From an optimization exercise on the open Yosys and OpenROAD flow, aimed at small area; shortcuts taken in it are not production practice.
RTL that was checked went through simulation tests only; none was proved equivalent to the original.
The series may have gaps, and a smaller design here may also do less where the tests do not look.
For runs 2 to 5, only the layout was checked, not whether the RTL still works.
In runs 7 to 9 the design's own scripts or RTL, not TritonCTS, make the clock network.
The clock port is modelled as an ideal driver, which makes a skipped or thinned clock tree look cheaper than it is; a real chip needs a root buffer or a tree.

Figure 1. Met2 routing (run 1).
Scale bar: 100 um. Cells faint in the background.
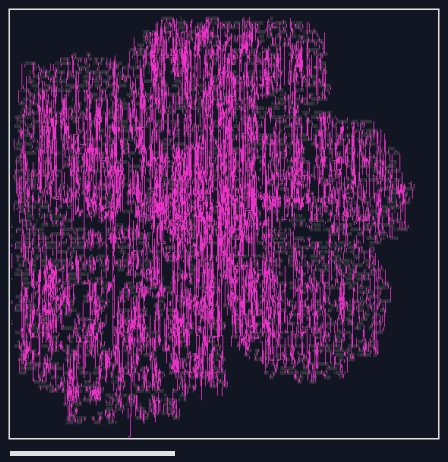
Figure 2. Close-up of the layout (run 1).
Region (170, 170) to (220, 220) um. Cells in gray, sequential cells in the stronger gray; small squares are vias.
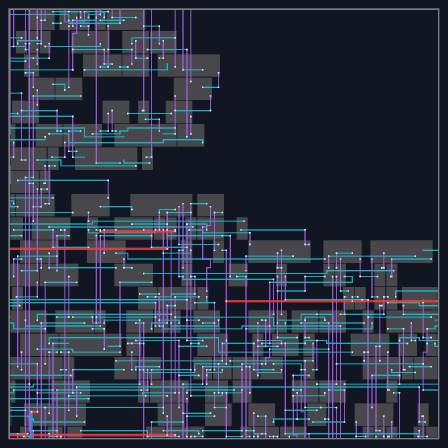
Figure 3. Clock nets (run 1).
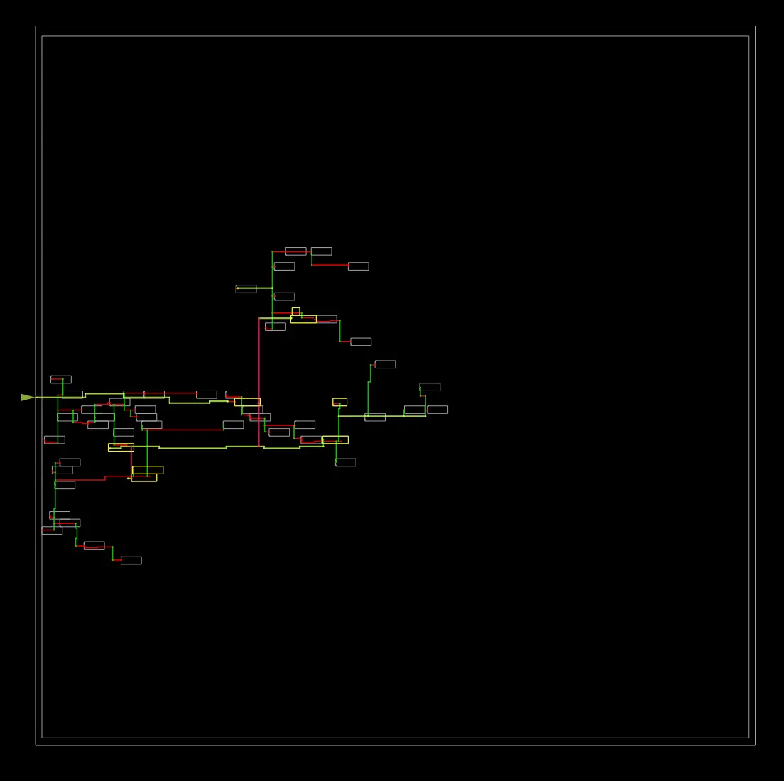
$ cat design/flow/constraint.sdc
create_clock -name core_clock -period 20.0 [get_ports {clk}]
set_input_delay 4.0000 -clock core_clock [delete_from_list [all_inputs] [get_ports {clk}]]
set_output_delay 4.0000 -clock core_clock [all_outputs]
set_load 0.01 [all_outputs]
$ cat design/flow/config.mk
export PLATFORM = sky130hd
export DESIGN_NAME = parking_meter
export DESIGN_NICKNAME = parking_meter
export VERILOG_FILES = /design/flow/design.v
export SDC_FILE = /design/flow/constraint.sdc
export NUM_CORES = 4
export LEC_CHECK = 0
export CAP_MARGIN = 20
export CORE_MARGIN = 2
export CORE_UTILIZATION = 40
export SLEW_MARGIN = 20
$ cat design/flow/run.sh
#!/bin/bash
# synth_recipe.tcl (not shown) runs the flow's synth.tcl, then flattens the netlist and writes it again
# the make line also repeats each setting of config.mk as NAME=value (left out here)
make -C /OpenROAD-flow-scripts/flow DESIGN_CONFIG=/design/flow/config.mk WORK_HOME=/design/flow/orfs CLKGATE_MAP_FILE= SYNTH_SCRIPT=/design/flow/synth_recipe.tcl finish
$ cat design/flow/design.v
module DFF(d,clk,rst,q,qn);
	input d;
	input clk;
	input rst;
	output reg q;
	output reg qn;
	always@(posedge clk)
	begin
	  if (rst) begin
	    q<=1'b0;
	    qn<=1'b1;
	  end
	  else begin
	    q<=d;
	    qn<=~d;
	  end
	end
endmodule
module debounce(clk,rst,in,out);
	input clk;
	input rst;
	input in;
	output out;
	wire q1;   
	wire q1n;  
	wire q2;   
	wire q2n;  
	DFF firstFlop(in,clk,rst,q1,q1n);
	DFF secondFlop(q1,clk,rst,q2,q2n);
	assign out = q2;
endmodule
module state_machine(f_clk, rst, s_clk, btnU, btnL, btnR, btnD, sw0, sw1, select);
	input btnU, btnL, btnR, btnD, sw0, sw1;
	input s_clk, f_clk;
	input rst;
	output wire [2:0] select;
	reg [3:0] state;
	assign select = state[2:0];
	always @ (posedge f_clk) begin
		if (rst) begin
			state <= 4'b0000;
		end
		else case(state)
		4'b0000:begin
			if(s_clk == 1 & !(btnU || btnL || btnR || btnD || sw0 || sw1)) begin 
				state <= 4'b0001;
			end
			else if(btnU == 1 & !(s_clk || btnL || btnR || btnD || sw0 || sw1)) begin 
				state <= 4'b0010;
			end
			else if(btnL == 1 & !(btnU || s_clk || btnR || btnD || sw0 || sw1)) begin 
				state <= 4'b0011;
			end
			else if(btnR == 1 & !(btnU || btnL || s_clk || btnD || sw0 || sw1)) begin 
				state <= 4'b0100;
			end
			else if(btnD == 1 & !(btnU || btnL || btnR || s_clk || sw0 || sw1)) begin 
				state <= 4'b0101;
			end
			else if(sw0 == 1  & !(btnU || btnL || btnR || btnD || s_clk || sw1)) begin 
				state <= 4'b0110;
			end
			else if(sw1 == 1 & !(btnU || btnL || btnR || btnD || sw0 || s_clk)) begin 
				state <= 4'b0111;
			end
			else begin
				state <= 4'b0000;
			end
		end
		4'b0001:begin
			state <= 4'b1000;
		end
		4'b0010:begin
			state <= 4'b1000;
		end
		4'b0011:begin
			state <= 4'b1000;
		end
		4'b0100:begin
			state <= 4'b1000;
		end
		4'b0101:begin
			state <= 4'b1000;
		end
		4'b0110:begin
			if(sw0 == 1) begin
				state <= 4'b0110;
			end 
			else begin
				state <= 4'b1000;
			end
		end
		4'b0111:begin
			if(sw1 == 1) begin
				state <= 4'b0111;
			end 
			else begin
				state <= 4'b1000;
			end
		end
		4'b1000:begin
			if(sw0 == 1 & !(btnU||btnL||btnR||btnD||s_clk)) begin
				state <= 4'b0110;
			end 
			else if(sw1 == 1 & !(btnU||btnL||btnR||btnD||s_clk)) begin
				state <= 4'b0111;
			end
			else if(btnU||btnL||btnR||btnD||s_clk) begin
				state <= 4'b1000;
			end
			else begin
				state <= 4'b0000;
			end
		end
		default: begin
			state <= 4'b1000;
		end
		endcase
	end
endmodule
module controller(f_clk, rst, s_clk,btnU,btnL,btnR,btnD,sw0,sw1,mode,times);
	input s_clk;
	input f_clk;
	input rst;
	input btnU;             
	input btnL;             
	input btnR;             
	input btnD;             
	input sw0;              
	input sw1;              
	output reg [1:0] mode;      
	output reg [15:0]times;   
	wire [2:0] select;
	wire btnUstable;         
	wire btnLstable;
	wire btnRstable;
	wire btnDstable;
	wire sw0;
	wire sw1;
	debounce up(f_clk,rst,btnU,btnUstable);
	debounce left(f_clk,rst,btnL,btnLstable);
	debounce right(f_clk,rst,btnR,btnRstable);
	debounce down(f_clk,rst,btnD,btnDstable);
    state_machine sm(f_clk, rst, s_clk, btnUstable, btnLstable, btnRstable, btnDstable, sw0, sw1, select);
    always @ (posedge f_clk) begin
        if (rst) begin
            times <= 0;
        end
        else case(select) 
        0:  begin
                times <= times;
            end
        1:  begin
                if(times == 0) begin
                    times <= 0;
                end
                else begin
                    times <= times - 1;  
                end
            end
        2:  begin
                times <= (times + 50) - ((times + 50)/9999)*((times + 50)%9999);
            end
        3:  begin
                times <= (times + 150) - ((times + 150)/9999)*((times + 150)%9999);
            end
        4:  begin
                times <= (times + 200) - ((times + 200)/9999)*((times + 200)%9999);
            end
        5:  begin
                times <= (times + 500) - ((times + 500)/9999)*((times + 500)%9999);
            end
        6:  begin
                times <= 10;
            end
        7:  begin
                times <= 205;
            end
        endcase
    end
	always @ (*) begin
		if(times == 0) begin
			mode = 2'b10;
		end
		else if((times<=200)&&(times>0)) begin
			mode=2'b11;  
		end
		else if(times>200) begin
			mode=2'b01;  
		end
		else begin  
			mode=2'b00;
		end
	end
endmodule
module binToBCD(timer,digit1,digit2,digit3,digit4);
	input [15:0]timer;
	output reg [3:0]digit1;
	output reg [3:0]digit2;
	output reg [3:0]digit3;
	output reg [3:0]digit4;
	integer i;
	always@(timer)
	begin
        digit4=0;  
        digit3=0;  
        digit2=0;  
        digit1=0;  
        for(i=15; i>=0; i=i-1)	begin
            if(digit4 >=5)
                digit4=digit4+3;
            else
                digit4=digit4;
            if(digit3>=5)
                digit3=digit3+3;
            else
                digit3=digit3;
            if(digit2>=5)
                digit2=digit2+3;
            else
                digit2=digit2;
            if(digit1>=5)
                digit1=digit1+3;
            else
                digit1=digit1;
            digit4={digit4[2:0], digit3[3]};
            digit3={digit3[2:0], digit2[3]};
            digit2={digit2[2:0], digit1[3]};
            digit1={digit1[2:0], timer[i]};
        end
	end
endmodule
module seven_seg_display(s_clk, f_clk, rst, mode, seg1, seg2, seg3, seg4, anode, cathodes);
	input s_clk, f_clk;
	input rst;
	input [1:0] mode;
	input [3:0] seg1, seg2, seg3, seg4;  
	output wire [3:0] anode;  
	output reg [6:0] cathodes;  
	reg [1:0] sequence_count;  
	reg s_clk_prev;  
	wire [3:0] seq_1Hz, seq_05Hz;  
	reg anode_seq_output;  
	reg [3:0] anode_cycle_output;  
	reg [2:0] anode_cycle;
	wire [2:0] anode_cycle_next = anode_cycle + 3'd1;
	function [6:0] seg_ROM;
		input [3:0] digit;
		begin
			case(digit)
			4'd0: seg_ROM = 7'b1000000;
			4'd1: seg_ROM = 7'b1111001;
			4'd2: seg_ROM = 7'b0100100;
			4'd3: seg_ROM = 7'b0110000;
			4'd4: seg_ROM = 7'b0011001;
			4'd5: seg_ROM = 7'b0010010;
			4'd6: seg_ROM = 7'b0000010;
			4'd7: seg_ROM = 7'b1111000;
			4'd8: seg_ROM = 7'b0000000;
			4'd9: seg_ROM = 7'b0011000;
			default: seg_ROM = 7'b0000000;
			endcase
		end
	endfunction
	assign seq_1Hz = 4'b0101;
	assign seq_05Hz = 4'b0011;
	always @ (posedge f_clk) begin
		if (rst) begin
			sequence_count <= 2'b00;
			s_clk_prev <= 1'b0;
		end
		else begin
			s_clk_prev <= s_clk;
			if (s_clk && !s_clk_prev)
				sequence_count <= sequence_count + 1;  
		end
	end
	always @ (*) begin
		case(mode) 
			2'b00: begin 
				anode_seq_output = 1'b1;
			end
			2'b01: begin 
				anode_seq_output = 1'b0;
			end
			2'b10: begin
				anode_seq_output = seq_05Hz[sequence_count];
			end
			default: begin
				anode_seq_output = seq_1Hz[sequence_count];
			end
		endcase
	end
	always @ (posedge f_clk) begin
		if (rst) begin
			anode_cycle <= 3'b000;
			anode_cycle_output <= 4'b0000;
			cathodes <= 7'b1111111;
		end
		else begin
			case(anode_cycle_next)
			0: begin
				cathodes <= seg_ROM(seg1);
				anode_cycle_output <= 4'b1111;
			end
			1: begin
				anode_cycle_output <= 4'b1110;
			end
			2: begin
				cathodes <= seg_ROM(seg2);
				anode_cycle_output <= 4'b1111;
			end
			3: begin
				anode_cycle_output <= 4'b1101;
			end
			4: begin
				cathodes <= seg_ROM(seg3);
				anode_cycle_output <= 4'b1111;
			end
			5: begin
				anode_cycle_output <= 4'b1011;
			end
			6: begin
				cathodes <= seg_ROM(seg4);
				anode_cycle_output <= 4'b1111;
			end
			default: begin
				anode_cycle_output <= 4'b0111;
			end
			endcase
			anode_cycle <= anode_cycle_next;
		end
	end
    assign anode[0] = anode_seq_output || anode_cycle_output[0];
    assign anode[1] = anode_seq_output || anode_cycle_output[1];
    assign anode[2] = anode_seq_output || anode_cycle_output[2];
    assign anode[3] = anode_seq_output || anode_cycle_output[3];
endmodule
module parking_meter(clk, rst, buttonU, buttonR, buttonL, buttonD, switch0, switch1, s_clk, seg_anode, seg_cathodes);
	input clk, rst;
	input buttonU, buttonR, buttonL, buttonD, switch0, switch1, s_clk;
	output wire [3:0] seg_anode;
	output wire [6:0] seg_cathodes;
	wire [1:0] mode;
	wire [15:0] counter;
	wire [3:0] digit1, digit2, digit3, digit4;
	controller main(clk, rst, s_clk, buttonU, buttonL, buttonR, buttonD, switch0, switch1, mode, counter);
	binToBCD convert(counter, digit1, digit2, digit3, digit4);
	seven_seg_display seg(s_clk, clk, rst, mode, digit1, digit2, digit3, digit4, seg_anode, seg_cathodes);
endmodule
==> metrics.csv, run 1 <==
metric,value,unit
cts.path.max_buffers,2,
tightest_slew,1.09,ns
grt_setup_unrepaired,no,
gr-usage-met1,0.301,
holdWs,0.432,ns
async_reset_ff_frac,0,
worstRegToRegCells,73,
fin_cells,4304,
firstDrtPassIters,7,
nFillCells,6689,
ys_warn_count,5,
slew_headroom,0.267,
ys_types,128,
core.rowCount,93,
cts_root_buffer,clkbuf_16,
skew,0.00755,ns
wl_per_cell,17.1,um
buf_share,0.0161,
wl_met3,4.51,mm
synth_compound_area_frac,0.207,
largest_reg_flops,16,
r2r_start,main.times[14],
buffers_excl_clock,53,
startpoint_type,flop,
die-area,67300,um^2
first_iter_violations,1682,
grtUsageMet3,0.0298,
yosys.area.top_type,ha_1,
n_clock_buffer,6,
critPathTopFamily,compound AO/OA/AOI/OAI gates,
crit_path_end_kind,flop,
dpl_worst_slack,3.27,ns
synth_edf_count,0,
crit_path_end,seg.cathodes[6],
critPathLaunch,main.times[14],
route.top_layer_used,met4,
largest_cell_class,multi-input gates,
cp_max_fo,11,
grt_pass1_wl,120,mm
final_common_cell,inv_1,
top_regs,"main.times (16), seg.cathodes (7)",
drv_slew,0,
synthAdderAreaFrac,0.302,
io_pins,20,
post_cts_resized,0,
critical_path_depth,73,
post_synth_and_or_nand_nor_area_fraction,0.212,
ys_ff_latch,45,
arrival,17.17,ns
vias_per_cell,5.59,
synth-xor-area-share,0.129,
tns,0,ns
num-nonclk-inverters,456,
grt_max_degree,45,
grt-busiest-layer,met2,
place_hpwl,60.6,mm
hold_depth,1,
worst_path_most_repeated_cell,ha_1,
r2r_slack,3.02,ns
nMultiInputCombCells,2887,
wl_met1,34.6,mm
netlist.area_leader.share,0.188,
layout_setup_ws,3.02,ns
overflow,0,
min_to,main.left.secondFlop.q,
setup_viol,0,
cts_tree,done,
hp-class,reg -> reg,
core,64500,um^2
synth_nets,4028,
first_global_vias,22700,
tap_cells,855,
clkLatencyLatePin,0.30,ns
synth_top_family_by_area,adder cells,
cpPeakStageDelay,0.66,ns
hold_viol,0,
multi_input_area_share,0.843,
route.met2.wl,32.7,mm
fin_crit,16.98,ns
fin_nets,3997,
placed_cell_area,27200,um^2
fin_util,0.425,
yosysMostFrequentCell,inv_1,
grt_use_total,0.217,
cts.sinks,45,
sh_seq_area,0.0329,
synthTopCellsByArea,"ha_1 (19%), fa_1 (11%), xnor2_1 (9.4%)",
cts_setup_buffers,0,
timing.final.crit_share,0.849,
place_inst,4296,
synth_area,26100,um^2
layout_common_cells,"inv_1 (437), ha_1 (392), nor2_1 (376), xnor2_1 (279), nand2_1 (223)",
synth_ff_type,dfxtp_1,
synth_seq_area_share,0.0345,
r2r_end,seg.cathodes[6],
die_h,259,um
die_x,259,um
path_clk_slew,0.07,ns
drive_above_1_share,0.0626,
diodes,0,
cp.required,20.19,ns
clkCellAreaFrac,0.00644,
fin_area,27400,um^2
outcome,timing/DRC/antenna clean,
gp_congestion,0.933,
ant_nets,0,
critical_path_class,reg -> reg,
syn_to_final_growth,5.00,%
fmax,58.9,MHz
via_count,24000,
start_util,0.405,
synth_mux_area_frac,0.0336,
drt-total-wl,73.8,mm
antenna_found_initial,0,
multi_input_area,23100,um^2
syn_area_per_cell,7.50,um^2
cp_slowest_cell,mux2i_1,
remaining_drc_errors,0,
grtUsageMet2,0.353,
path_buf_inv,8,
port_buffers,19,
maxCapViolCount,0,
regArea,901,um^2
hp-start,main.left.firstFlop.q,
syn_inst,3479,
hold_buffers,0,
htree_levels,2,
synth_common_cells,"inv_1 (437), ha_1 (392), nor2_1 (376)",
Notes on Figure 1 above:
share of all routed wire	44%
main direction	vertical
wire length on this layer	32.7 mm

Notes on Figure 2 above:
layer	color
M2	purple
M4	blue
M3	red
M1	cyan
cells with their middle in the window	132
sequential cells in the window	0
most frequent	ha_1 (26), inv_1 (20), nor2_1 (20)

Notes on Figure 3 above:
FF+latch count: 45
CTS Buf Count: 5

Figure 4. M1 wires (run 1).
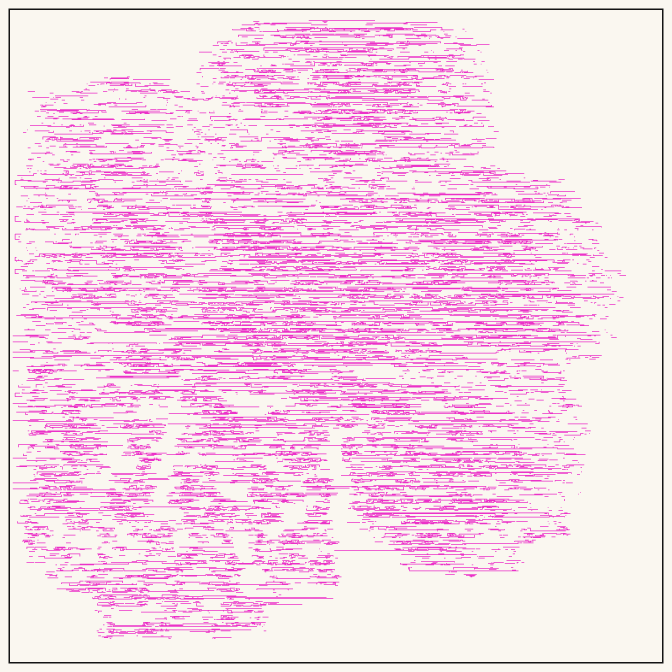

--- run 2 (changed files replaced; the others as in run 1) ---
==> design/flow/design.v <==
module parking_meter(clk, rst, buttonU, buttonR, buttonL, buttonD, switch0, switch1, s_clk, seg_anode, seg_cathodes);
	input clk, rst;
	input buttonU, buttonR, buttonL, buttonD, switch0, switch1, s_clk;
	output wire [3:0] seg_anode;
	output wire [6:0] seg_cathodes;
	reg [3:0] b1, b2;            
	always @(posedge clk) begin
		if (rst) begin
			b1 <= 4'd0;
			b2 <= 4'd0;
		end else begin
			b1 <= {buttonD, buttonR, buttonL, buttonU};
			b2 <= b1;
		end
	end
	wire U = b2[0], L = b2[1], R = b2[2], D = b2[3];
	wire s = s_clk, w0 = switch0, w1 = switch1;
	reg [3:0] st;
	wire bs = U | L | R | D | s;
	reg [3:0] st_n;
	always @(*) begin
		case (st)
		4'd0: begin
			if (s & ~(U|L|R|D|w0|w1)) st_n = 4'd1;
			else if (U & ~(s|L|R|D|w0|w1)) st_n = 4'd2;
			else if (L & ~(U|s|R|D|w0|w1)) st_n = 4'd3;
			else if (R & ~(U|L|s|D|w0|w1)) st_n = 4'd4;
			else if (D & ~(U|L|R|s|w0|w1)) st_n = 4'd5;
			else if (w0 & ~(U|L|R|D|s|w1)) st_n = 4'd6;
			else if (w1 & ~(U|L|R|D|w0|s)) st_n = 4'd7;
			else st_n = 4'd0;
		end
		4'd6: st_n = w0 ? 4'd6 : 4'd8;
		4'd7: st_n = w1 ? 4'd7 : 4'd8;
		4'd8: begin
			if (w0 & ~bs) st_n = 4'd6;
			else if (w1 & ~bs) st_n = 4'd7;
			else if (bs) st_n = 4'd8;
			else st_n = 4'd0;
		end
		default: st_n = 4'd8;
		endcase
	end
	always @(posedge clk) begin
		if (rst) st <= 4'd0;
		else st <= st_n;
	end
	reg [3:0] t0, t1, t2, t3;
	wire [2:0] sel = st[2:0];
	wire zero = (t0 == 4'd0) & (t1 == 4'd0) & (t2 == 4'd0) & (t3 == 4'd0);
	wire [3:0] k1 = (sel == 3'd2 || sel == 3'd3) ? 4'd5 : 4'd0;
	wire [3:0] k2 = (sel == 3'd3) ? 4'd1 : (sel == 3'd4) ? 4'd2 : (sel == 3'd5) ? 4'd5 : 4'd0;
	wire [4:0] s1 = t1 + k1;
	wire c2 = s1 >= 5'd10;
	wire [3:0] a1 = c2 ? s1 - 5'd10 : s1[3:0];
	wire [4:0] s2 = t2 + k2 + c2;
	wire c3 = s2 >= 5'd10;
	wire [3:0] a2 = c3 ? s2 - 5'd10 : s2[3:0];
	wire c4 = c3 & (t3 == 4'd9);
	wire [3:0] a3 = t3 + c3;
	wire z0 = t0 == 4'd0, z1 = t1 == 4'd0, z2 = t2 == 4'd0;
	wire [3:0] d0 = z0 ? 4'd9 : t0 - 4'd1;
	wire [3:0] d1 = z0 ? (z1 ? 4'd9 : t1 - 4'd1) : t1;
	wire [3:0] d2 = (z0 & z1) ? (z2 ? 4'd9 : t2 - 4'd1) : t2;
	wire [3:0] d3 = (z0 & z1 & z2) ? t3 - 4'd1 : t3;
	always @(posedge clk) begin
		if (rst) begin
			t0 <= 4'd0; t1 <= 4'd0; t2 <= 4'd0; t3 <= 4'd0;
		end else case (sel)
		3'd0: ;
		3'd1: if (!zero) begin
			t0 <= d0; t1 <= d1; t2 <= d2; t3 <= d3;
		end
		3'd6: begin
			t0 <= 4'd0; t1 <= 4'd1; t2 <= 4'd0; t3 <= 4'd0;
		end
		3'd7: begin
			t0 <= 4'd5; t1 <= 4'd0; t2 <= 4'd2; t3 <= 4'd0;
		end
		default: begin
			if (c4) begin
				t0 <= 4'd9; t1 <= 4'd9; t2 <= 4'd9; t3 <= 4'd9;
			end else begin
				t1 <= a1; t2 <= a2; t3 <= a3;
			end
		end
		endcase
	end
	reg [1:0] seq;
	reg sp;
	always @(posedge clk) begin
		if (rst) begin
			seq <= 2'd0;
			sp <= 1'b0;
		end else begin
			sp <= s;
			if (s & ~sp) seq <= seq + 2'd1;
		end
	end
	wire le200 = (t3 == 4'd0) & ((t2 < 4'd2) | ((t2 == 4'd2) & (t1 == 4'd0) & (t0 == 4'd0)));
	wire blank = zero ? ~seq[1] : le200 ? ~seq[0] : 1'b0;
	reg [2:0] ac;
	reg [3:0] hd;       
	reg [3:0] dsel;
	always @(*) begin
		case (ac[2:1])
		2'd0: dsel = t1;
		2'd1: dsel = t2;
		2'd2: dsel = t3;
		default: dsel = t0;
		endcase
	end
	always @(posedge clk) begin
		if (rst) begin
			ac <= 3'd0;
			hd <= 4'd15;
		end else begin
			ac <= ac + 3'd1;
			if (ac[0]) hd <= dsel;
		end
	end
	assign seg_anode[0] = blank | ~(ac[0] & (ac[2:1] == 2'd0));
	assign seg_anode[1] = blank | ~(ac[0] & (ac[2:1] == 2'd1));
	assign seg_anode[2] = blank | ~(ac[0] & (ac[2:1] == 2'd2));
	assign seg_anode[3] = blank | ~(ac[0] & (ac[2:1] == 2'd3));
	reg [6:0] cat;
	always @(*) begin
		case (hd)
		4'd0: cat = 7'b1000000;
		4'd1: cat = 7'b1111001;
		4'd2: cat = 7'b0100100;
		4'd3: cat = 7'b0110000;
		4'd4: cat = 7'b0011001;
		4'd5: cat = 7'b0010010;
		4'd6: cat = 7'b0000010;
		4'd7: cat = 7'b1111000;
		4'd8: cat = 7'b0000000;
		4'd9: cat = 7'b0011000;
		4'd15: cat = 7'b1111111;
		default: cat = 7'bxxxxxxx;
		endcase
	end
	assign seg_cathodes = cat;
endmodule
Figure 5. M1 wires (run 2).
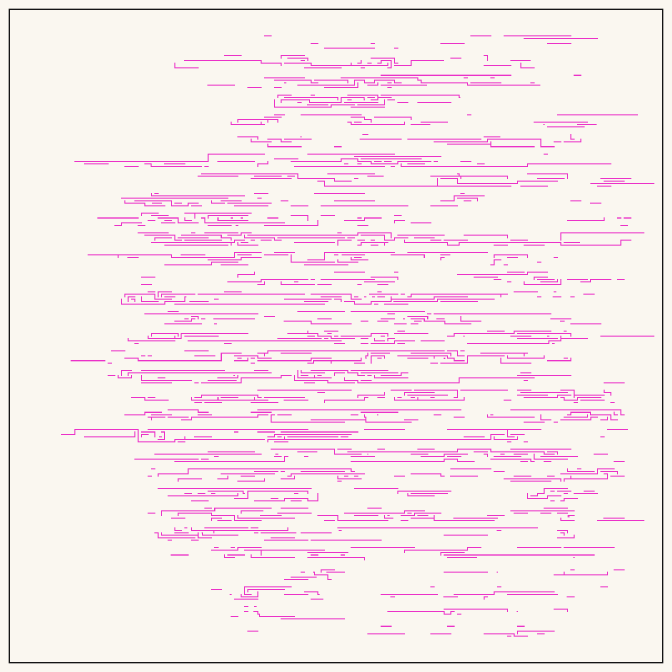
longest straight run	30.8 um
nets with wire on the layer	357

Figure 6. I/O nets highlighted (run 2).
Scale bar: 20 um.
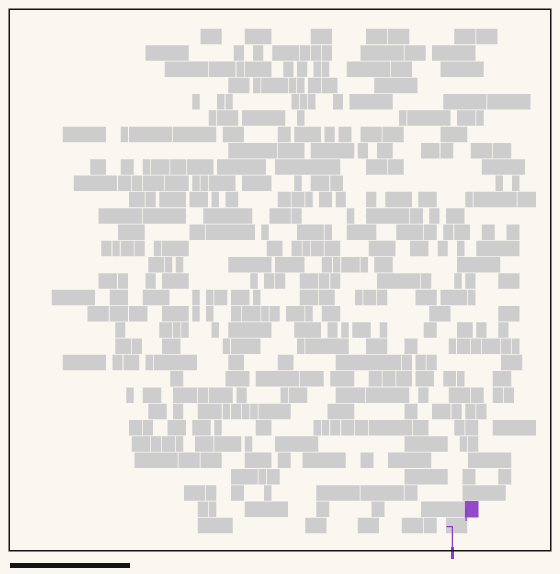
port	color	bits	direction	edge	end cells	buffers	wire
`buttonL`	purple	1	input	south	1	1	6.50 um

==> run 2 against run 1 <==
Still clean on timing, DRC and antenna; register-to-register slack improved by 12 ns; first-iteration DRC count decreased by 87%; die area down 88%; maximum frequency rose by 150%; cell area is 88% lower; global-route usage is 3.3 points lower; critical path depth decreased by 64; setup slack better by 10 ns; via count fell by 89%; count of clock-buffer cells in the layout down 1; routed wire length decreased by 90%; synthesized cell count down 90%; critical path type is now reg -> out.
==> metrics.csv, run 2 <==
metric,value,unit,change
grt_use_total,0.184,,-0.0332
io_pins,20,,unchanged
path_buf_inv,2,,-6
fin_crit,6.87,ns,-10.11 ns
largest_reg_flops,7,,-9
timing.final.crit_share,0.344,,-0.505
startpoint_type,flop,,
post_synth_and_or_nand_nor_area_fraction,0.224,,+0.0111
buffers_excl_clock,20,,-62%
fin_area,3360,um^2,-88%
gr-usage-met1,0.256,,-0.0446
seq_cell_count,45,,unchanged
ys_warn_count,1,,-4
cp.required,16.00,ns,-4.19 ns
crit_path_end_kind,primary output,,
cp_max_fo,7,,-4
fin_cells,458,,-89%
antenna_found_initial,0,,unchanged
dpl_worst_slack,13.51,ns,+10.25 ns
syn_inst,349,,-90%
sh_seq_area,0.268,,+0.235
die-area,8120,um^2,-88%
ys_ff_latch,45,,unchanged
critical_path_depth,9,,-88%
multi_input_area,1910,um^2,-92%
cts.sinks,45,,unchanged
synth_top_family_by_area,simple AND/OR/NAND/NOR gates,,
vias_per_cell,5.63,,+0.79%
grtUsageMet2,0.299,,-0.0539
clkCellAreaFrac,0.0410,,+0.0346
async_reset_ff_frac,0,,unchanged
port_buffers,19,,unchanged
syn_to_final_growth,13.2,%,
holdWs,0.441,ns,+0.00888 ns
drive_above_1_share,0.0947,,+0.0321
clkLatencyLatePin,0.30,ns,about the same
tap_cells,99,,-88%
hold_viol,0,,unchanged
wl_per_cell,15.8,um,-7.6%
cts-buffers-inserted,5,,unchanged
firstDrtPassIters,4,,-3
layout_setup_ws,13.13,ns,+10.11 ns
synth_area,2970,um^2,-89%
hold_depth,1,,unchanged
netlist.area_leader.share,0.304,,+0.116
grt-busiest-layer,met2,,
hold_buffers,0,,unchanged
layout_common_cells,"dfxtp_1 (45), nor2_1 (26), nand2_1 (25), o21ai_0 (23), ha_1 (21)",,
place_hpwl,5.35,mm,-91%
grt_max_degree,32,,-29%
synth_nets,381,,-91%
regArea,901,um^2,unchanged
die_h,90.1,um,-65%
first_iter_violations,226,,-87%
outcome,timing/DRC/antenna clean,,
hp-class,reg -> reg,,
skew,0.00831,ns,+0.000760 ns
synth-xor-area-share,0.0439,,-0.0852
cp_slowest_cell,clkdlybuf4s50_1,,
cts.path.max_buffers,2,,unchanged
grt_setup_unrepaired,no,,
ys_types,66,,-48%
crit_path_end,seg_anode[0],,
hp-start,b1[2],,
tns,0,ns,unchanged
critical_path_class,reg -> out,,
tightest_slew,0.698,ns,-0.393 ns
gp_congestion,0.856,,-8.2%
synth_seq_area_share,0.304,,+0.269
diodes,0,,unchanged
first_global_vias,2469,,-89%
place_inst,450,,-90%
nMultiInputCombCells,264,,-91%
start_util,0.411,,+0.00654
arrival,2.87,ns,-14.30 ns
path_clk_slew,0.09,ns,+0.02 ns
buf_share,0.0589,,+0.0428
final_common_cell,dfxtp_1,,
remaining_drc_errors,0,,unchanged
grtUsageMet3,0.0302,,+0.000397
cpPeakStageDelay,0.49,ns,-0.17 ns
grt_pass1_wl,12.3,mm,-90%
route.top_layer_used,met4,,
slew_headroom,0.532,,+0.265
overflow,0,,unchanged
synthAdderAreaFrac,0.102,,-0.200
nFillCells,719,,-89%
fmax,145,MHz,+150%
r2r_slack,15.10,ns,+12.08 ns
r2r_end,t3[2],,
critPathTopFamily,simple AND/OR/NAND/NOR gates,,
r2r_start,st[1],,
fin_util,0.465,,+0.0404
n_clock_buffer,5,,-1
fin_nets,390,,-90%
worstRegToRegCells,22,,-70%
via_count,2579,,-89%
setup_viol,0,,unchanged
post_cts_resized,0,,unchanged
die_x,90.1,um,-65%
wl_met3,316,um,-93%
drt-total-wl,7.26,mm,-90%
synth_edf_count,0,,unchanged
min_to,b2[2],,
core,7210,um^2,-89%
largest_cell_class,multi-input gates,,
core.rowCount,31,,-67%
yosys.area.top_type,dfxtp_1,,
synth_common_cells,"dfxtp_1 (45), nor2_1 (26), nand2_1 (25)",,
critPathLaunch,t1[0],,
wl_met1,3.54,mm,-90%
cts_root_buffer,clkbuf_8,,
ant_nets,0,,unchanged
cts_tree,done,,
htree_levels,2,,unchanged
placed_cell_area,3220,um^2,-88%
yosysMostFrequentCell,dfxtp_1,,
syn_area_per_cell,8.50,um^2,+13%
Figure 7. Clock nets (run 2).
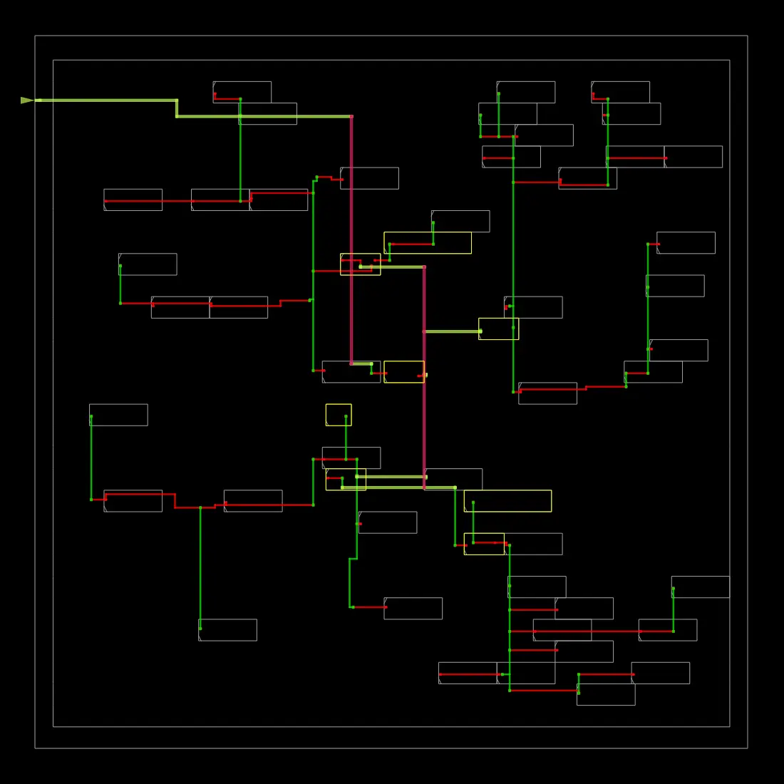

## Run 3: files that changed since run 2, shown whole
==> design/flow/design.v <==
module parking_meter(clk, rst, buttonU, buttonR, buttonL, buttonD, switch0, switch1, s_clk, seg_anode, seg_cathodes);
	input clk, rst;
	input buttonU, buttonR, buttonL, buttonD, switch0, switch1, s_clk;
	output wire [3:0] seg_anode;
	output wire [6:0] seg_cathodes;
	function [3:0] bcd_dec;    
		input [3:0] x;
		bcd_dec = {(~x[0] & ~x[1] & ~x[2] & ~x[3]) | (x[0] & x[3]),
		           (~x[0] & x[3]) | (x[0] & x[2]) | (x[1] & x[2]),
		           (~x[0] & x[3]) | (x[0] & x[1]) | (~x[0] & ~x[1] & x[2]),
		           ~x[0]};
	endfunction
	function [3:0] bcd_inc;    
		input [3:0] x;
		bcd_inc = {(~x[0] & x[3]) | (x[0] & x[1] & x[2]),
		           (x[0] & x[1] & ~x[2]) | (~x[1] & x[2]) | (~x[0] & x[2]),
		           (x[0] & ~x[1] & ~x[3]) | (~x[0] & x[1]),
		           ~x[0]};
	endfunction
	function [3:0] bcd_add2;   
		input [3:0] x;
		bcd_add2 = {x[1] & x[2], x[1] ^ x[2], ~x[1] & ~x[3], x[0]};
	endfunction
	function [3:0] bcd_add5;   
		input [3:0] x;
		bcd_add5 = {(x[0] & x[1] & ~x[2]) | (~x[0] & ~x[1] & x[2]),
		            (~x[0] & ~x[2] & ~x[3]) | (x[0] & ~x[1] & ~x[2]),
		            (~x[0] & x[3]) | (x[0] & ~x[1] & ~x[2] & ~x[3]) | (~x[0] & x[1] & ~x[2]) | (x[0] & x[1] & x[2]),
		            ~x[0]};
	endfunction
	reg [3:0] b1, b2;            
	always @(posedge clk) begin
		if (rst) begin
			b1 <= 4'd0;
			b2 <= 4'd0;
		end else begin
			b1 <= {buttonD, buttonR, buttonL, buttonU};
			b2 <= b1;
		end
	end
	wire U = b2[0], L = b2[1], R = b2[2], D = b2[3];
	wire s = s_clk, w0 = switch0, w1 = switch1;
	reg [3:0] st;
	wire bs = U | L | R | D | s;
	reg [3:0] st_n;
	always @(*) begin
		case (st)
		4'd0: begin
			if (s & ~(U|L|R|D|w0|w1)) st_n = 4'd1;
			else if (U & ~(s|L|R|D|w0|w1)) st_n = 4'd2;
			else if (L & ~(U|s|R|D|w0|w1)) st_n = 4'd3;
			else if (R & ~(U|L|s|D|w0|w1)) st_n = 4'd4;
			else if (D & ~(U|L|R|s|w0|w1)) st_n = 4'd5;
			else if (w0 & ~(U|L|R|D|s|w1)) st_n = 4'd6;
			else if (w1 & ~(U|L|R|D|w0|s)) st_n = 4'd7;
			else st_n = 4'd0;
		end
		4'd6: st_n = w0 ? 4'd6 : 4'd8;
		4'd7: st_n = w1 ? 4'd7 : 4'd8;
		4'd8: begin
			if (w0 & ~bs) st_n = 4'd6;
			else if (w1 & ~bs) st_n = 4'd7;
			else if (bs) st_n = 4'd8;
			else st_n = 4'd0;
		end
		default: st_n = 4'd8;
		endcase
	end
	always @(posedge clk) begin
		if (rst) st <= 4'd0;
		else st <= st_n;
	end
	reg [3:0] t0, t1, t2, t3;
	wire [2:0] sel = st[2:0];
	wire z0 = ~|t0, z1 = ~|t1, z2 = ~|t2, z3 = ~|t3;
	wire zero = z0 & z1 & z2 & z3;
	wire e_dec = sel == 3'd1;
	wire e_50 = sel == 3'd2;
	wire e_150 = sel == 3'd3;
	wire e_200 = sel == 3'd4;
	wire e_500 = sel == 3'd5;
	wire e_10 = sel == 3'd6;
	wire e_205 = sel == 3'd7;
	wire c2 = (e_50 | e_150) & (t1[3] | (t1[2] & (t1[1] | t1[0])));    
	wire [3:0] a1 = (e_50 | e_150) ? bcd_add5(t1) : t1;
	wire m1 = (e_50 & c2) | (e_150 & ~c2);
	wire m2 = e_200 | (e_150 & c2);
	wire m5 = e_500;
	wire c3 = (m1 & t2[3] & t2[0]) | (m2 & t2[3]) | (m5 & (t2[3] | (t2[2] & (t2[1] | t2[0]))));
	wire [3:0] a2 = m1 ? bcd_inc(t2) : m2 ? bcd_add2(t2) : m5 ? bcd_add5(t2) : t2;
	wire sat = c3 & t3[3] & t3[0];
	wire [3:0] a3 = c3 ? bcd_inc(t3) : t3;
	wire dn = e_dec & ~zero;
	always @(posedge clk) begin
		if (rst) begin
			t0 <= 4'd0; t1 <= 4'd0; t2 <= 4'd0; t3 <= 4'd0;
		end else if (dn) begin
			t0 <= bcd_dec(t0);
			if (z0) t1 <= bcd_dec(t1);
			if (z0 & z1) t2 <= bcd_dec(t2);
			if (z0 & z1 & z2) t3 <= bcd_dec(t3);
		end else if (e_10) begin
			t0 <= 4'd0; t1 <= 4'd1; t2 <= 4'd0; t3 <= 4'd0;
		end else if (e_205) begin
			t0 <= 4'd5; t1 <= 4'd0; t2 <= 4'd2; t3 <= 4'd0;
		end else if (sat) begin
			t0 <= 4'd9; t1 <= 4'd9; t2 <= 4'd9; t3 <= 4'd9;
		end else begin
			t1 <= a1; t2 <= a2; t3 <= a3;
		end
	end
	reg [1:0] seq;
	reg sp;
	always @(posedge clk) begin
		if (rst) begin
			seq <= 2'd0;
			sp <= 1'b0;
		end else begin
			sp <= s;
			if (s & ~sp) seq <= {seq[1] ^ seq[0], ~seq[0]};
		end
	end
	wire le200 = z3 & ((~t2[3] & ~t2[2] & ~t2[1]) | (~t2[3] & ~t2[2] & t2[1] & ~t2[0] & z1 & z0));
	wire blank = zero ? ~seq[1] : le200 ? ~seq[0] : 1'b0;
	reg [2:0] ac;
	reg [3:0] hd;       
	reg [3:0] dsel;
	always @(*) begin
		case (ac[2:1])
		2'd0: dsel = t1;
		2'd1: dsel = t2;
		2'd2: dsel = t3;
		default: dsel = t0;
		endcase
	end
	always @(posedge clk) begin
		if (rst) begin
			ac <= 3'd0;
			hd <= 4'd15;
		end else begin
			ac <= {ac[2] ^ (ac[1] & ac[0]), ac[1] ^ ac[0], ~ac[0]};
			if (ac[0]) hd <= dsel;
		end
	end
	assign seg_anode[0] = blank | ~(ac[0] & ~ac[1] & ~ac[2]);
	assign seg_anode[1] = blank | ~(ac[0] & ac[1] & ~ac[2]);
	assign seg_anode[2] = blank | ~(ac[0] & ~ac[1] & ac[2]);
	assign seg_anode[3] = blank | ~(ac[0] & ac[1] & ac[2]);
	wire h0 = hd[0], h1 = hd[1], h2 = hd[2], h3 = hd[3];
	assign seg_cathodes[0] = (h0 & ~h1 & ~h2 & ~h3) | (~h0 & ~h1 & h2) | (h2 & h3);
	assign seg_cathodes[1] = (h0 & ~h1 & h2) | (~h0 & h1 & h2) | (h1 & h3);
	assign seg_cathodes[2] = (~h0 & h1 & ~h2) | (h1 & h3);
	assign seg_cathodes[3] = (h0 & ~h1 & ~h2) | (~h0 & ~h1 & h2) | (h0 & h1 & h2);
	assign seg_cathodes[4] = h0 | (~h1 & h2);
	assign seg_cathodes[5] = (h0 & ~h2 & ~h3) | (h1 & ~h2) | (h0 & h1);
	assign seg_cathodes[6] = (~h1 & ~h2 & ~h3) | (h0 & h1 & h2);
endmodule
==> design/flow/config.mk <==
export PLATFORM = sky130hd
export DESIGN_NAME = parking_meter
export DESIGN_NICKNAME = parking_meter
export VERILOG_FILES = /design/flow/design.v
export SDC_FILE = /design/flow/constraint.sdc
export NUM_CORES = 4
export LEC_CHECK = 0
export CAP_MARGIN = 20
export CORE_MARGIN = 2
export CORE_UTILIZATION = 70
export CTS_CLUSTER_DIAMETER = 300
export CTS_CLUSTER_SIZE = 50
export SLEW_MARGIN = 20
Figure 8. Clock nets (run 3).
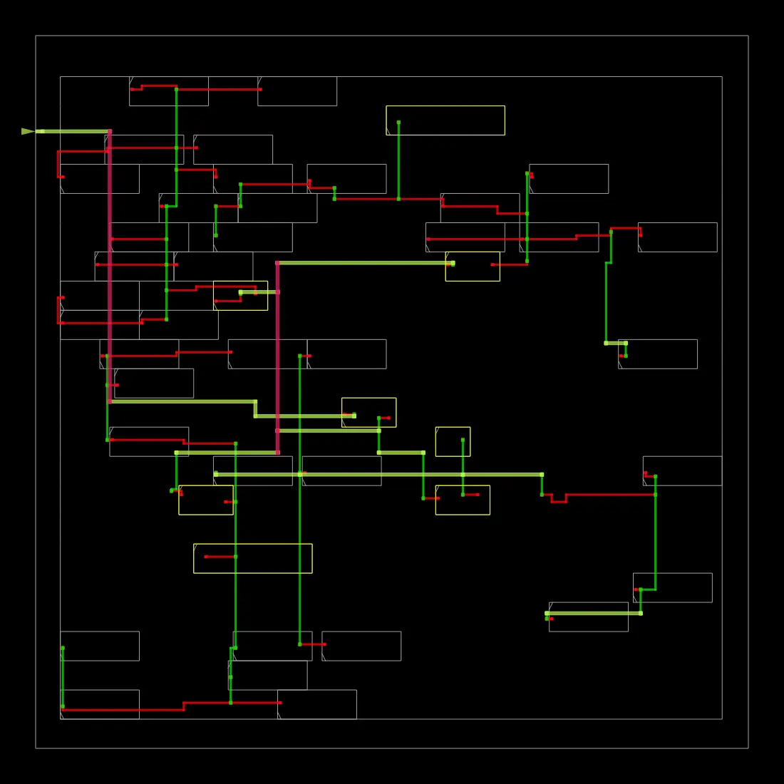
Worst Skew: 0.00922 ns
FF+latch count: 38

Figure 9. Met2 routing (run 3).
Scale bar: 20 um. Cells faint in the background.
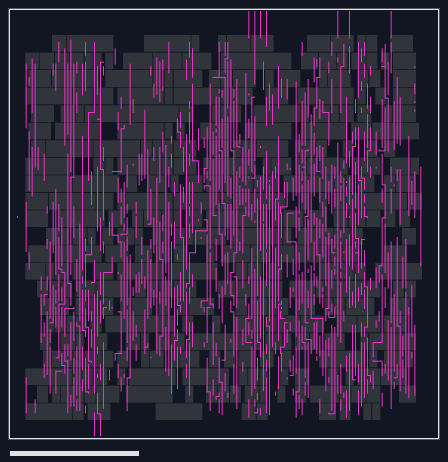
wire length on this layer	3,220 um
longest straight run	29.9 um
share of all routed wire	46%
nets with wire on the layer	308
main direction	vertical

==> run 3 against run 2 <==
Sequential share of layout area down 1.4 points; via count up 5.4%; final cell count down 11%; global-route usage up 16 points; still clean on timing, DRC and antenna; flip-flop and latch count down 7; die area down 46%.
==> metrics.csv, run 3 <==
metric,value,unit,change
outcome,timing/DRC/antenna clean,,
critical_path_depth,7,,-2
yosys.area.top_type,dfxtp_1,,
io_pins,20,,unchanged
setup_viol,0,,unchanged
cts.path.max_buffers,2,,unchanged
cts_tree,done,,
layout_setup_ws,13.13,ns,+0.00260 ns
syn_to_final_growth,9.65,%,
dpl_worst_slack,13.58,ns,+0.0629 ns
fin_area,2990,um^2,-11%
critPathTopFamily,simple AND/OR/NAND/NOR gates,,
drv_slew,0,,
fin_crit,6.87,ns,-0.00260 ns
cts_root_buffer,clkbuf_8,,
timing.final.crit_share,0.344,,about the same
fin_nets,371,,-4.9%
synth_ff_type,dfxtp_1,,
place_inst,398,,-12%
path_buf_inv,1,,-1
clkCellAreaFrac,0.0461,,+0.00508
holdWs,0.461,ns,+0.0205 ns
tap_cells,48,,-52%
overflow,0,,unchanged
ys_types,61,,-7.6%
die_x,66.4,um,-26%
tightest_slew,0.703,ns,+0.00418 ns
remaining_drc_errors,0,,unchanged
critPathLaunch,t1[0],,
grt_use_total,0.343,,+0.160
first_global_vias,2419,,-2.0%
place_hpwl,4.77,mm,-11%
grtUsageMet2,0.538,,+0.238
startpoint_type,flop,,
crit_path_end_kind,primary output,,
diodes,0,,unchanged
syn_area_per_cell,7.63,um^2,-10%
core,3690,um^2,-49%
largest_cell_class,multi-input gates,,
fmax,146,MHz,about the same
vias_per_cell,6.69,,+19%
hold_viol,0,,unchanged
hold_depth,1,,unchanged
grtUsageMet3,0.101,,+0.0703
synth_mux_area_frac,0.0661,,
synth_edf_count,0,,unchanged
nMultiInputCombCells,278,,+5.3%
grt_pass1_wl,11.6,mm,-5.7%
arrival,2.87,ns,about the same
fin_util,0.810,,+0.344
sh_seq_area,0.255,,-0.0136
gr-usage-met1,0.448,,+0.192
placed_cell_area,2850,um^2,-12%
port_buffers,19,,unchanged
layout_common_cells,"nor2_1 (38), dfxtp_1 (38), nand2_1 (34), a21oi_1 (30), o21ai_0 (28)",,
r2r_start,st[0],,
netlist.area_leader.share,0.279,,-0.0244
wl_per_cell,17.2,um,+8.7%
drive_above_1_share,0.0838,,-0.0109
clkLatencyLatePin,0.30,ns,about the same
core.rowCount,22,,-29%
cpPeakStageDelay,0.59,ns,+0.10 ns
cts_setup_buffers,0,,
ys_warn_count,1,,unchanged
cp_cell_sequence,"or4_1, nor3_1, xor2_1, o21ai_0, nand4_1, nand2_1, clkdlybuf4s50_1",,
synth_area,2720,um^2,-8.2%
num-nonclk-inverters,14,,
wl_met3,622,um,+97%
wl_met1,2.98,mm,-16%
tns,0,ns,unchanged
die_h,66.4,um,-26%
synth_top_family_by_area,compound AO/OA/AOI/OAI gates,,
firstDrtPassIters,5,,+1
grt-busiest-layer,met2,,
regArea,761,um^2,-16%
min_to,b2[2],,
fin_cells,406,,-11%
route.met2.wl,3.22,mm,
worstRegToRegCells,6,,-73%
synth_nets,371,,-2.6%
buf_share,0.0662,,+0.00730
htree_levels,2,,unchanged
async_reset_ff_frac,0,,unchanged
hp-start,b1[2],,
slew_headroom,0.529,,-0.00357
post_synth_and_or_nand_nor_area_fraction,0.269,,+0.0452
via_count,2717,,+5.4%
synthTopCellsByArea,"dfxtp_1 (28%), a21oi_1 (5.5%), nor2_1 (5.2%)",,
syn_inst,357,,+2.3%
cp.required,16.00,ns,about the same
cp_slowest_cell,or4_1,,
nFillCells,265,,-63%
start_util,0.738,,+0.327
multi_input_area_share,0.595,,
cts.sinks,38,,-16%
die-area,4410,um^2,-46%
first_iter_violations,349,,+54%
buffers_excl_clock,20,,unchanged
r2r_end,t2[2],,
synth_compound_area_frac,0.279,,
hp-class,reg -> reg,,
n_clock_buffer,5,,unchanged
grt_max_degree,30,,-6.3%
synth_common_cells,"dfxtp_1 (38), nor2_1 (38), nand2_1 (34)",,
drt-total-wl,6.99,mm,-3.7%
cts-buffers-inserted,5,,unchanged
antenna_found_initial,0,,unchanged
post_cts_resized,0,,unchanged
gp_congestion,0.933,,+8.9%
r2r_slack,16.94,ns,+1.84 ns
critical_path_class,reg -> out,,
maxCapViolCount,0,,
synth_seq_area_share,0.279,,-0.0244
grt_setup_unrepaired,no,,
route.top_layer_used,met4,,
synthAdderAreaFrac,0.0230,,-0.0791
synth-xor-area-share,0.0161,,-0.0278
cp_max_fo,17,,+10
path_clk_slew,0.08,ns,about the same
crit_path_end,seg_anode[1],,
hold_buffers,0,,unchanged
ant_nets,0,,unchanged
multi_input_area,1780,um^2,-7.1%
ys_ff_latch,38,,-16%
Figure 10. Met3 routing (run 3).
Cells faint in the background.
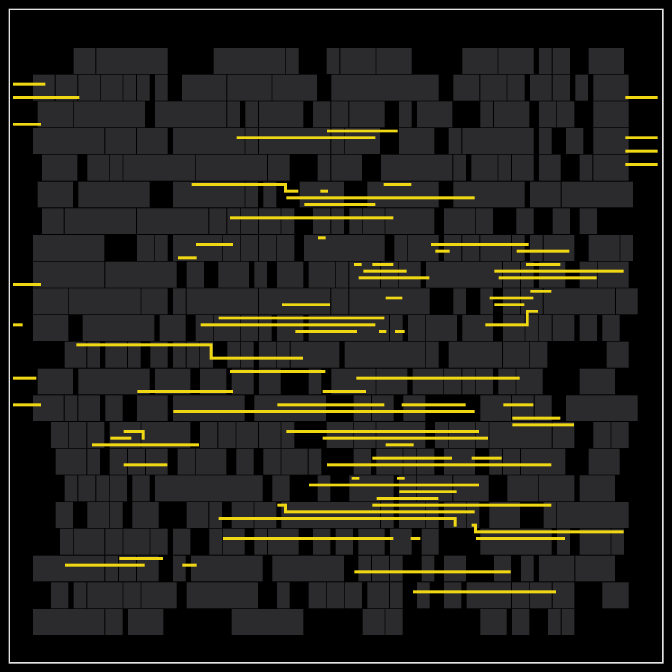

==> run 4: a larger rewrite; changed files in full <==
removed: design/flow/run.sh
==> design/flow/design.v <==
module parking_meter(clk, rst, buttonU, buttonR, buttonL, buttonD, switch0, switch1, s_clk, seg_anode, seg_cathodes);
	input clk, rst;
	input buttonU, buttonR, buttonL, buttonD, switch0, switch1, s_clk;
	output wire [3:0] seg_anode;
	output wire [6:0] seg_cathodes;
	function [2:0] rinc;  input [2:0] x; rinc = {(x[1]), (x[0]), (~x[1] & ~x[2])}; endfunction
	function [2:0] rinc2; input [2:0] x; rinc2 = {(x[0]), (~x[1] & ~x[2]), (~x[0] & ~x[1])}; endfunction
	function [2:0] rdec;  input [2:0] x; rdec = {(~x[0] & ~x[1]), (x[2]), (x[1])}; endfunction
	function ris0; input [2:0] x; ris0 = (~x[0] & ~x[2]); endfunction
	function ris4; input [2:0] x; ris4 = (~x[1] & x[2]); endfunction
	function rge3; input [2:0] x; rge3 = (x[2]); endfunction
	function rle1; input [2:0] x; rle1 = (~x[1] & ~x[2]); endfunction
	function ris2; input [2:0] x; ris2 = (x[1] & ~x[2]); endfunction
	reg [3:0] b1, b2;            
	always @(posedge clk) begin
		if (rst) begin
			b1 <= 4'd0;
			b2 <= 4'd0;
		end else begin
			b1 <= {buttonD, buttonR, buttonL, buttonU};
			b2 <= b1;
		end
	end
	wire U = b2[0], L = b2[1], R = b2[2], D = b2[3];
	wire s = s_clk, w0 = switch0, w1 = switch1;
	reg [3:0] st;
	wire bs = U | L | R | D | s;
	reg [3:0] st_n;
	always @(*) begin
		case (st)
		4'd0: begin
			if (s & ~(U|L|R|D|w0|w1)) st_n = 4'd1;
			else if (U & ~(s|L|R|D|w0|w1)) st_n = 4'd2;
			else if (L & ~(U|s|R|D|w0|w1)) st_n = 4'd3;
			else if (R & ~(U|L|s|D|w0|w1)) st_n = 4'd4;
			else if (D & ~(U|L|R|s|w0|w1)) st_n = 4'd5;
			else if (w0 & ~(U|L|R|D|s|w1)) st_n = 4'd6;
			else if (w1 & ~(U|L|R|D|w0|s)) st_n = 4'd7;
			else st_n = 4'd0;
		end
		4'd6: st_n = w0 ? 4'd6 : 4'd8;
		4'd7: st_n = w1 ? 4'd7 : 4'd8;
		4'd8: begin
			if (w0 & ~bs) st_n = 4'd6;
			else if (w1 & ~bs) st_n = 4'd7;
			else if (bs) st_n = 4'd8;
			else st_n = 4'd0;
		end
		default: st_n = 4'd8;
		endcase
	end
	always @(posedge clk) begin
		if (rst) st <= 4'd0;
		else st <= st_n;
	end
	wire [2:0] sel = st[2:0];
	wire e_dec = sel == 3'd1;
	wire e_50 = sel == 3'd2;
	wire e_150 = sel == 3'd3;
	wire e_200 = sel == 3'd4;
	wire e_500 = sel == 3'd5;
	wire e_10 = sel == 3'd6;
	wire e_205 = sel == 3'd7;
	reg q0, q1, q2, q3;
	reg [2:0] r0, r1, r2, r3;
	wire z0 = ~q0 & ris0(r0), z1 = ~q1 & ris0(r1), z2 = ~q2 & ris0(r2), z3 = ~q3 & ris0(r3);
	wire zero = z0 & z1 & z2 & z3;
	wire dn = e_dec & ~zero;
	wire add1 = (e_50 & q1) | (e_150 & ~q1);
	wire add2 = e_200 | (e_150 & q1);
	wire c3 = q2 & ((add1 & ris4(r2)) | (add2 & rge3(r2)) | e_500);
	wire sat = c3 & q3 & ris4(r3);
	always @(posedge clk) begin
		if (rst) begin
			q0 <= 1'b0; r0 <= 3'd0; q1 <= 1'b0; r1 <= 3'd0;
			q2 <= 1'b0; r2 <= 3'd0; q3 <= 1'b0; r3 <= 3'd0;
		end else if (dn) begin
			r0 <= rdec(r0); q0 <= q0 ^ ris0(r0);
			if (z0) begin r1 <= rdec(r1); q1 <= q1 ^ ris0(r1); end
			if (z0 & z1) begin r2 <= rdec(r2); q2 <= q2 ^ ris0(r2); end
			if (z0 & z1 & z2) begin r3 <= rdec(r3); q3 <= q3 ^ ris0(r3); end
		end else if (e_10) begin
			q0 <= 1'b0; r0 <= 3'd0; q1 <= 1'b0; r1 <= 3'd1;
			q2 <= 1'b0; r2 <= 3'd0; q3 <= 1'b0; r3 <= 3'd0;
		end else if (e_205) begin
			q0 <= 1'b1; r0 <= 3'd0; q1 <= 1'b0; r1 <= 3'd0;
			q2 <= 1'b0; r2 <= 3'd3; q3 <= 1'b0; r3 <= 3'd0;
		end else if (sat) begin
			q0 <= 1'b1; r0 <= 3'd4; q1 <= 1'b1; r1 <= 3'd4;
			q2 <= 1'b1; r2 <= 3'd4; q3 <= 1'b1; r3 <= 3'd4;
		end else begin
			if (e_50 | e_150) q1 <= ~q1;
			if (add1) begin r2 <= rinc(r2); q2 <= q2 ^ ris4(r2); end
			if (add2) begin r2 <= rinc2(r2); q2 <= q2 ^ rge3(r2); end
			if (e_500) q2 <= ~q2;
			if (c3) begin r3 <= rinc(r3); q3 <= q3 ^ ris4(r3); end
		end
	end
	reg [1:0] seq;
	reg sp;
	always @(posedge clk) begin
		if (rst) begin
			seq <= 2'd0;
			sp <= 1'b0;
		end else begin
			sp <= s;
			if (s & ~sp) seq <= {seq[1] ^ seq[0], ~seq[0]};
		end
	end
	wire le200 = z3 & ~q2 & (rle1(r2) | (ris2(r2) & z1 & z0));
	wire blank = zero ? ~seq[1] : le200 ? ~seq[0] : 1'b0;
	reg [2:0] ac;
	reg [3:0] hd;       
	reg [3:0] dsel;
	always @(*) begin
		case (ac[2:1])
		2'd0: dsel = {q1, r1};
		2'd1: dsel = {q2, r2};
		2'd2: dsel = {q3, r3};
		default: dsel = {q0, r0};
		endcase
	end
	always @(posedge clk) begin
		if (rst) begin
			ac <= 3'd0;
			hd <= 4'd5;
		end else begin
			ac <= {ac[2] ^ (ac[1] & ac[0]), ac[1] ^ ac[0], ~ac[0]};
			if (ac[0]) hd <= dsel;
		end
	end
	assign seg_anode[0] = blank | ~(ac[0] & ~ac[1] & ~ac[2]);
	assign seg_anode[1] = blank | ~(ac[0] & ac[1] & ~ac[2]);
	assign seg_anode[2] = blank | ~(ac[0] & ~ac[1] & ac[2]);
	assign seg_anode[3] = blank | ~(ac[0] & ac[1] & ac[2]);
	wire h0 = hd[0], h1 = hd[1], h2 = hd[2], h3 = hd[3];
	assign seg_cathodes[0] = ~((~h0 & ~h2) | (h1) | (h3));
	assign seg_cathodes[1] = (h0 & h2) | (~h1 & ~h2 & h3);
	assign seg_cathodes[2] = (h0 & h2) | (h1 & ~h2 & ~h3);
	assign seg_cathodes[3] = (h0 & ~h1 & ~h3) | (~h1 & h2) | (h1 & ~h2 & h3);
	assign seg_cathodes[4] = (h0 & ~h1 & ~h3) | (h2 & ~h3) | (~h0 & ~h1 & h3) | (h1 & ~h2 & h3);
	assign seg_cathodes[5] = (h0 & ~h3) | (h1 & ~h3) | (h1 & ~h2);
	assign seg_cathodes[6] = ~((h1 & ~h3) | (~h0 & h2) | (~h1 & h3));
endmodule
==> design/flow/flow/run.sh <==
#!/bin/bash
export BUFFER_PORTS_ARGS="-buffer_cell sky130_fd_sc_hd__buf_1"
export CTS_ARGS="-sink_clustering_enable -repair_clock_nets -dont_use_dummy_load -sink_clustering_size 40 -sink_clustering_max_diameter 200"
export RECOVER_POWER=100
bash standard.sh > standard.log 2>&1
==> design/flow/standard.sh <==
#!/bin/bash
# synth_recipe.tcl (not shown) runs the flow's synth.tcl, then flattens the netlist and writes it again
# the make line also repeats each setting of config.mk as NAME=value (left out here)
make -C /OpenROAD-flow-scripts/flow DESIGN_CONFIG=/design/flow/config.mk WORK_HOME=/design/flow/orfs CLKGATE_MAP_FILE= SYNTH_SCRIPT=/design/flow/synth_recipe.tcl "${@:-finish}"
==> design/flow/config.mk <==
export PLATFORM = sky130hd
export DESIGN_NAME = parking_meter
export DESIGN_NICKNAME = parking_meter
export VERILOG_FILES = /design/flow/design.v
export SDC_FILE = /design/flow/constraint.sdc
export NUM_CORES = 4
export LEC_CHECK = 0
export CAP_MARGIN = 20
export CORE_MARGIN = 2
export CORE_UTILIZATION = 70
export SLEW_MARGIN = 20
Figure 11. Met3 routing (run 4).
Cells faint in the background.
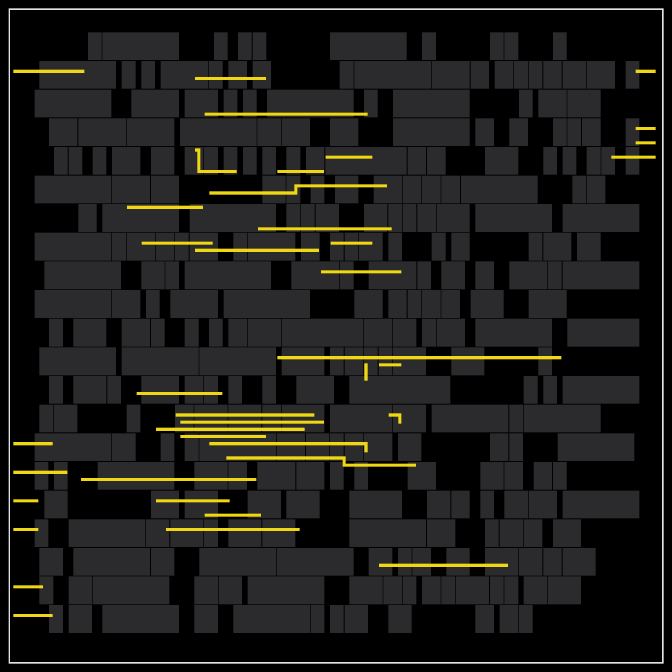
share of all routed wire	6.2%
main direction	horizontal
longest straight run	26.7 um
nets with wire on the layer	33
wire length on this layer	308 um

Figure 12. Clock nets (run 4).
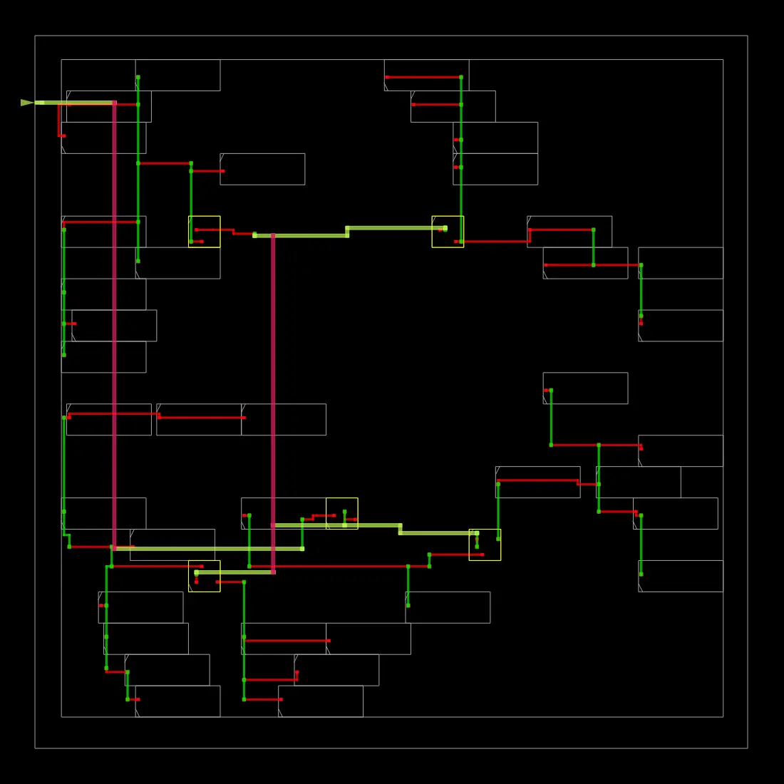
worst skew pair latency: 0.35 ns
Clock buffer cells: 5

==> run 4 against run 3 <==
Still clean; critical path depth is 1 lower; synthesized cell count shrank 22%; global-route usage down 5.6 points; die area shrank 13%; non-clock buffer count unchanged; setup slack gained 0.80 ns; cell area decreased by 19%; via count down 25%; critical path type unchanged.
==> metrics.csv, run 4 <==
metric,value,unit,change
outcome,timing/DRC/antenna clean,,
die_h,61.9,um,-6.7%
min_to,b2[1],,
ant_nets,0,,unchanged
nFillCells,276,,+4.2%
crit_path_end,seg_anode[2],,
cts_tree,done,,
critical_path_class,reg -> out,,
place_hpwl,3.75,mm,-21%
fin_cells,336,,-17%
io_pins,20,,unchanged
synth_ff_type,dfxtp_1,,
grtUsageMet2,0.433,,-0.104
multi_input_area,1440,um^2,-19%
dpl_worst_slack,14.44,ns,+0.865 ns
synth_area,2350,um^2,-14%
wl_met3,308,um,-50%
synth-xor-area-share,0.0261,,+0.0100
synth_nets,297,,-20%
remaining_drc_errors,0,,unchanged
num-nonclk-inverters,13,,-1
drt-total-wl,4.97,mm,-29%
synth_top_family_by_area,compound AO/OA/AOI/OAI gates,,
maxCapViolCount,0,,unchanged
skew,0.0281,ns,+0.0189 ns
timing.final.crit_share,0.303,,-0.0402
multi_input_area_share,0.595,,about the same
diodes,0,,unchanged
gp_congestion,0.993,,+6.5%
post_synth_and_or_nand_nor_area_fraction,0.241,,-0.0274
grt_use_total,0.287,,-0.0560
post_cts_resized,0,,unchanged
vias_per_cell,6.10,,-8.9%
slew_headroom,0.394,,-0.135
synth_mux_area_frac,0.0554,,-0.0107
hold_buffers,0,,unchanged
synth_edf_count,0,,unchanged
layout_common_cells,"nor2_1 (40), dfxtp_1 (38), nand2_1 (25), buf_1 (17), a21oi_1 (16)",,
place_inst,331,,-17%
hp-class,reg -> reg,,
arrival,2.07,ns,-0.80 ns
r2r_start,r0[2],,
firstDrtPassIters,4,,-1
path_buf_inv,1,,unchanged
wl_met1,2.33,mm,-22%
ys_ff_latch,38,,unchanged
path_clk_slew,0.12,ns,+0.04 ns
async_reset_ff_frac,0,,unchanged
tns,0,ns,unchanged
fin_area,2420,um^2,-19%
r2r_slack,17.45,ns,+0.51 ns
core,3280,um^2,-11%
worstRegToRegCells,8,,+2
synth_seq_area_share,0.324,,+0.0446
critPathTopFamily,simple AND/OR/NAND/NOR gates,,
fmax,165,MHz,+13%
gr-usage-met1,0.411,,-0.0370
synth_common_cells,"nor2_1 (40), dfxtp_1 (38), nand2_1 (25)",,
buf_share,0.0310,,-0.0352
core.rowCount,21,,-4.5%
syn_inst,280,,-22%
buffers_excl_clock,20,,unchanged
overflow,0,,unchanged
critPathLaunch,r0[2],,
start_util,0.715,,-0.0234
syn_area_per_cell,8.39,um^2,+9.9%
ys_types,58,,-4.9%
cts-buffers-inserted,5,,unchanged
fin_crit,6.07,ns,-0.803 ns
grt-busiest-layer,met2,,
hp-start,b1[1],,
grt_max_degree,22,,-27%
fin_util,0.737,,-0.0729
grt_pass1_wl,7.94,mm,-32%
first_iter_violations,162,,-54%
synthAdderAreaFrac,0.0426,,+0.0197
crit_path_end_kind,primary output,,
fin_nets,309,,-17%
layout_setup_ws,13.93,ns,+0.803 ns
r2r_end,r1[0],,
clkCellAreaFrac,0.0155,,-0.0306
via_count,2048,,-25%
placed_cell_area,2410,um^2,-16%
htree_levels,2,,unchanged
nMultiInputCombCells,214,,-23%
sh_seq_area,0.314,,+0.0597
hold_depth,1,,unchanged
synthTopCellsByArea,"dfxtp_1 (32%), nor2_1 (6.4%), ha_1 (4.3%)",,
die-area,3830,um^2,-13%
seq_cell_count,38,,unchanged
cpPeakStageDelay,0.38,ns,-0.21 ns
grtUsageMet3,0.0600,,-0.0405
port_buffers,19,,unchanged
cts_setup_buffers,0,,unchanged
ys_warn_count,1,,unchanged
cp_cell_sequence,"nor2_1, ha_1, nand4_1, a31oi_1, nand3_1, buf_1",,
largest_cell_class,multi-input gates,,
==> run 4 -> run 5 <==
==> design/flow/flow/run.sh (replaced) <==
#!/bin/bash
export BUFFER_PORTS_ARGS="-buffer_cell sky130_fd_sc_hd__buf_1"
export CTS_ARGS="-sink_clustering_enable -repair_clock_nets -dont_use_dummy_load"
export RECOVER_POWER=100
bash standard.sh > standard.log 2>&1
Figure 13. M1 wires (run 5).
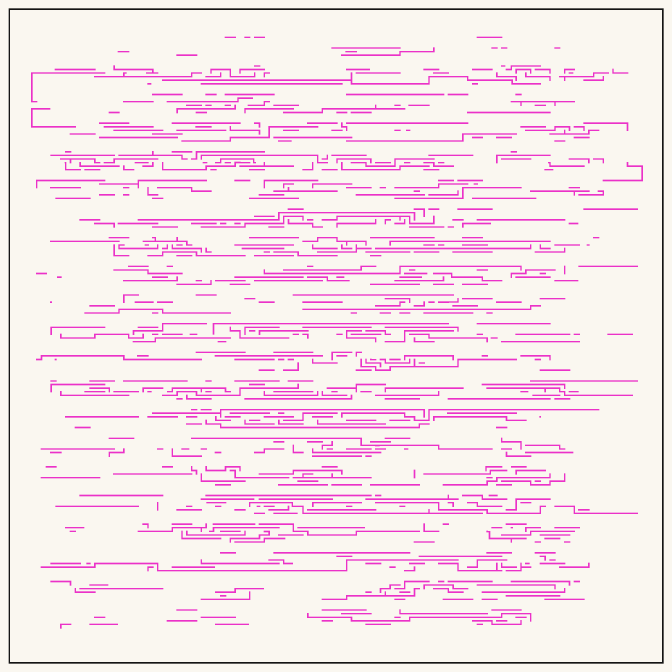
main direction	horizontal
nets with wire on the layer	279
longest straight run	22.3 um

==> run 5 against run 4 <==
Flip-flop and latch count unchanged; synthesized cell count unchanged; clock skew unchanged; register-to-register slack about the same; non-clock buffer count unchanged.
==> metrics.csv, run 5 <==
metric,value,unit,change
grtUsageMet2,0.433,,unchanged
largest_cell_class,multi-input gates,,
gr-usage-met1,0.411,,unchanged
fin_cells,336,,unchanged
overflow,0,,unchanged
core,3280,um^2,unchanged
critPathTopFamily,simple AND/OR/NAND/NOR gates,,
wl_met1,2.33,mm,unchanged
nFillCells,276,,unchanged
nMultiInputCombCells,214,,unchanged
synth_common_cells,"nor2_1 (40), dfxtp_1 (38), nand2_1 (25)",,
start_util,0.715,,unchanged
synthTopCellsByArea,"dfxtp_1 (32%), nor2_1 (6.4%), ha_1 (4.3%)",,
dpl_worst_slack,14.44,ns,unchanged
worstRegToRegCells,8,,unchanged
critPathLaunch,r0[2],,
fin_crit,6.07,ns,unchanged
buffers_excl_clock,20,,unchanged
post_cts_resized,0,,unchanged
arrival,2.07,ns,about the same
multi_input_area_share,0.595,,unchanged
r2r_start,r0[2],,
port_buffers,19,,unchanged
syn_area_per_cell,8.39,um^2,unchanged
grt_use_total,0.287,,unchanged
antenna_found_initial,0,,
fin_area,2420,um^2,unchanged
grt_max_degree,22,,unchanged
clkCellAreaFrac,0.0155,,unchanged
tns,0,ns,unchanged
critical_path_class,reg -> out,,
layout_common_cells,"nor2_1 (40), dfxtp_1 (38), nand2_1 (25), buf_1 (17), a21oi_1 (16)",,
n_clock_buffer,5,,unchanged
layout_setup_ws,13.93,ns,unchanged
via_count,2048,,unchanged
grt_pass1_wl,7.94,mm,unchanged
outcome,timing/DRC/antenna clean,,
grtUsageMet3,0.0600,,unchanged
clkLatencyLatePin,0.35,ns,about the same
multi_input_area,1440,um^2,unchanged
die_h,61.9,um,unchanged
vias_per_cell,6.10,,unchanged
cp_cell_sequence,"nor2_1, ha_1, nand4_1, a31oi_1, nand3_1, buf_1",,
fmax,165,MHz,unchanged
ant_nets,0,,unchanged
fin_nets,309,,unchanged
hp-start,b1[1],,
synth_top_family_by_area,compound AO/OA/AOI/OAI gates,,
synth_edf_count,0,,unchanged
drt-total-wl,4.97,mm,unchanged
grt-busiest-layer,met2,,
hp-class,reg -> reg,,
cts.sinks,38,,
route.top_layer_used,met4,,
syn_inst,280,,unchanged
ys_warn_count,1,,unchanged
ys_types,58,,unchanged
ys_ff_latch,38,,unchanged
wl_met3,308,um,unchanged
core.rowCount,21,,unchanged
cts_setup_buffers,0,,unchanged
r2r_end,r1[0],,
cts-buffers-inserted,5,,unchanged
path_clk_slew,0.12,ns,about the same
die-area,3830,um^2,unchanged
skew,0.0281,ns,unchanged
timing.final.crit_share,0.303,,unchanged
synth_area,2350,um^2,unchanged
r2r_slack,17.45,ns,about the same
slew_headroom,0.394,,unchanged
firstDrtPassIters,4,,unchanged
path_buf_inv,1,,unchanged
remaining_drc_errors,0,,unchanged
io_pins,20,,unchanged
post_synth_and_or_nand_nor_area_fraction,0.241,,unchanged
place_inst,331,,unchanged
cpPeakStageDelay,0.38,ns,about the same
gp_congestion,0.993,,unchanged
synth_nets,297,,unchanged
fin_util,0.737,,unchanged
seq_cell_count,38,,unchanged
num-nonclk-inverters,13,,unchanged
htree_levels,2,,unchanged
Figure 14. I/O nets highlighted (run 5).
Scale bar: 20 um.
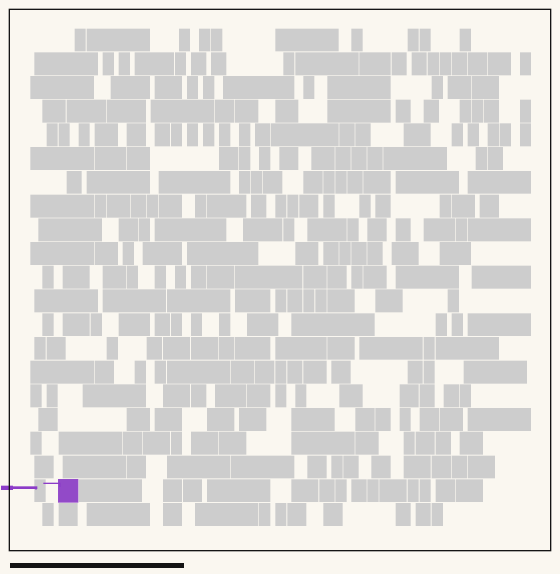
port	color	bits	direction	edge	end cells	buffers	wire
`buttonL`	purple	1	input	west	1	1	4.90 um

Figure 15. Met2 routing (run 5).
Scale bar: 20 um. Cells faint in the background.
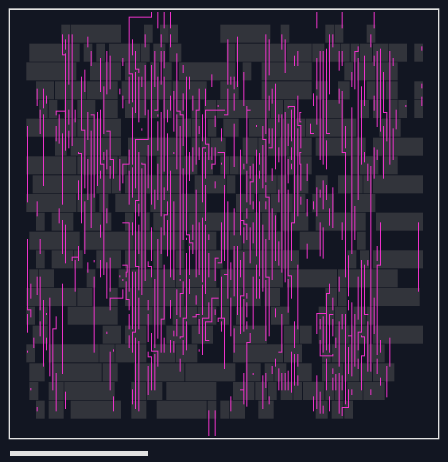

==> run 5 -> run 6 <==
--- a/design/flow/design.v
+++ b/design/flow/design.v
@@ -13,9 +13,12 @@
 	function ris2; input [2:0] x; ris2 = (x[1] & ~x[2]); endfunction
-	reg [3:0] b1, b2;            
+	reg [2:0] b1, b2;
+	wire [2:0] benc = {(buttonU & buttonL) | buttonR | buttonD,
+	                   buttonU | buttonL | (buttonR & buttonD),
+	                   buttonL | buttonD};
 	always @(posedge clk) begin
 		if (rst) begin
-			b1 <= 4'd0;
-			b2 <= 4'd0;
+			b1 <= 3'd0;
+			b2 <= 3'd0;
 		end else begin
-			b1 <= {buttonD, buttonR, buttonL, buttonU};
+			b1 <= benc;
 			b2 <= b1;
@@ -23,6 +26,7 @@
 	end
-	wire U = b2[0], L = b2[1], R = b2[2], D = b2[3];
 	wire s = s_clk, w0 = switch0, w1 = switch1;
+	wire b_any = |b2;                   
+	wire b_one = b2[2] ^ b2[1];         
 	reg [3:0] st;
-	wire bs = U | L | R | D | s;
+	wire bs = b_any | s;
 	reg [3:0] st_n;
@@ -31,9 +35,6 @@
 		4'd0: begin
-			if (s & ~(U|L|R|D|w0|w1)) st_n = 4'd1;
-			else if (U & ~(s|L|R|D|w0|w1)) st_n = 4'd2;
-			else if (L & ~(U|s|R|D|w0|w1)) st_n = 4'd3;
-			else if (R & ~(U|L|s|D|w0|w1)) st_n = 4'd4;
-			else if (D & ~(U|L|R|s|w0|w1)) st_n = 4'd5;
-			else if (w0 & ~(U|L|R|D|s|w1)) st_n = 4'd6;
-			else if (w1 & ~(U|L|R|D|w0|s)) st_n = 4'd7;
+			if (s & ~(b_any|w0|w1)) st_n = 4'd1;
+			else if (b_one & ~(s|w0|w1)) st_n = {1'b0, b2};
+			else if (w0 & ~(b_any|s|w1)) st_n = 4'd6;
+			else if (w1 & ~(b_any|s|w0)) st_n = 4'd7;
 			else st_n = 4'd0;
--- a/design/flow/flow/run.sh
+++ b/design/flow/flow/run.sh
@@ -1,2 +1,37 @@
 #!/bin/bash
+# Own layout flow: the standard synthesis, then the combinational logic
+# re-mapped for area with ABC (registers untouched; several random seeds,
+# smallest kept), then the standard ORFS steps with 1x port buffers, no
+# dummy clock loads and area (power) recovery after global routing.
+set -euo pipefail
+here=$(pwd)
+res=$here/orfs/results/$FLOW_PLATFORM/parking_meter/base
+lib=$FLOW_HOME/platforms/$FLOW_PLATFORM/lib/sky130_fd_sc_hd__tt_025C_1v80.lib
+
+bash standard.sh synth > synth.log 2>&1
+
+cp $res/1_2_yosys.v $here/standard_1_2_yosys.v
+du=$(grep -o -- '-dont_use [a-z0-9_]*' orfs/logs/$FLOW_PLATFORM/parking_meter/base/1_2_yosys.log | sort -u | tr '\n' ' ')
+mkdir -p remap
+for s in 1 2 3 4; do
+  printf 'strash\n&get -n\n&deepsyn -T 60 -S %s\n&put\ndch -f\namap\n' $s > remap/s$s.abc
+  sed -e "s#{LIB}#$lib#g" -e "s#{NETLIST_IN}#$here/standard_1_2_yosys.v#" \
+      -e "s#{NETLIST_OUT}#$here/remap/s$s.v#" -e "s#{TOP}#$FLOW_TOP#" \
+      -e "s#{ABC_SCRIPT}#$here/remap/s$s.abc#" -e "s#{DONT_USE}#$du#" \
+      -e "s#{STAT}#$here/remap/s$s.stat#" flow/remap.ys > remap/s$s.ys
+  (yosys -s remap/s$s.ys > remap_s$s.log 2>&1 || true) &
+done
+wait
+best=""; barea=""
+for s in 1 2 3 4; do
+  a=$(grep -s 'Chip area' remap/s$s.stat | awk '{print $NF}') || true
+  [[ -n "$a" && -s remap/s$s.v ]] || continue
+  if [[ -z "$barea" ]] || awk "BEGIN{exit !($a < $barea)}"; then best=$s; barea=$a; fi
+done
+echo "remap: best seed $best area $barea" | tee remap.log
+if [[ -n "$best" ]]; then
+  cp remap/s$best.v $res/1_2_yosys.v
+  rm -f $res/1_synth.odb $res/1_synth.sdc
+fi
+
 export BUFFER_PORTS_ARGS="-buffer_cell sky130_fd_sc_hd__buf_1"
==> design/flow/flow/remap.ys (new file) <==
# Re-map the combinational logic of the standard synthesis for area.
# Flip-flops are kept as black boxes, so every register keeps its name and cell.
read_liberty -ignore_miss_func {LIB}
read_verilog {NETLIST_IN}
hierarchy -top {TOP}
setattr -mod -set blackbox 1 sky130_fd_sc_hd__df*
flatten
opt_clean
abc -script {ABC_SCRIPT} -liberty {LIB} {DONT_USE}
opt_clean -purge
tee -o {STAT} stat -liberty {LIB}
write_verilog -noattr -nohex -nodec {NETLIST_OUT}
--- a/design/flow/config.mk
+++ b/design/flow/config.mk
@@ -9,3 +9,3 @@
 export CORE_MARGIN = 2
-export CORE_UTILIZATION = 70
+export CORE_UTILIZATION = 40
 export SLEW_MARGIN = 20
Figure 16. Met2 routing (run 6).
Scale bar: 20 um. Cells faint in the background.
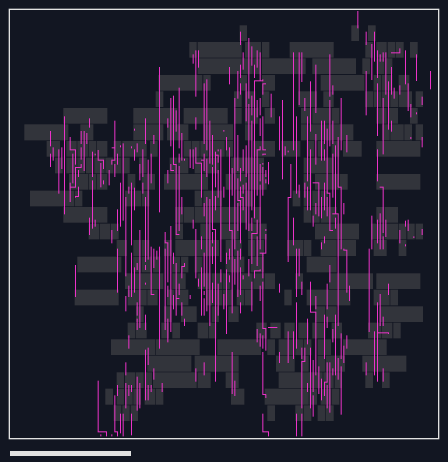
longest straight run	25.0 um
main direction	vertical

Figure 17. I/O nets highlighted (run 6).
Scale bar: 20 um.
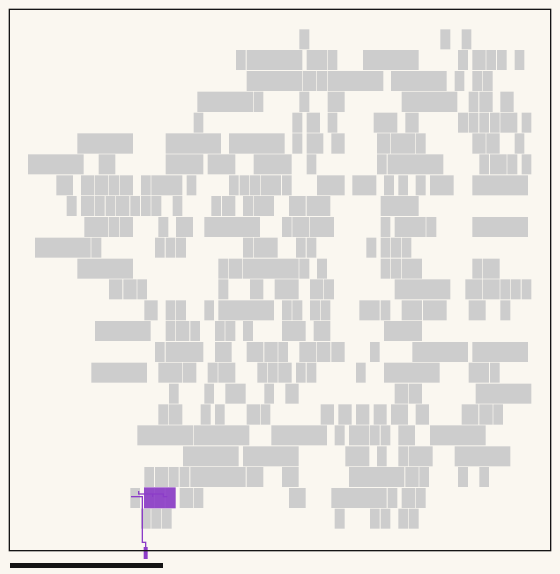
port	color	bits	direction	edge	end cells	buffers	wire
`buttonL`	purple	1	input	south	3	1	13.2 um

==> run 6 against run 5 <==
Still clean on timing, DRC and antenna; flip-flop and latch count down 2; first-iteration DRC count down 31%; synthesized cell count down 11%; cell area shrank 19%; hold slack worse by 0.014 ns; die area rose by 29%; non-clock buffer count shrank 1; routed wire length down 19%; utilization decreased by 28 points; synthesized area fell by 25%; via count is 15% lower; largest cell class unchanged.
==> metrics.csv, run 6 <==
metric,value,unit,change
grt_use_total,0.183,,-0.105
grtUsageMet3,0.0433,,-0.0168
min_to,b2[2],,
remaining_drc_errors,0,,unchanged
syn_area_per_cell,7.10,um^2,-15%
timing.final.crit_share,0.306,,+0.00230
place_hpwl,3.21,mm,
placed_cell_area,1900,um^2,
place_inst,320,,-3.3%
fin_nets,284,,-8.1%
holdWs,0.440,ns,
nMultiInputCombCells,177,,-17%
setup_viol,0,,
layout_common_cells,"nor2_1 (60), clkinv_1 (36), dfxtp_1 (36), nand2_1 (22), buf_1 (18)",,
fin_crit,6.11,ns,+0.0460 ns
maxCapViolCount,0,,
r2r_end,q0,,
hp-class,reg -> reg,,
final_common_cell,nor2_1,,
cp_slowest_cell,dfxtp_1,,
hp-start,b1[2],,
grt-busiest-layer,met2,,
dpl_worst_slack,14.21,ns,-0.234 ns
core,4290,um^2,+31%
vias_per_cell,5.38,,-12%
first_iter_violations,112,,
slew_headroom,0.431,,+0.0375
core.rowCount,24,,+14%
drive_above_1_share,0.0183,,
start_util,0.411,,-0.304
syn_inst,249,,-11%
ant_nets,0,,unchanged
grtUsageMet2,0.280,,-0.153
antenna_found_initial,0,,unchanged
top_regs,"hd (4), st (4)",,
fmax,164,MHz,-0.75%
grt_pass1_wl,7.24,mm,-8.8%
multi_input_area_share,0.462,,-0.133
skew,0.0105,ns,-0.0177 ns
regArea,721,um^2,
route.met2.wl,1.76,mm,
clkLatencyLatePin,0.29,ns,-0.06 ns
die_h,70.5,um,+14%
drt-total-wl,4.04,mm,-19%
seq_cell_count,36,,-5.3%
buffers_excl_clock,19,,-5.0%
wl_met1,1.97,mm,-16%
post_cts_resized,0,,unchanged
tns,0,ns,unchanged
n_clock_buffer,5,,unchanged
buf_share,0.0362,,
fin_util,0.459,,-0.278
critPathTopFamily,simple AND/OR/NAND/NOR gates,,
io_pins,20,,unchanged
gr-usage-met1,0.252,,-0.159
die-area,4960,um^2,+29%
synth_nets,258,,-13%
grt_setup_unrepaired,no,,
crit_path_end_kind,primary output,,
firstDrtPassIters,4,,unchanged
diodes,0,,
wl_per_cell,12.4,um,
via_count,1747,,-15%
cpPeakStageDelay,0.35,ns,-0.03 ns
hold_buffers,0,,
syn_to_final_growth,11.6,%,
cp_cell_sequence,"nor2_1, clkinv_1, nor3_1, nand2_1, o22a_1, o31ai_1, or3_1, buf_1",,
htree_levels,2,,unchanged
grt_max_degree,19,,-14%
cp_max_fo,4,,
cts.path.max_buffers,2,,
sh_seq_area,0.365,,
critPathLaunch,r1[2],,
r2r_start,st[0],,
num-nonclk-inverters,36,,+23
multi_input_area,911,um^2,-37%
port_buffers,19,,unchanged
path_buf_inv,2,,+1
clkCellAreaFrac,0.0349,,+0.0194
gp_congestion,0.856,,-14%
cp.required,16.00,ns,
arrival,2.11,ns,+0.04 ns
hold_viol,0,,
cts_setup_buffers,0,,unchanged
ys_warn_count,1,,unchanged
synth_area,1770,um^2,-25%
tap_cells,52,,
fin_cells,325,,-3.3%
fin_area,1970,um^2,-19%
outcome,timing/DRC/antenna clean,,
largest_cell_class,multi-input gates,,
tightest_slew,0.853,ns,
route.top_layer_used,met4,,
layout_setup_ws,13.89,ns,-0.0460 ns
cts.sinks,36,,-5.3%
wl_met3,275,um,-11%
r2r_slack,16.88,ns,-0.57 ns
overflow,0,,unchanged
nFillCells,459,,+66%
startpoint_type,flop,,
path_clk_slew,0.07,ns,-0.05 ns
critical_path_depth,8,,
cts-buffers-inserted,5,,unchanged
die_x,70.5,um,
drv_slew,0,,
crit_path_end,seg_anode[2],,
critical_path_class,reg -> out,,
cts_root_buffer,clkbuf_8,,
worstRegToRegCells,12,,+4
Figure 18. Met3 routing (run 6).
Cells faint in the background.
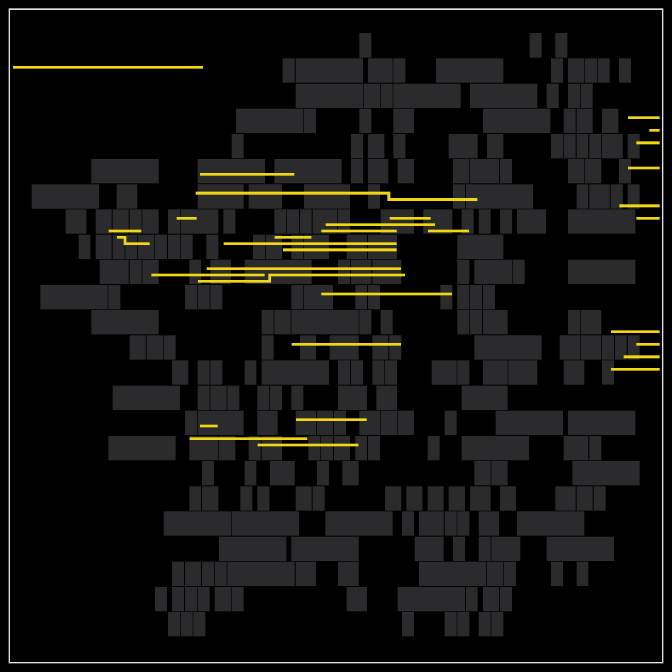

==> run 6 -> run 7 <==
==> design/flow/flow/run.sh (replaced) <==
#!/bin/bash
# Own layout flow: the standard synthesis, then the combinational logic
# re-mapped for area with ABC (registers untouched; several random seeds,
# smallest kept), then the standard ORFS steps with 1x port buffers, a
# small clock distribution of its own and area (power) recovery after
# global routing.
set -euo pipefail
here=$(pwd)
res=$here/orfs/results/$FLOW_PLATFORM/parking_meter/base
lib=$FLOW_HOME/platforms/$FLOW_PLATFORM/lib/sky130_fd_sc_hd__tt_025C_1v80.lib

bash standard.sh synth > synth.log 2>&1

cp $res/1_2_yosys.v $here/standard_1_2_yosys.v
du=$(grep -o -- '-dont_use [a-z0-9_]*' orfs/logs/$FLOW_PLATFORM/parking_meter/base/1_2_yosys.log | sort -u | tr '\n' ' ')
mkdir -p remap
runs=""
for s in 1 2 3 4; do
  printf 'strash\n&get -n\n&deepsyn -T 60 -S %s\n&put\ndch -f\namap\n' $s > remap/a$s.abc
  printf 'strash\n&get -n\n&deepsyn -T 60 -S %s\n&put\n&get -n\n&dch -f\n&nf -R 1000\n&put\n' $s > remap/n$s.abc
  runs="$runs a$s n$s"
done
for r in $runs; do
  sed -e "s#{LIB}#$lib#g" -e "s#{NETLIST_IN}#$here/standard_1_2_yosys.v#" \
      -e "s#{NETLIST_OUT}#$here/remap/$r.v#" -e "s#{TOP}#$FLOW_TOP#" \
      -e "s#{ABC_SCRIPT}#$here/remap/$r.abc#" -e "s#{DONT_USE}#$du#" \
      -e "s#{STAT}#$here/remap/$r.stat#" flow/remap.ys > remap/$r.ys
done
for s in 1 2 3 4; do
  ( (yosys -s remap/a$s.ys > remap_a$s.log 2>&1 || true); (yosys -s remap/n$s.ys > remap_n$s.log 2>&1 || true) ) &
done
wait
best=""; barea=""
for r in $runs; do
  a=$(grep -s 'Chip area' remap/$r.stat | awk '{print $NF}') || true
  [[ -n "$a" && -s remap/$r.v ]] || continue
  if [[ -z "$barea" ]] || awk "BEGIN{exit !($a < $barea)}"; then best=$r; barea=$a; fi
done
echo "remap: best run $best area $barea" | tee remap.log
if [[ -n "$best" ]]; then
  cp remap/$best.v $res/1_2_yosys.v
  rm -f $res/1_synth.odb $res/1_synth.sdc
fi

export BUFFER_PORTS_ARGS="-buffer_cell sky130_fd_sc_hd__buf_1"
export RECOVER_POWER=100
bash standard.sh place > place.log 2>&1

export OWN_CTS_TCL=$here/flow/owncts.tcl
export FLOW_CLK=$(grep -o 'create_clock.*get_ports {*[A-Za-z0-9_]*' constraint.sdc | sed 's/.*get_ports {*//')
export PROBE_ODB=$res/3_place.odb PROBE_SDC=$res/3_place.sdc
chosen=""
for cand in "sky130_fd_sc_hd__clkbuf_4 3" "sky130_fd_sc_hd__clkbuf_16 1" "sky130_fd_sc_hd__clkbuf_8 2" \
            "sky130_fd_sc_hd__clkbuf_4 4" "sky130_fd_sc_hd__clkbuf_8 3" "sky130_fd_sc_hd__clkbuf_8 4"; do
  set -- $cand
  log=cts_probe_${1##*__}_$2.log
  OWN_CTS_CELL=$1 OWN_CTS_K=$2 openroad -no_init -exit flow/cts_probe.tcl > $log 2>&1 || true
  w=$(grep -o 'PROBE_WORST_SLEW [0-9.e-]*' $log | awk '{print $2}') || true
  echo "cts probe $cand: worst slew $w" >> cts_choice.log
  if [[ -n "$w" ]] && awk "BEGIN{exit !($w <= 0.100)}"; then chosen="$cand"; break; fi
done
echo "chosen: $chosen" >> cts_choice.log
if [[ -n "$chosen" ]]; then
  set -- $chosen
  export OWN_CTS_CELL=$1 OWN_CTS_K=$2
  rm -rf $here/scripts_own
  cp -r $FLOW_HOME/scripts $here/scripts_own
  python3 - $here/scripts_own/cts.tcl <<'PY'
import sys
p = sys.argv[1]
s = open(p).read()
old = "log_cmd clock_tree_synthesis {*}$cts_args"
assert old in s
s = s.replace(old, "source $::env(OWN_CTS_TCL)\nown_clock_tree $::env(OWN_CTS_CELL) $::env(OWN_CTS_K)\nset_propagated_clock [all_clocks]")
open(p, "w").write(s)
PY
  bash standard.sh SCRIPTS_DIR=$here/scripts_own cts > cts.log 2>&1
else
  export CTS_ARGS="-sink_clustering_enable -repair_clock_nets -dont_use_dummy_load"
fi
bash standard.sh > standard.log 2>&1
==> design/flow/flow/cts_probe.tcl (new file) <==
# Try one clock-buffer choice on the placed design; print the worst
# register clock-pin slew (placement parasitics).
set P $::env(FLOW_HOME)/platforms/$::env(FLOW_PLATFORM)
read_lef $P/lef/sky130_fd_sc_hd.tlef
read_lef $P/lef/sky130_fd_sc_hd_merged.lef
read_liberty $P/lib/sky130_fd_sc_hd__tt_025C_1v80.lib
read_db $::env(PROBE_ODB)
read_sdc $::env(PROBE_SDC)
source $P/setRC.tcl
source $::env(OWN_CTS_TCL)
own_clock_tree $::env(OWN_CTS_CELL) $::env(OWN_CTS_K)
detailed_placement
set_propagated_clock [all_clocks]
estimate_parasitics -placement
set worst 0
foreach p [get_pins -hierarchical */CLK] {
  set v [get_property $p slew_max]
  if { $v > $worst } { set worst $v }
}
puts "PROBE_WORST_SLEW $worst"
==> design/flow/flow/owncts.tcl (new file) <==
# Own clock distribution: K buffers, each driving one geometric cluster of
# register clock pins, all driven straight from the clock port.
proc own_clock_tree { cell k } {
  set block [ord::get_db_block]
  set port_net [get_nets [[[$block findBTerm $::env(FLOW_CLK)] getNet] getName]]
  set pins {}
  foreach p [get_pins -of_objects $port_net] {
    if { [get_property $p direction] == "input" } { lappend pins $p }
  }
  set pts {}
  foreach p $pins {
    set inst [[sta::sta_to_db_pin $p] getInst]
    set b [$inst getBBox]
    lappend pts [list $p [expr {([$b xMin] + [$b xMax]) / 2.0}] [expr {([$b yMin] + [$b yMax]) / 2.0}]]
  }
  # k-means, seeded by sorting on x
  set sorted [lsort -real -index 1 $pts]
  set n [llength $sorted]
  set cents {}
  for {set i 0} {$i < $k} {incr i} {
    set q [lindex $sorted [expr {int(($i + 0.5) * $n / $k)}]]
    lappend cents [list [lindex $q 1] [lindex $q 2]]
  }
  for {set it 0} {$it < 50} {incr it} {
    set groups {}
    for {set i 0} {$i < $k} {incr i} { lappend groups {} }
    foreach q $pts {
      set bi 0; set bd 1e30
      for {set i 0} {$i < $k} {incr i} {
        set c [lindex $cents $i]
        set d [expr {abs([lindex $q 1] - [lindex $c 0]) + abs([lindex $q 2] - [lindex $c 1])}]
        if { $d < $bd } { set bd $d; set bi $i }
      }
      lset groups $bi [concat [lindex $groups $bi] [list $q]]
    }
    set cents {}
    foreach g $groups {
      set sx 0; set sy 0
      foreach q $g { set sx [expr {$sx + [lindex $q 1]}]; set sy [expr {$sy + [lindex $q 2]}] }
      set m [llength $g]
      if { $m == 0 } { set m 1 }
      lappend cents [list [expr {$sx / $m}] [expr {$sy / $m}]]
    }
  }
  set dbu [$block getDbUnitsPerMicron]
  for {set i 0} {$i < $k} {incr i} {
    set g [lindex $groups $i]
    if { [llength $g] == 0 } { continue }
    set lp {}
    foreach q $g { lappend lp [lindex $q 0] }
    set c [lindex $cents $i]
    puts "own_clock_tree: buffer $i ($cell) drives [llength $lp] clock pins"
    insert_buffer -buffer_cell $cell -net [get_full_name $port_net] -load_pins $lp \
      -location [list [expr {[lindex $c 0] / $dbu}] [expr {[lindex $c 1] / $dbu}]] \
      -buffer_name clkbuf_own_$i -net_name clknet_own_$i
  }
}
Figure 19. Met3 routing (run 7).
Cells faint in the background.
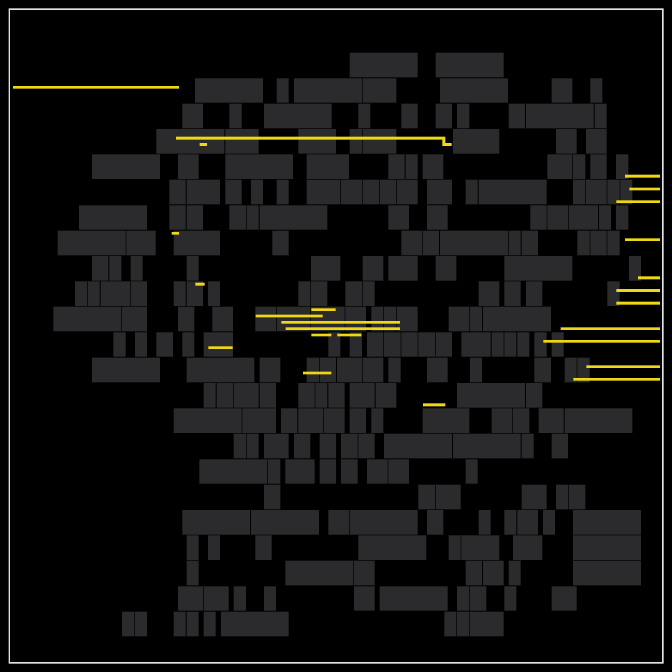
nets with wire on the layer	21
wire length on this layer	158 um

Figure 20. M1 wires (run 7).
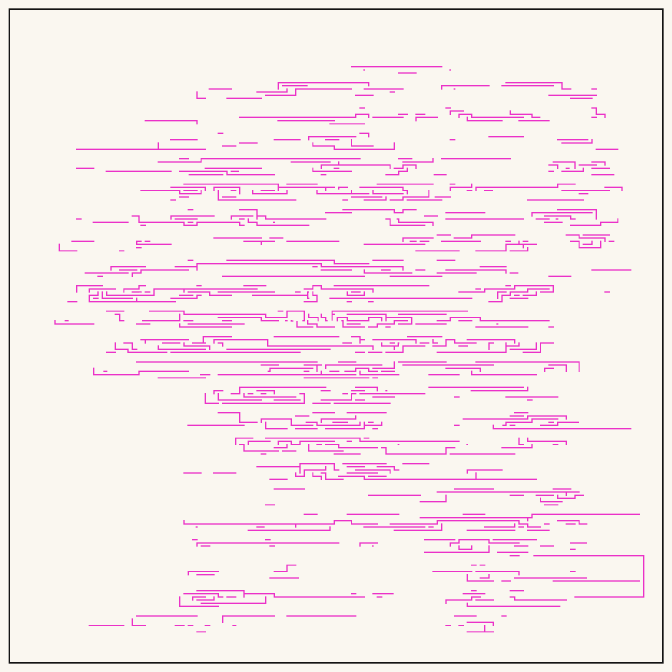
wire length on this layer	2,000 um
share of all routed wire	51%

==> run 7 against run 6 <==
Die area shrank 1.8%; via count shrank 5.3%; final cell count shrank 10%; critical path type unchanged; highest routed layer unchanged.
==> metrics.csv, run 7 <==
metric,value,unit,change
tns,0,ns,unchanged
setup_viol,0,,unchanged
hold_viol,0,,unchanged
gp_congestion,0.808,,-5.6%
place_inst,289,,-9.7%
grtUsageMet2,0.259,,-0.0206
arrival,1.77,ns,-0.34 ns
startpoint_type,flop,,
drt-total-wl,3.94,mm,-2.3%
fin_cells,292,,-10%
syn_area_per_cell,7.91,um^2,+12%
die_x,69.8,um,-0.91%
fin_crit,5.77,ns,-0.341 ns
worstRegToRegCells,12,,unchanged
cp_slowest_cell,nor4_1,,
grtUsageMet3,0.0145,,-0.0288
ys_warn_count,1,,unchanged
crit_path_end,seg_anode[3],,
hold_depth,1,,
dpl_worst_slack,14.38,ns,+0.174 ns
fin_nets,253,,-11%
drv_slew,0,,unchanged
core.rowCount,23,,-4.2%
wl_met1,2.00,mm,+1.9%
grt_pass1_wl,6.83,mm,-5.6%
ant_nets,0,,unchanged
largest_cell_class,multi-input gates,,
firstDrtPassIters,6,,+2
die-area,4870,um^2,-1.8%
num-nonclk-inverters,6,,-83%
first_global_vias,1483,,
path_buf_inv,1,,-1
antenna_found_initial,0,,unchanged
fmax,173,MHz,+5.9%
placed_cell_area,1870,um^2,-1.5%
place_hpwl,2.98,mm,-7.3%
wl_met3,157,um,-43%
fin_area,1920,um^2,-2.7%
holdWs,0.443,ns,+0.00237 ns
r2r_slack,16.99,ns,+0.11 ns
final_common_cell,nor2_1,,
synth_nets,228,,-12%
hp-class,reg -> reg,,
grt_setup_unrepaired,no,,
maxCapViolCount,0,,unchanged
cpPeakStageDelay,0.40,ns,+0.05 ns
critical_path_depth,8,,unchanged
critPathTopFamily,simple AND/OR/NAND/NOR gates,,
hp-start,b1[2],,
nMultiInputCombCells,177,,unchanged
r2r_end,r2[0],,
cts_setup_buffers,0,,unchanged
gr-usage-met1,0.234,,-0.0181
clkLatencyLatePin,0.15,ns,-0.14 ns
overflow,0,,unchanged
first_iter_violations,128,,+14%
min_to,b2[2],,
crit_path_end_kind,primary output,,
remaining_drc_errors,0,,unchanged
start_util,0.424,,+0.0126
tightest_slew,0.915,ns,+0.0617 ns
grt_use_total,0.159,,-0.0236
sh_seq_area,0.376,,+0.0103
route.met2.wl,1.72,mm,-2.0%
slew_headroom,0.390,,-0.0411
timing.final.crit_share,0.289,,-0.0170
vias_per_cell,5.67,,+5.4%
via_count,1655,,-5.3%
r2r_start,st[0],,
nFillCells,422,,-8.1%
cp_cell_sequence,"nor4_1, nand2_1, nor2_1, nand2_1, o21ai_0, a21oi_1, nand3_1, buf_1",,
seq_cell_count,36,,unchanged
outcome,timing/DRC/antenna clean,,
cp_max_fo,6,,+2
regArea,721,um^2,unchanged
fin_util,0.469,,+0.0102
syn_to_final_growth,10.7,%,
route.top_layer_used,met4,,
port_buffers,19,,unchanged
synth_area,1730,um^2,-1.9%
post_cts_resized,0,,unchanged
skew,0.0200,ns,+0.00953 ns
worst_path_most_repeated_cell,nand2_1,,
layout_setup_ws,14.23,ns,+0.341 ns
critical_path_class,reg -> out,,
drive_above_1_share,0.0165,,-0.00179
core,4090,um^2,-4.8%
hold_buffers,0,,unchanged
critPathLaunch,r0[0],,
syn_inst,219,,-12%
diodes,0,,unchanged
multi_input_area_share,0.519,,+0.0573
io_pins,20,,unchanged
layout_common_cells,"nor2_1 (37), dfxtp_1 (36), a21oi_1 (24), buf_1 (19), nand2_1 (16)",,
tap_cells,50,,-3.8%
cp.required,16.00,ns,about the same
top_regs,"hd (4), st (4)",,
multi_input_area,996,um^2,+9.3%
grt-busiest-layer,met2,,
die_h,69.8,um,-0.91%
grt_max_degree,23,,+4
wl_per_cell,13.5,um,+8.7%
path_clk_slew,0.09,ns,+0.02 ns
Figure 21. Met2 routing (run 7).
Scale bar: 20 um. Cells faint in the background.
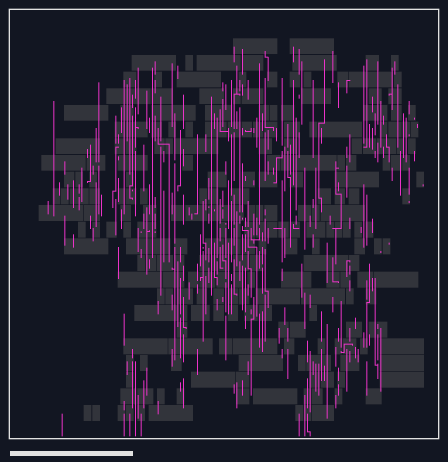

==> run 7 -> run 8 <==
--- a/design/flow/config.mk
+++ b/design/flow/config.mk
@@ -9,3 +9,3 @@
 export CORE_MARGIN = 2
-export CORE_UTILIZATION = 40
+export CORE_UTILIZATION = 50
 export SLEW_MARGIN = 20
Figure 22. Met2 routing (run 8).
Scale bar: 20 um. Cells faint in the background.
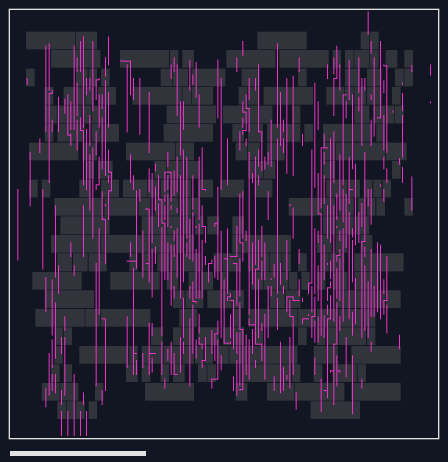
main direction	vertical
wire length on this layer	2,000 um
nets with wire on the layer	216
longest straight run	23.8 um
share of all routed wire	49%

==> run 8 against run 7 <==
Still clean; setup slack worse by 0.25 ns; routed wire length is 3.3% higher; synthesized area is 0.29% higher; highest routed layer unchanged.
==> metrics.csv, run 8 <==
metric,value,unit,change
grtUsageMet2,0.395,,+0.136
ant_nets,0,,unchanged
grt_setup_unrepaired,no,,
core.rowCount,21,,-8.7%
num-nonclk-inverters,7,,+1
syn_to_final_growth,10.0,%,
io_pins,20,,unchanged
grtUsageMet3,0.0234,,+0.00889
remaining_drc_errors,0,,unchanged
largest_cell_class,multi-input gates,,
critPathLaunch,r0[0],,
vias_per_cell,5.83,,+2.9%
slew_headroom,0.300,,-0.0897
tap_cells,46,,-8.0%
cp_cell_sequence,"nor4_1, nand2_1, nor2_1, mux2i_1, a21boi_0, nand3_1, buf_1",,
route.top_layer_used,met4,,
dpl_worst_slack,14.17,ns,-0.215 ns
skew,0.00964,ns,-0.0103 ns
crit_path_end_kind,primary output,,
critical_path_depth,7,,-1
cp.required,16.00,ns,about the same
maxCapViolCount,0,,unchanged
fin_area,1910,um^2,-0.33%
cpPeakStageDelay,0.39,ns,about the same
die_x,63.0,um,-9.8%
cp_max_fo,6,,unchanged
die_h,63.0,um,-9.8%
critical_path_class,reg -> out,,
post_cts_resized,0,,unchanged
path_buf_inv,1,,unchanged
hold_depth,1,,unchanged
cp_slowest_cell,a21boi_0,,
seq_cell_count,36,,unchanged
fmax,166,MHz,-4.2%
min_to,b2[2],,
multi_input_area_share,0.518,,-0.000918
top_regs,"hd (4), st (4)",,
r2r_start,r0[0],,
drive_above_1_share,0.0123,,-0.00418
hp-start,b1[2],,
diodes,0,,unchanged
nMultiInputCombCells,177,,unchanged
syn_area_per_cell,7.90,um^2,-0.17%
grt_use_total,0.212,,+0.0530
gp_congestion,0.871,,+7.8%
r2r_slack,16.87,ns,-0.12 ns
drt-total-wl,4.07,mm,+3.3%
start_util,0.521,,+0.0967
cts_setup_buffers,0,,unchanged
multi_input_area,991,um^2,-0.50%
tightest_slew,1.04,ns,+0.126 ns
holdWs,0.453,ns,+0.0106 ns
wl_met3,210,um,+34%
outcome,timing/DRC/antenna clean,,
r2r_end,r1[0],,
timing.final.crit_share,0.301,,+0.0127
critPathTopFamily,simple AND/OR/NAND/NOR gates,,
path_clk_slew,0.08,ns,about the same
synth_nets,229,,+0.44%
route.met2.wl,1.99,mm,+16%
crit_path_end,seg_anode[3],,
worstRegToRegCells,10,,-2
fin_cells,289,,-1.0%
layout_common_cells,"nor2_1 (37), dfxtp_1 (36), nand2_1 (24), buf_1 (19), a21oi_1 (16)",,
antenna_found_initial,0,,unchanged
grt_pass1_wl,7.11,mm,+4.0%
fin_nets,254,,+0.40%
ys_warn_count,1,,unchanged
hold_viol,0,,unchanged
fin_util,0.573,,+0.104
clkLatencyLatePin,0.14,ns,about the same
fin_crit,6.03,ns,+0.254 ns
hp-class,reg -> reg,,
setup_viol,0,,unchanged
grt-busiest-layer,met2,,
die-area,3960,um^2,-19%
firstDrtPassIters,4,,-2
drv_slew,0,,unchanged
Figure 23. Met3 routing (run 8).
Cells faint in the background.
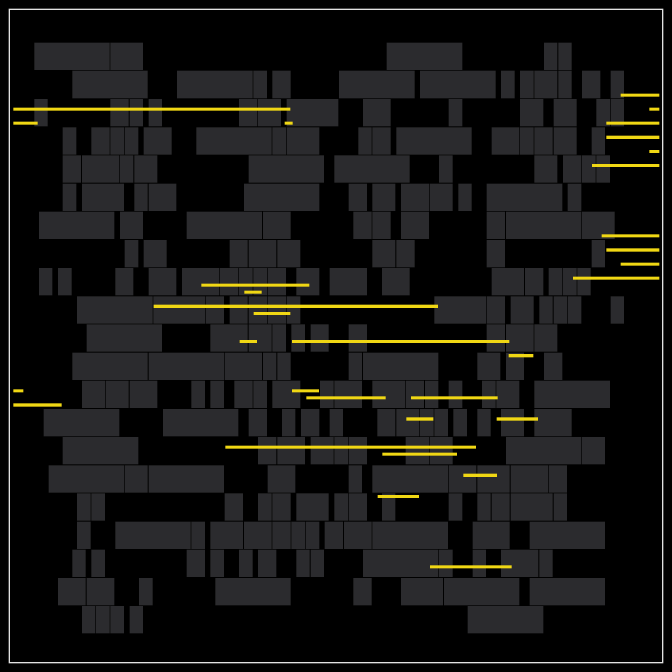
main direction	horizontal
longest straight run	27.1 um
nets with wire on the layer	28
share of all routed wire	5.2%
wire length on this layer	210 um

Figure 24. Clock nets (run 8).
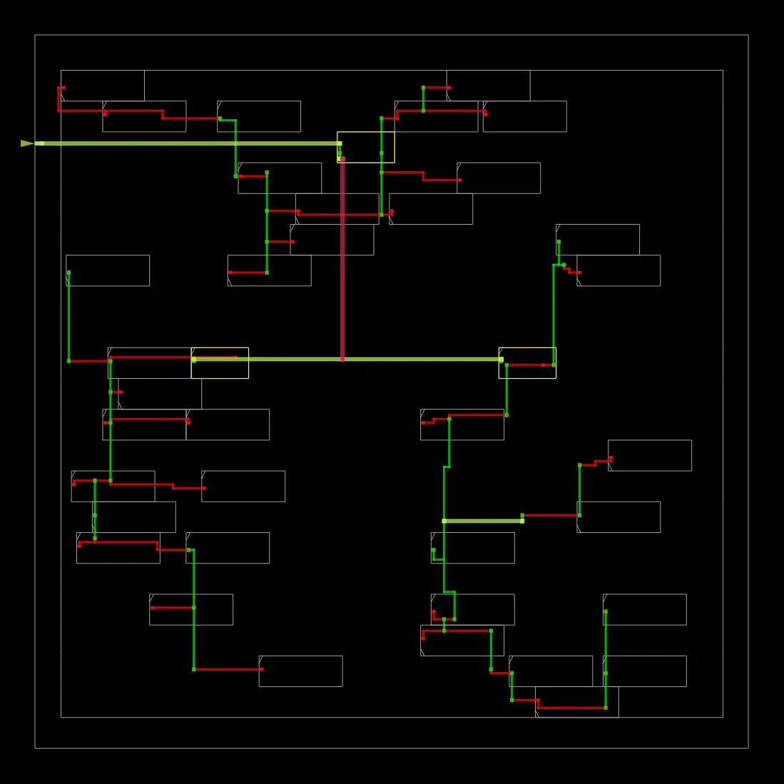

==> run 8 -> run 9 <==
--- a/design/flow/design.v
+++ b/design/flow/design.v
@@ -5,5 +5,5 @@
 	output wire [6:0] seg_cathodes;
-	function [2:0] rinc;  input [2:0] x; rinc = {(x[1]), (x[0]), (~x[1] & ~x[2])}; endfunction
-	function [2:0] rinc2; input [2:0] x; rinc2 = {(x[0]), (~x[1] & ~x[2]), (~x[0] & ~x[1])}; endfunction
-	function [2:0] rdec;  input [2:0] x; rdec = {(~x[0] & ~x[1]), (x[2]), (x[1])}; endfunction
+	function [2:0] rinc;  input [2:0] x; rinc = {(x[1]), (x[0] & ~x[2]), (~x[2])}; endfunction
+	function [2:0] rinc2; input [2:0] x; rinc2 = {(x[0] & ~x[2]), (~x[1] & ~x[2]), (~x[1])}; endfunction
+	function [2:0] rdec;  input [2:0] x; rdec = {(~x[0]), (x[2]), (x[1]) | (x[2])}; endfunction
 	function ris0; input [2:0] x; ris0 = (~x[0] & ~x[2]); endfunction
@@ -126,3 +126,3 @@
 			ac <= 3'd0;
-			hd <= 4'd5;
+			hd <= 4'd10;
 		end else begin
@@ -137,9 +137,9 @@
 	wire h0 = hd[0], h1 = hd[1], h2 = hd[2], h3 = hd[3];
-	assign seg_cathodes[0] = ~((~h0 & ~h2) | (h1) | (h3));
-	assign seg_cathodes[1] = (h0 & h2) | (~h1 & ~h2 & h3);
-	assign seg_cathodes[2] = (h0 & h2) | (h1 & ~h2 & ~h3);
-	assign seg_cathodes[3] = (h0 & ~h1 & ~h3) | (~h1 & h2) | (h1 & ~h2 & h3);
-	assign seg_cathodes[4] = (h0 & ~h1 & ~h3) | (h2 & ~h3) | (~h0 & ~h1 & h3) | (h1 & ~h2 & h3);
-	assign seg_cathodes[5] = (h0 & ~h3) | (h1 & ~h3) | (h1 & ~h2);
-	assign seg_cathodes[6] = ~((h1 & ~h3) | (~h0 & h2) | (~h1 & h3));
+	assign seg_cathodes[0] = ~((~h0 & ~h1 & ~h2) | (h0 & h1) | (~h1 & h3));
+	assign seg_cathodes[1] = ~((~h3) | (h0 & h1) | (h2));
+	assign seg_cathodes[2] = ~((~h1) | (h0 & h3) | (h2));
+	assign seg_cathodes[3] = (h0 & ~h1 & ~h3) | (h1 & ~h2 & h3) | (~h0 & h2);
+	assign seg_cathodes[4] = (h0 & ~h1 & ~h3) | (h2 & ~h3) | (~h0 & h3) | (h1 & ~h2 & h3);
+	assign seg_cathodes[5] = (h0 & ~h3) | (h1 & ~h2);
+	assign seg_cathodes[6] = ~((h1 & ~h3) | (h2) | (~h1 & h3));
 endmodule
--- a/design/flow/flow/run.sh
+++ b/design/flow/flow/run.sh
@@ -17,5 +17,5 @@
 runs=""
-for s in 1 2 3 4; do
-  printf 'strash\n&get -n\n&deepsyn -T 60 -S %s\n&put\ndch -f\namap\n' $s > remap/a$s.abc
-  printf 'strash\n&get -n\n&deepsyn -T 60 -S %s\n&put\n&get -n\n&dch -f\n&nf -R 1000\n&put\n' $s > remap/n$s.abc
+for s in 1 2 3 4 5 6; do
+  printf 'strash\n&get -n\n&deepsyn -T 90 -S %s\n&put\ndch -f\namap\n' $s > remap/a$s.abc
+  printf 'strash\n&get -n\n&deepsyn -T 90 -S %s\n&put\n&get -n\n&dch -f\n&nf -R 1000\n&put\n' $s > remap/n$s.abc
   runs="$runs a$s n$s"
@@ -28,6 +28,4 @@
 done
-for s in 1 2 3 4; do
-  ( (yosys -s remap/a$s.ys > remap_a$s.log 2>&1 || true); (yosys -s remap/n$s.ys > remap_n$s.log 2>&1 || true) ) &
-done
-wait
+printf '%s\n' $runs | xargs -P 4 -I R sh -c 'yosys -s remap/R.ys > remap_R.log 2>&1 || true'
+
 best=""; barea=""
@@ -59,3 +57,3 @@
   echo "cts probe $cand: worst slew $w" >> cts_choice.log
-  if [[ -n "$w" ]] && awk "BEGIN{exit !($w <= 0.100)}"; then chosen="$cand"; break; fi
+  if [[ -n "$w" ]] && awk "BEGIN{exit !($w <= 0.125)}"; then chosen="$cand"; break; fi
 done
Figure 25. Clock nets (run 9).
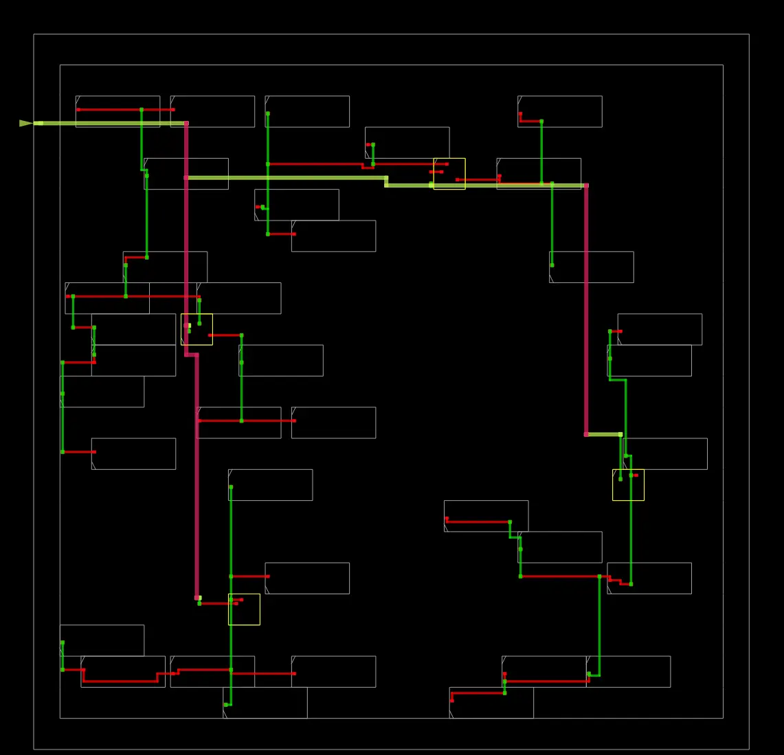
FF+latch count: 36
Worst Skew: 0.0320 ns

==> run 9 against run 8 <==
Still clean; synthesized cell count shrank 1.4%; cell area decreased by 1.8%; critical path depth increased by 1; critical endpoint unchanged; largest cell class unchanged.
==> metrics.csv, run 9 <==
metric,value,unit,change
syn_area_per_cell,7.89,um^2,about the same
fin_area,1880,um^2,-1.8%
tightest_slew,0.849,ns,-0.192 ns
post_cts_resized,0,,unchanged
worstRegToRegCells,12,,+2
crit_path_end,seg_anode[3],,
grt-busiest-layer,met2,,
critPathLaunch,r0[0],,
timing.final.crit_share,0.311,,+0.00976
antenna_found_initial,1,,+1
nMultiInputCombCells,174,,-1.7%
cpPeakStageDelay,0.52,ns,+0.13 ns
dpl_worst_slack,13.99,ns,-0.174 ns
ys_warn_count,1,,unchanged
fin_crit,6.22,ns,+0.195 ns
setup_viol,0,,unchanged
r2r_end,r3[0],,
vias_per_cell,5.85,,+0.41%
io_pins,20,,unchanged
route.top_layer_used,met4,,
r2r_slack,17.36,ns,+0.49 ns
fin_cells,288,,-0.35%
drt-total-wl,3.91,mm,-4.0%
outcome,timing/DRC/antenna clean,,
core.rowCount,21,,unchanged
syn_to_final_growth,9.64,%,
grtUsageMet2,0.366,,-0.0294
remaining_drc_errors,0,,unchanged
die-area,3910,um^2,-1.3%
grt_use_total,0.193,,-0.0190
min_to,b2[1],,
drv_slew,0,,unchanged
cp_max_fo,6,,unchanged
hp-class,reg -> reg,,
gp_congestion,0.852,,-2.2%
num-nonclk-inverters,7,,unchanged
cp_cell_sequence,"or4_1, or3_1, nor2_1, nand2_1, o21ai_0, a21oi_1, nand3_1, buf_1",,
path_clk_slew,0.11,ns,+0.03 ns
firstDrtPassIters,5,,+1
layout_common_cells,"dfxtp_1 (36), nor2_1 (28), nand2_1 (21), a21oi_1 (21), buf_1 (18)",,
path_buf_inv,1,,unchanged
hold_depth,1,,unchanged
fin_nets,252,,-0.79%
critPathTopFamily,simple AND/OR/NAND/NOR gates,,
maxCapViolCount,0,,unchanged
route.met2.wl,1.95,mm,-2.1%
r2r_start,r0[0],,
start_util,0.517,,-0.00343
die_x,62.5,um,-0.68%
multi_input_area_share,0.514,,-0.00400
clkLatencyLatePin,0.17,ns,+0.03 ns
holdWs,0.462,ns,+0.00818 ns
cp_slowest_cell,or4_1,,
cp.required,16.00,ns,about the same
diodes,1,,+1
tap_cells,46,,unchanged
Figure 26. I/O nets highlighted (run 9).
Scale bar: 20 um.
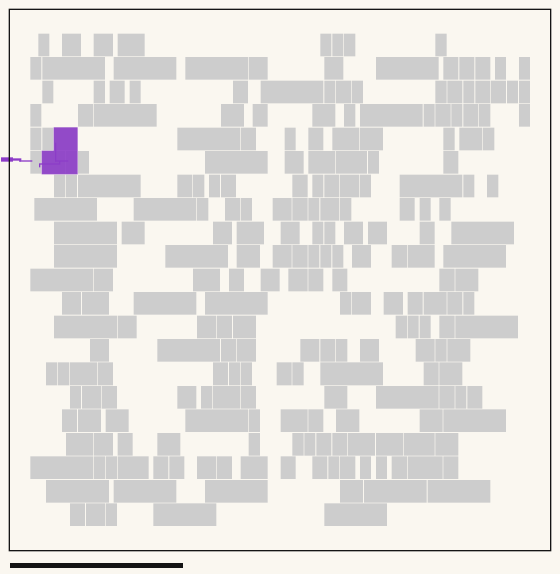
port	color	bits	direction	edge	end cells	buffers	wire
`buttonL`	purple	1	input	west	3	1	8.60 um


## Gallery

I/O nets highlighted.
shot_01.png
Scale bar: 20 um.
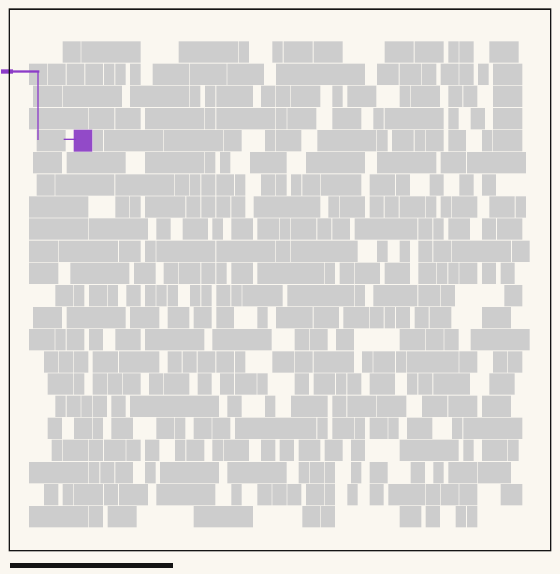
shot_02.png
Scale bar: 100 um.
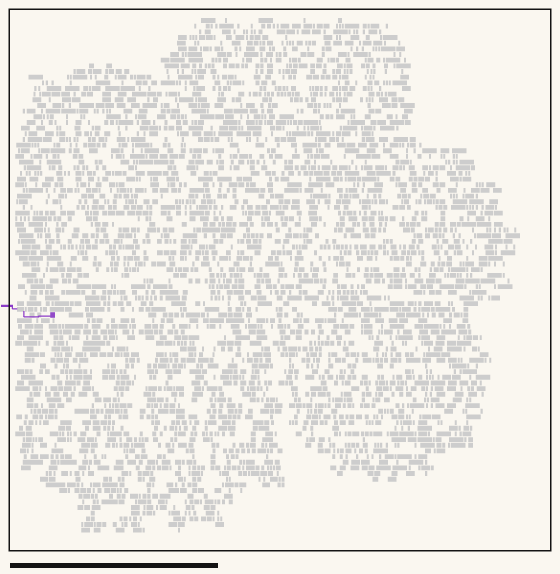
shot_03.png
Scale bar: 20 um.
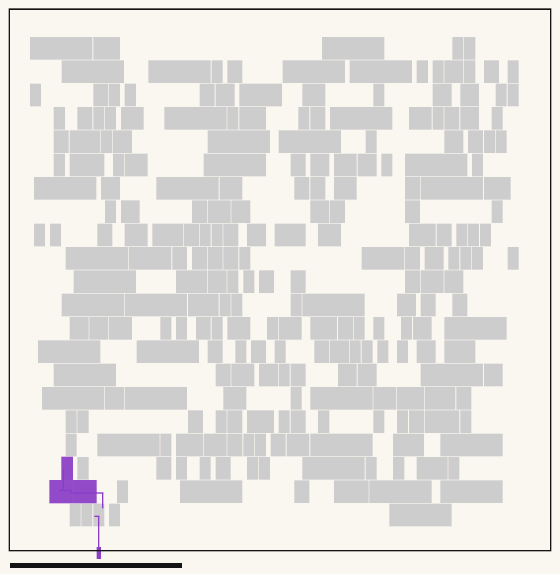
shot_04.png
Scale bar: 20 um.
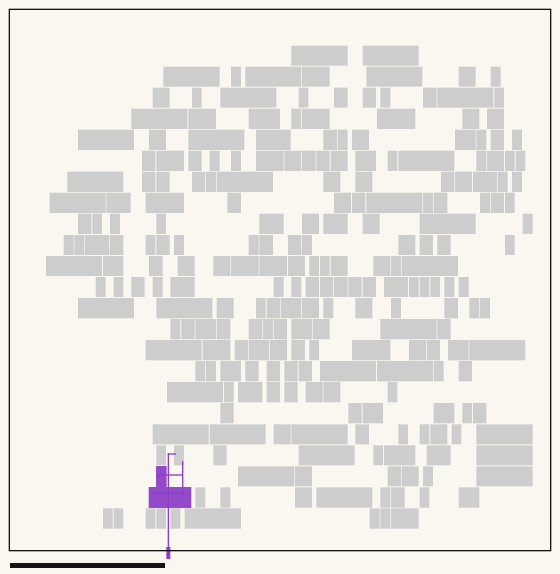
- largest die: shot_02.png
- most cells: shot_02.png
Run 7 is shot_04.png.
Run 8 is shot_03.png.
Run 3 is shot_01.png.
Run 1 is shot_02.png.

Key to shot_01.png:
port	color	bits	direction	edge	end cells	buffers	wire
`buttonL`	purple	1	input	west	1	1	12.7 um


## Gallery

M1 wires.
Plate I
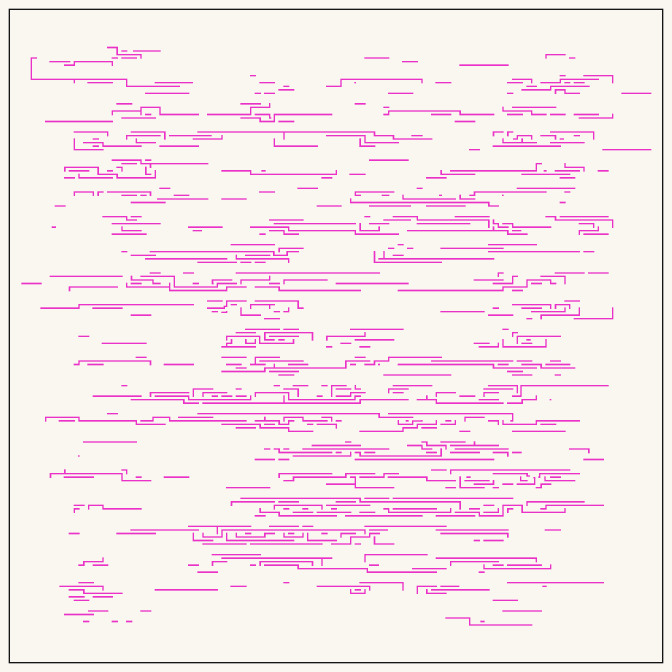
Plate II
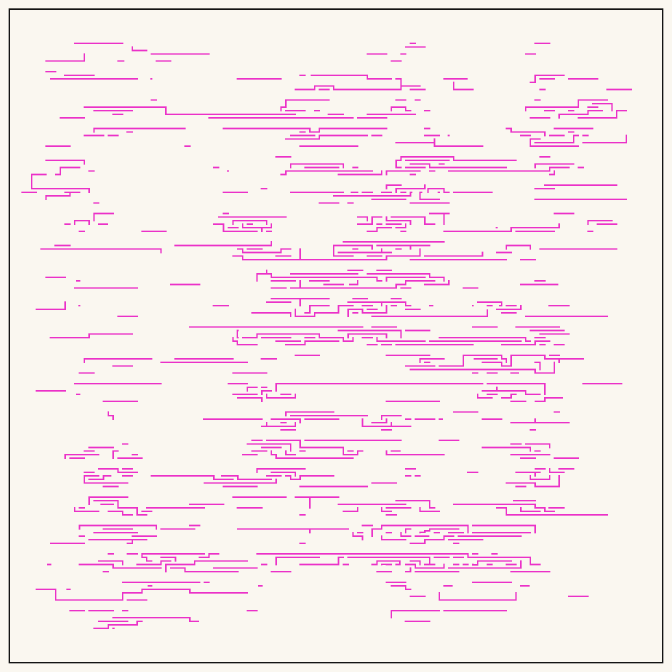
Plate III
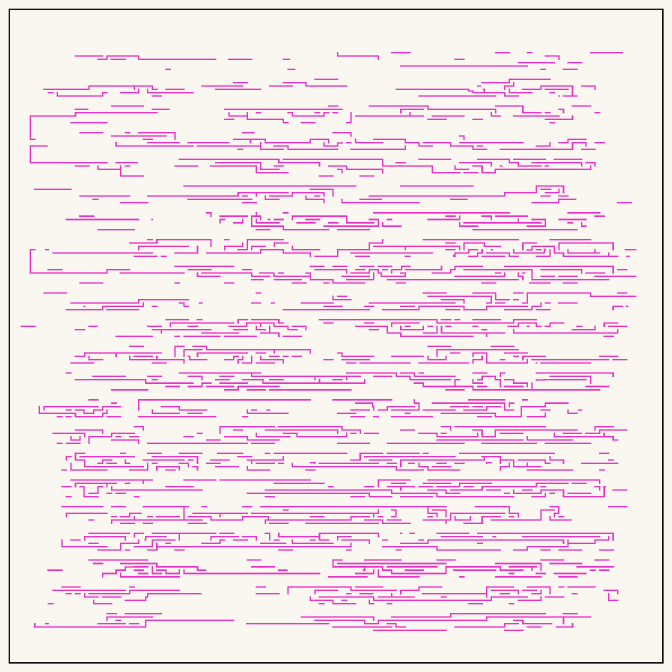
Plate IV
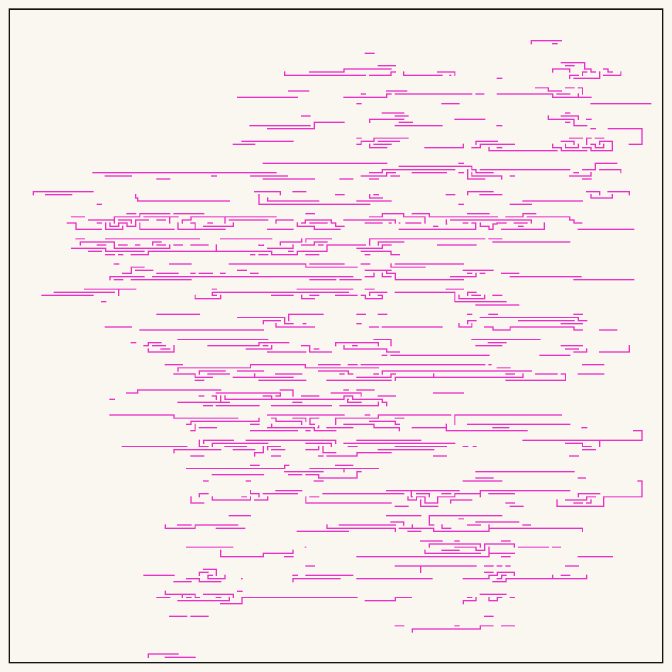
| from | picture |
|---|---|
| run 3 | Plate III |
| run 6 | Plate IV |
| run 9 | Plate II |
| run 8 | Plate I |

## re-timing with driven ports
How much do the figures lean on ideal ports? The routed layouts below were timed once more, with nothing changed but the port constraints.
Step 1 assumes that a clkbuf_16 drives the clock port and a buf_2 every other input.
Step 2 adds t to the input delays and takes it off the output delays; t is the mean of the earliest and latest rising clock arrival at the registers after step 1. Input paths then give back, and output paths get back, about the clock's delay inside the block.
Three values: ideal ports, drivers, drivers and shift; two values: the first two.
| run | t, ns | setup slack, ns | clock arrival spread, ns |
|---|---|---|---|
| run 1 | 0.337 | 3.022 / 3.022 / 3.022 | 0.008 / 0.007 |
| run 2 | 0.326 | 13.127 / 13.098 / 13.424 | 0.009 / 0.008 |
| run 3 | 0.325 | 13.130 / 13.102 / 13.426 | 0.009 / 0.009 |
| run 4 | 0.365 | 13.933 / 13.907 / 14.114 | 0.028 / 0.028 |
| run 5 | 0.365 | 13.933 / 13.907 / 14.114 | 0.028 / 0.028 |
| run 6 | 0.302 | 13.887 / 13.864 / 14.167 | 0.011 / 0.011 |
| run 7 | 0.182 | 14.228 / 14.182 / 14.270 | 0.020 / 0.021 |
| run 8 | 0.179 | 13.974 / 13.933 / 14.112 | 0.009 / 0.009 |
| run 9 | 0.203 | 13.779 / 13.730 / 13.933 | 0.032 / 0.032 |
After both steps setup and hold are still met in every run listed.
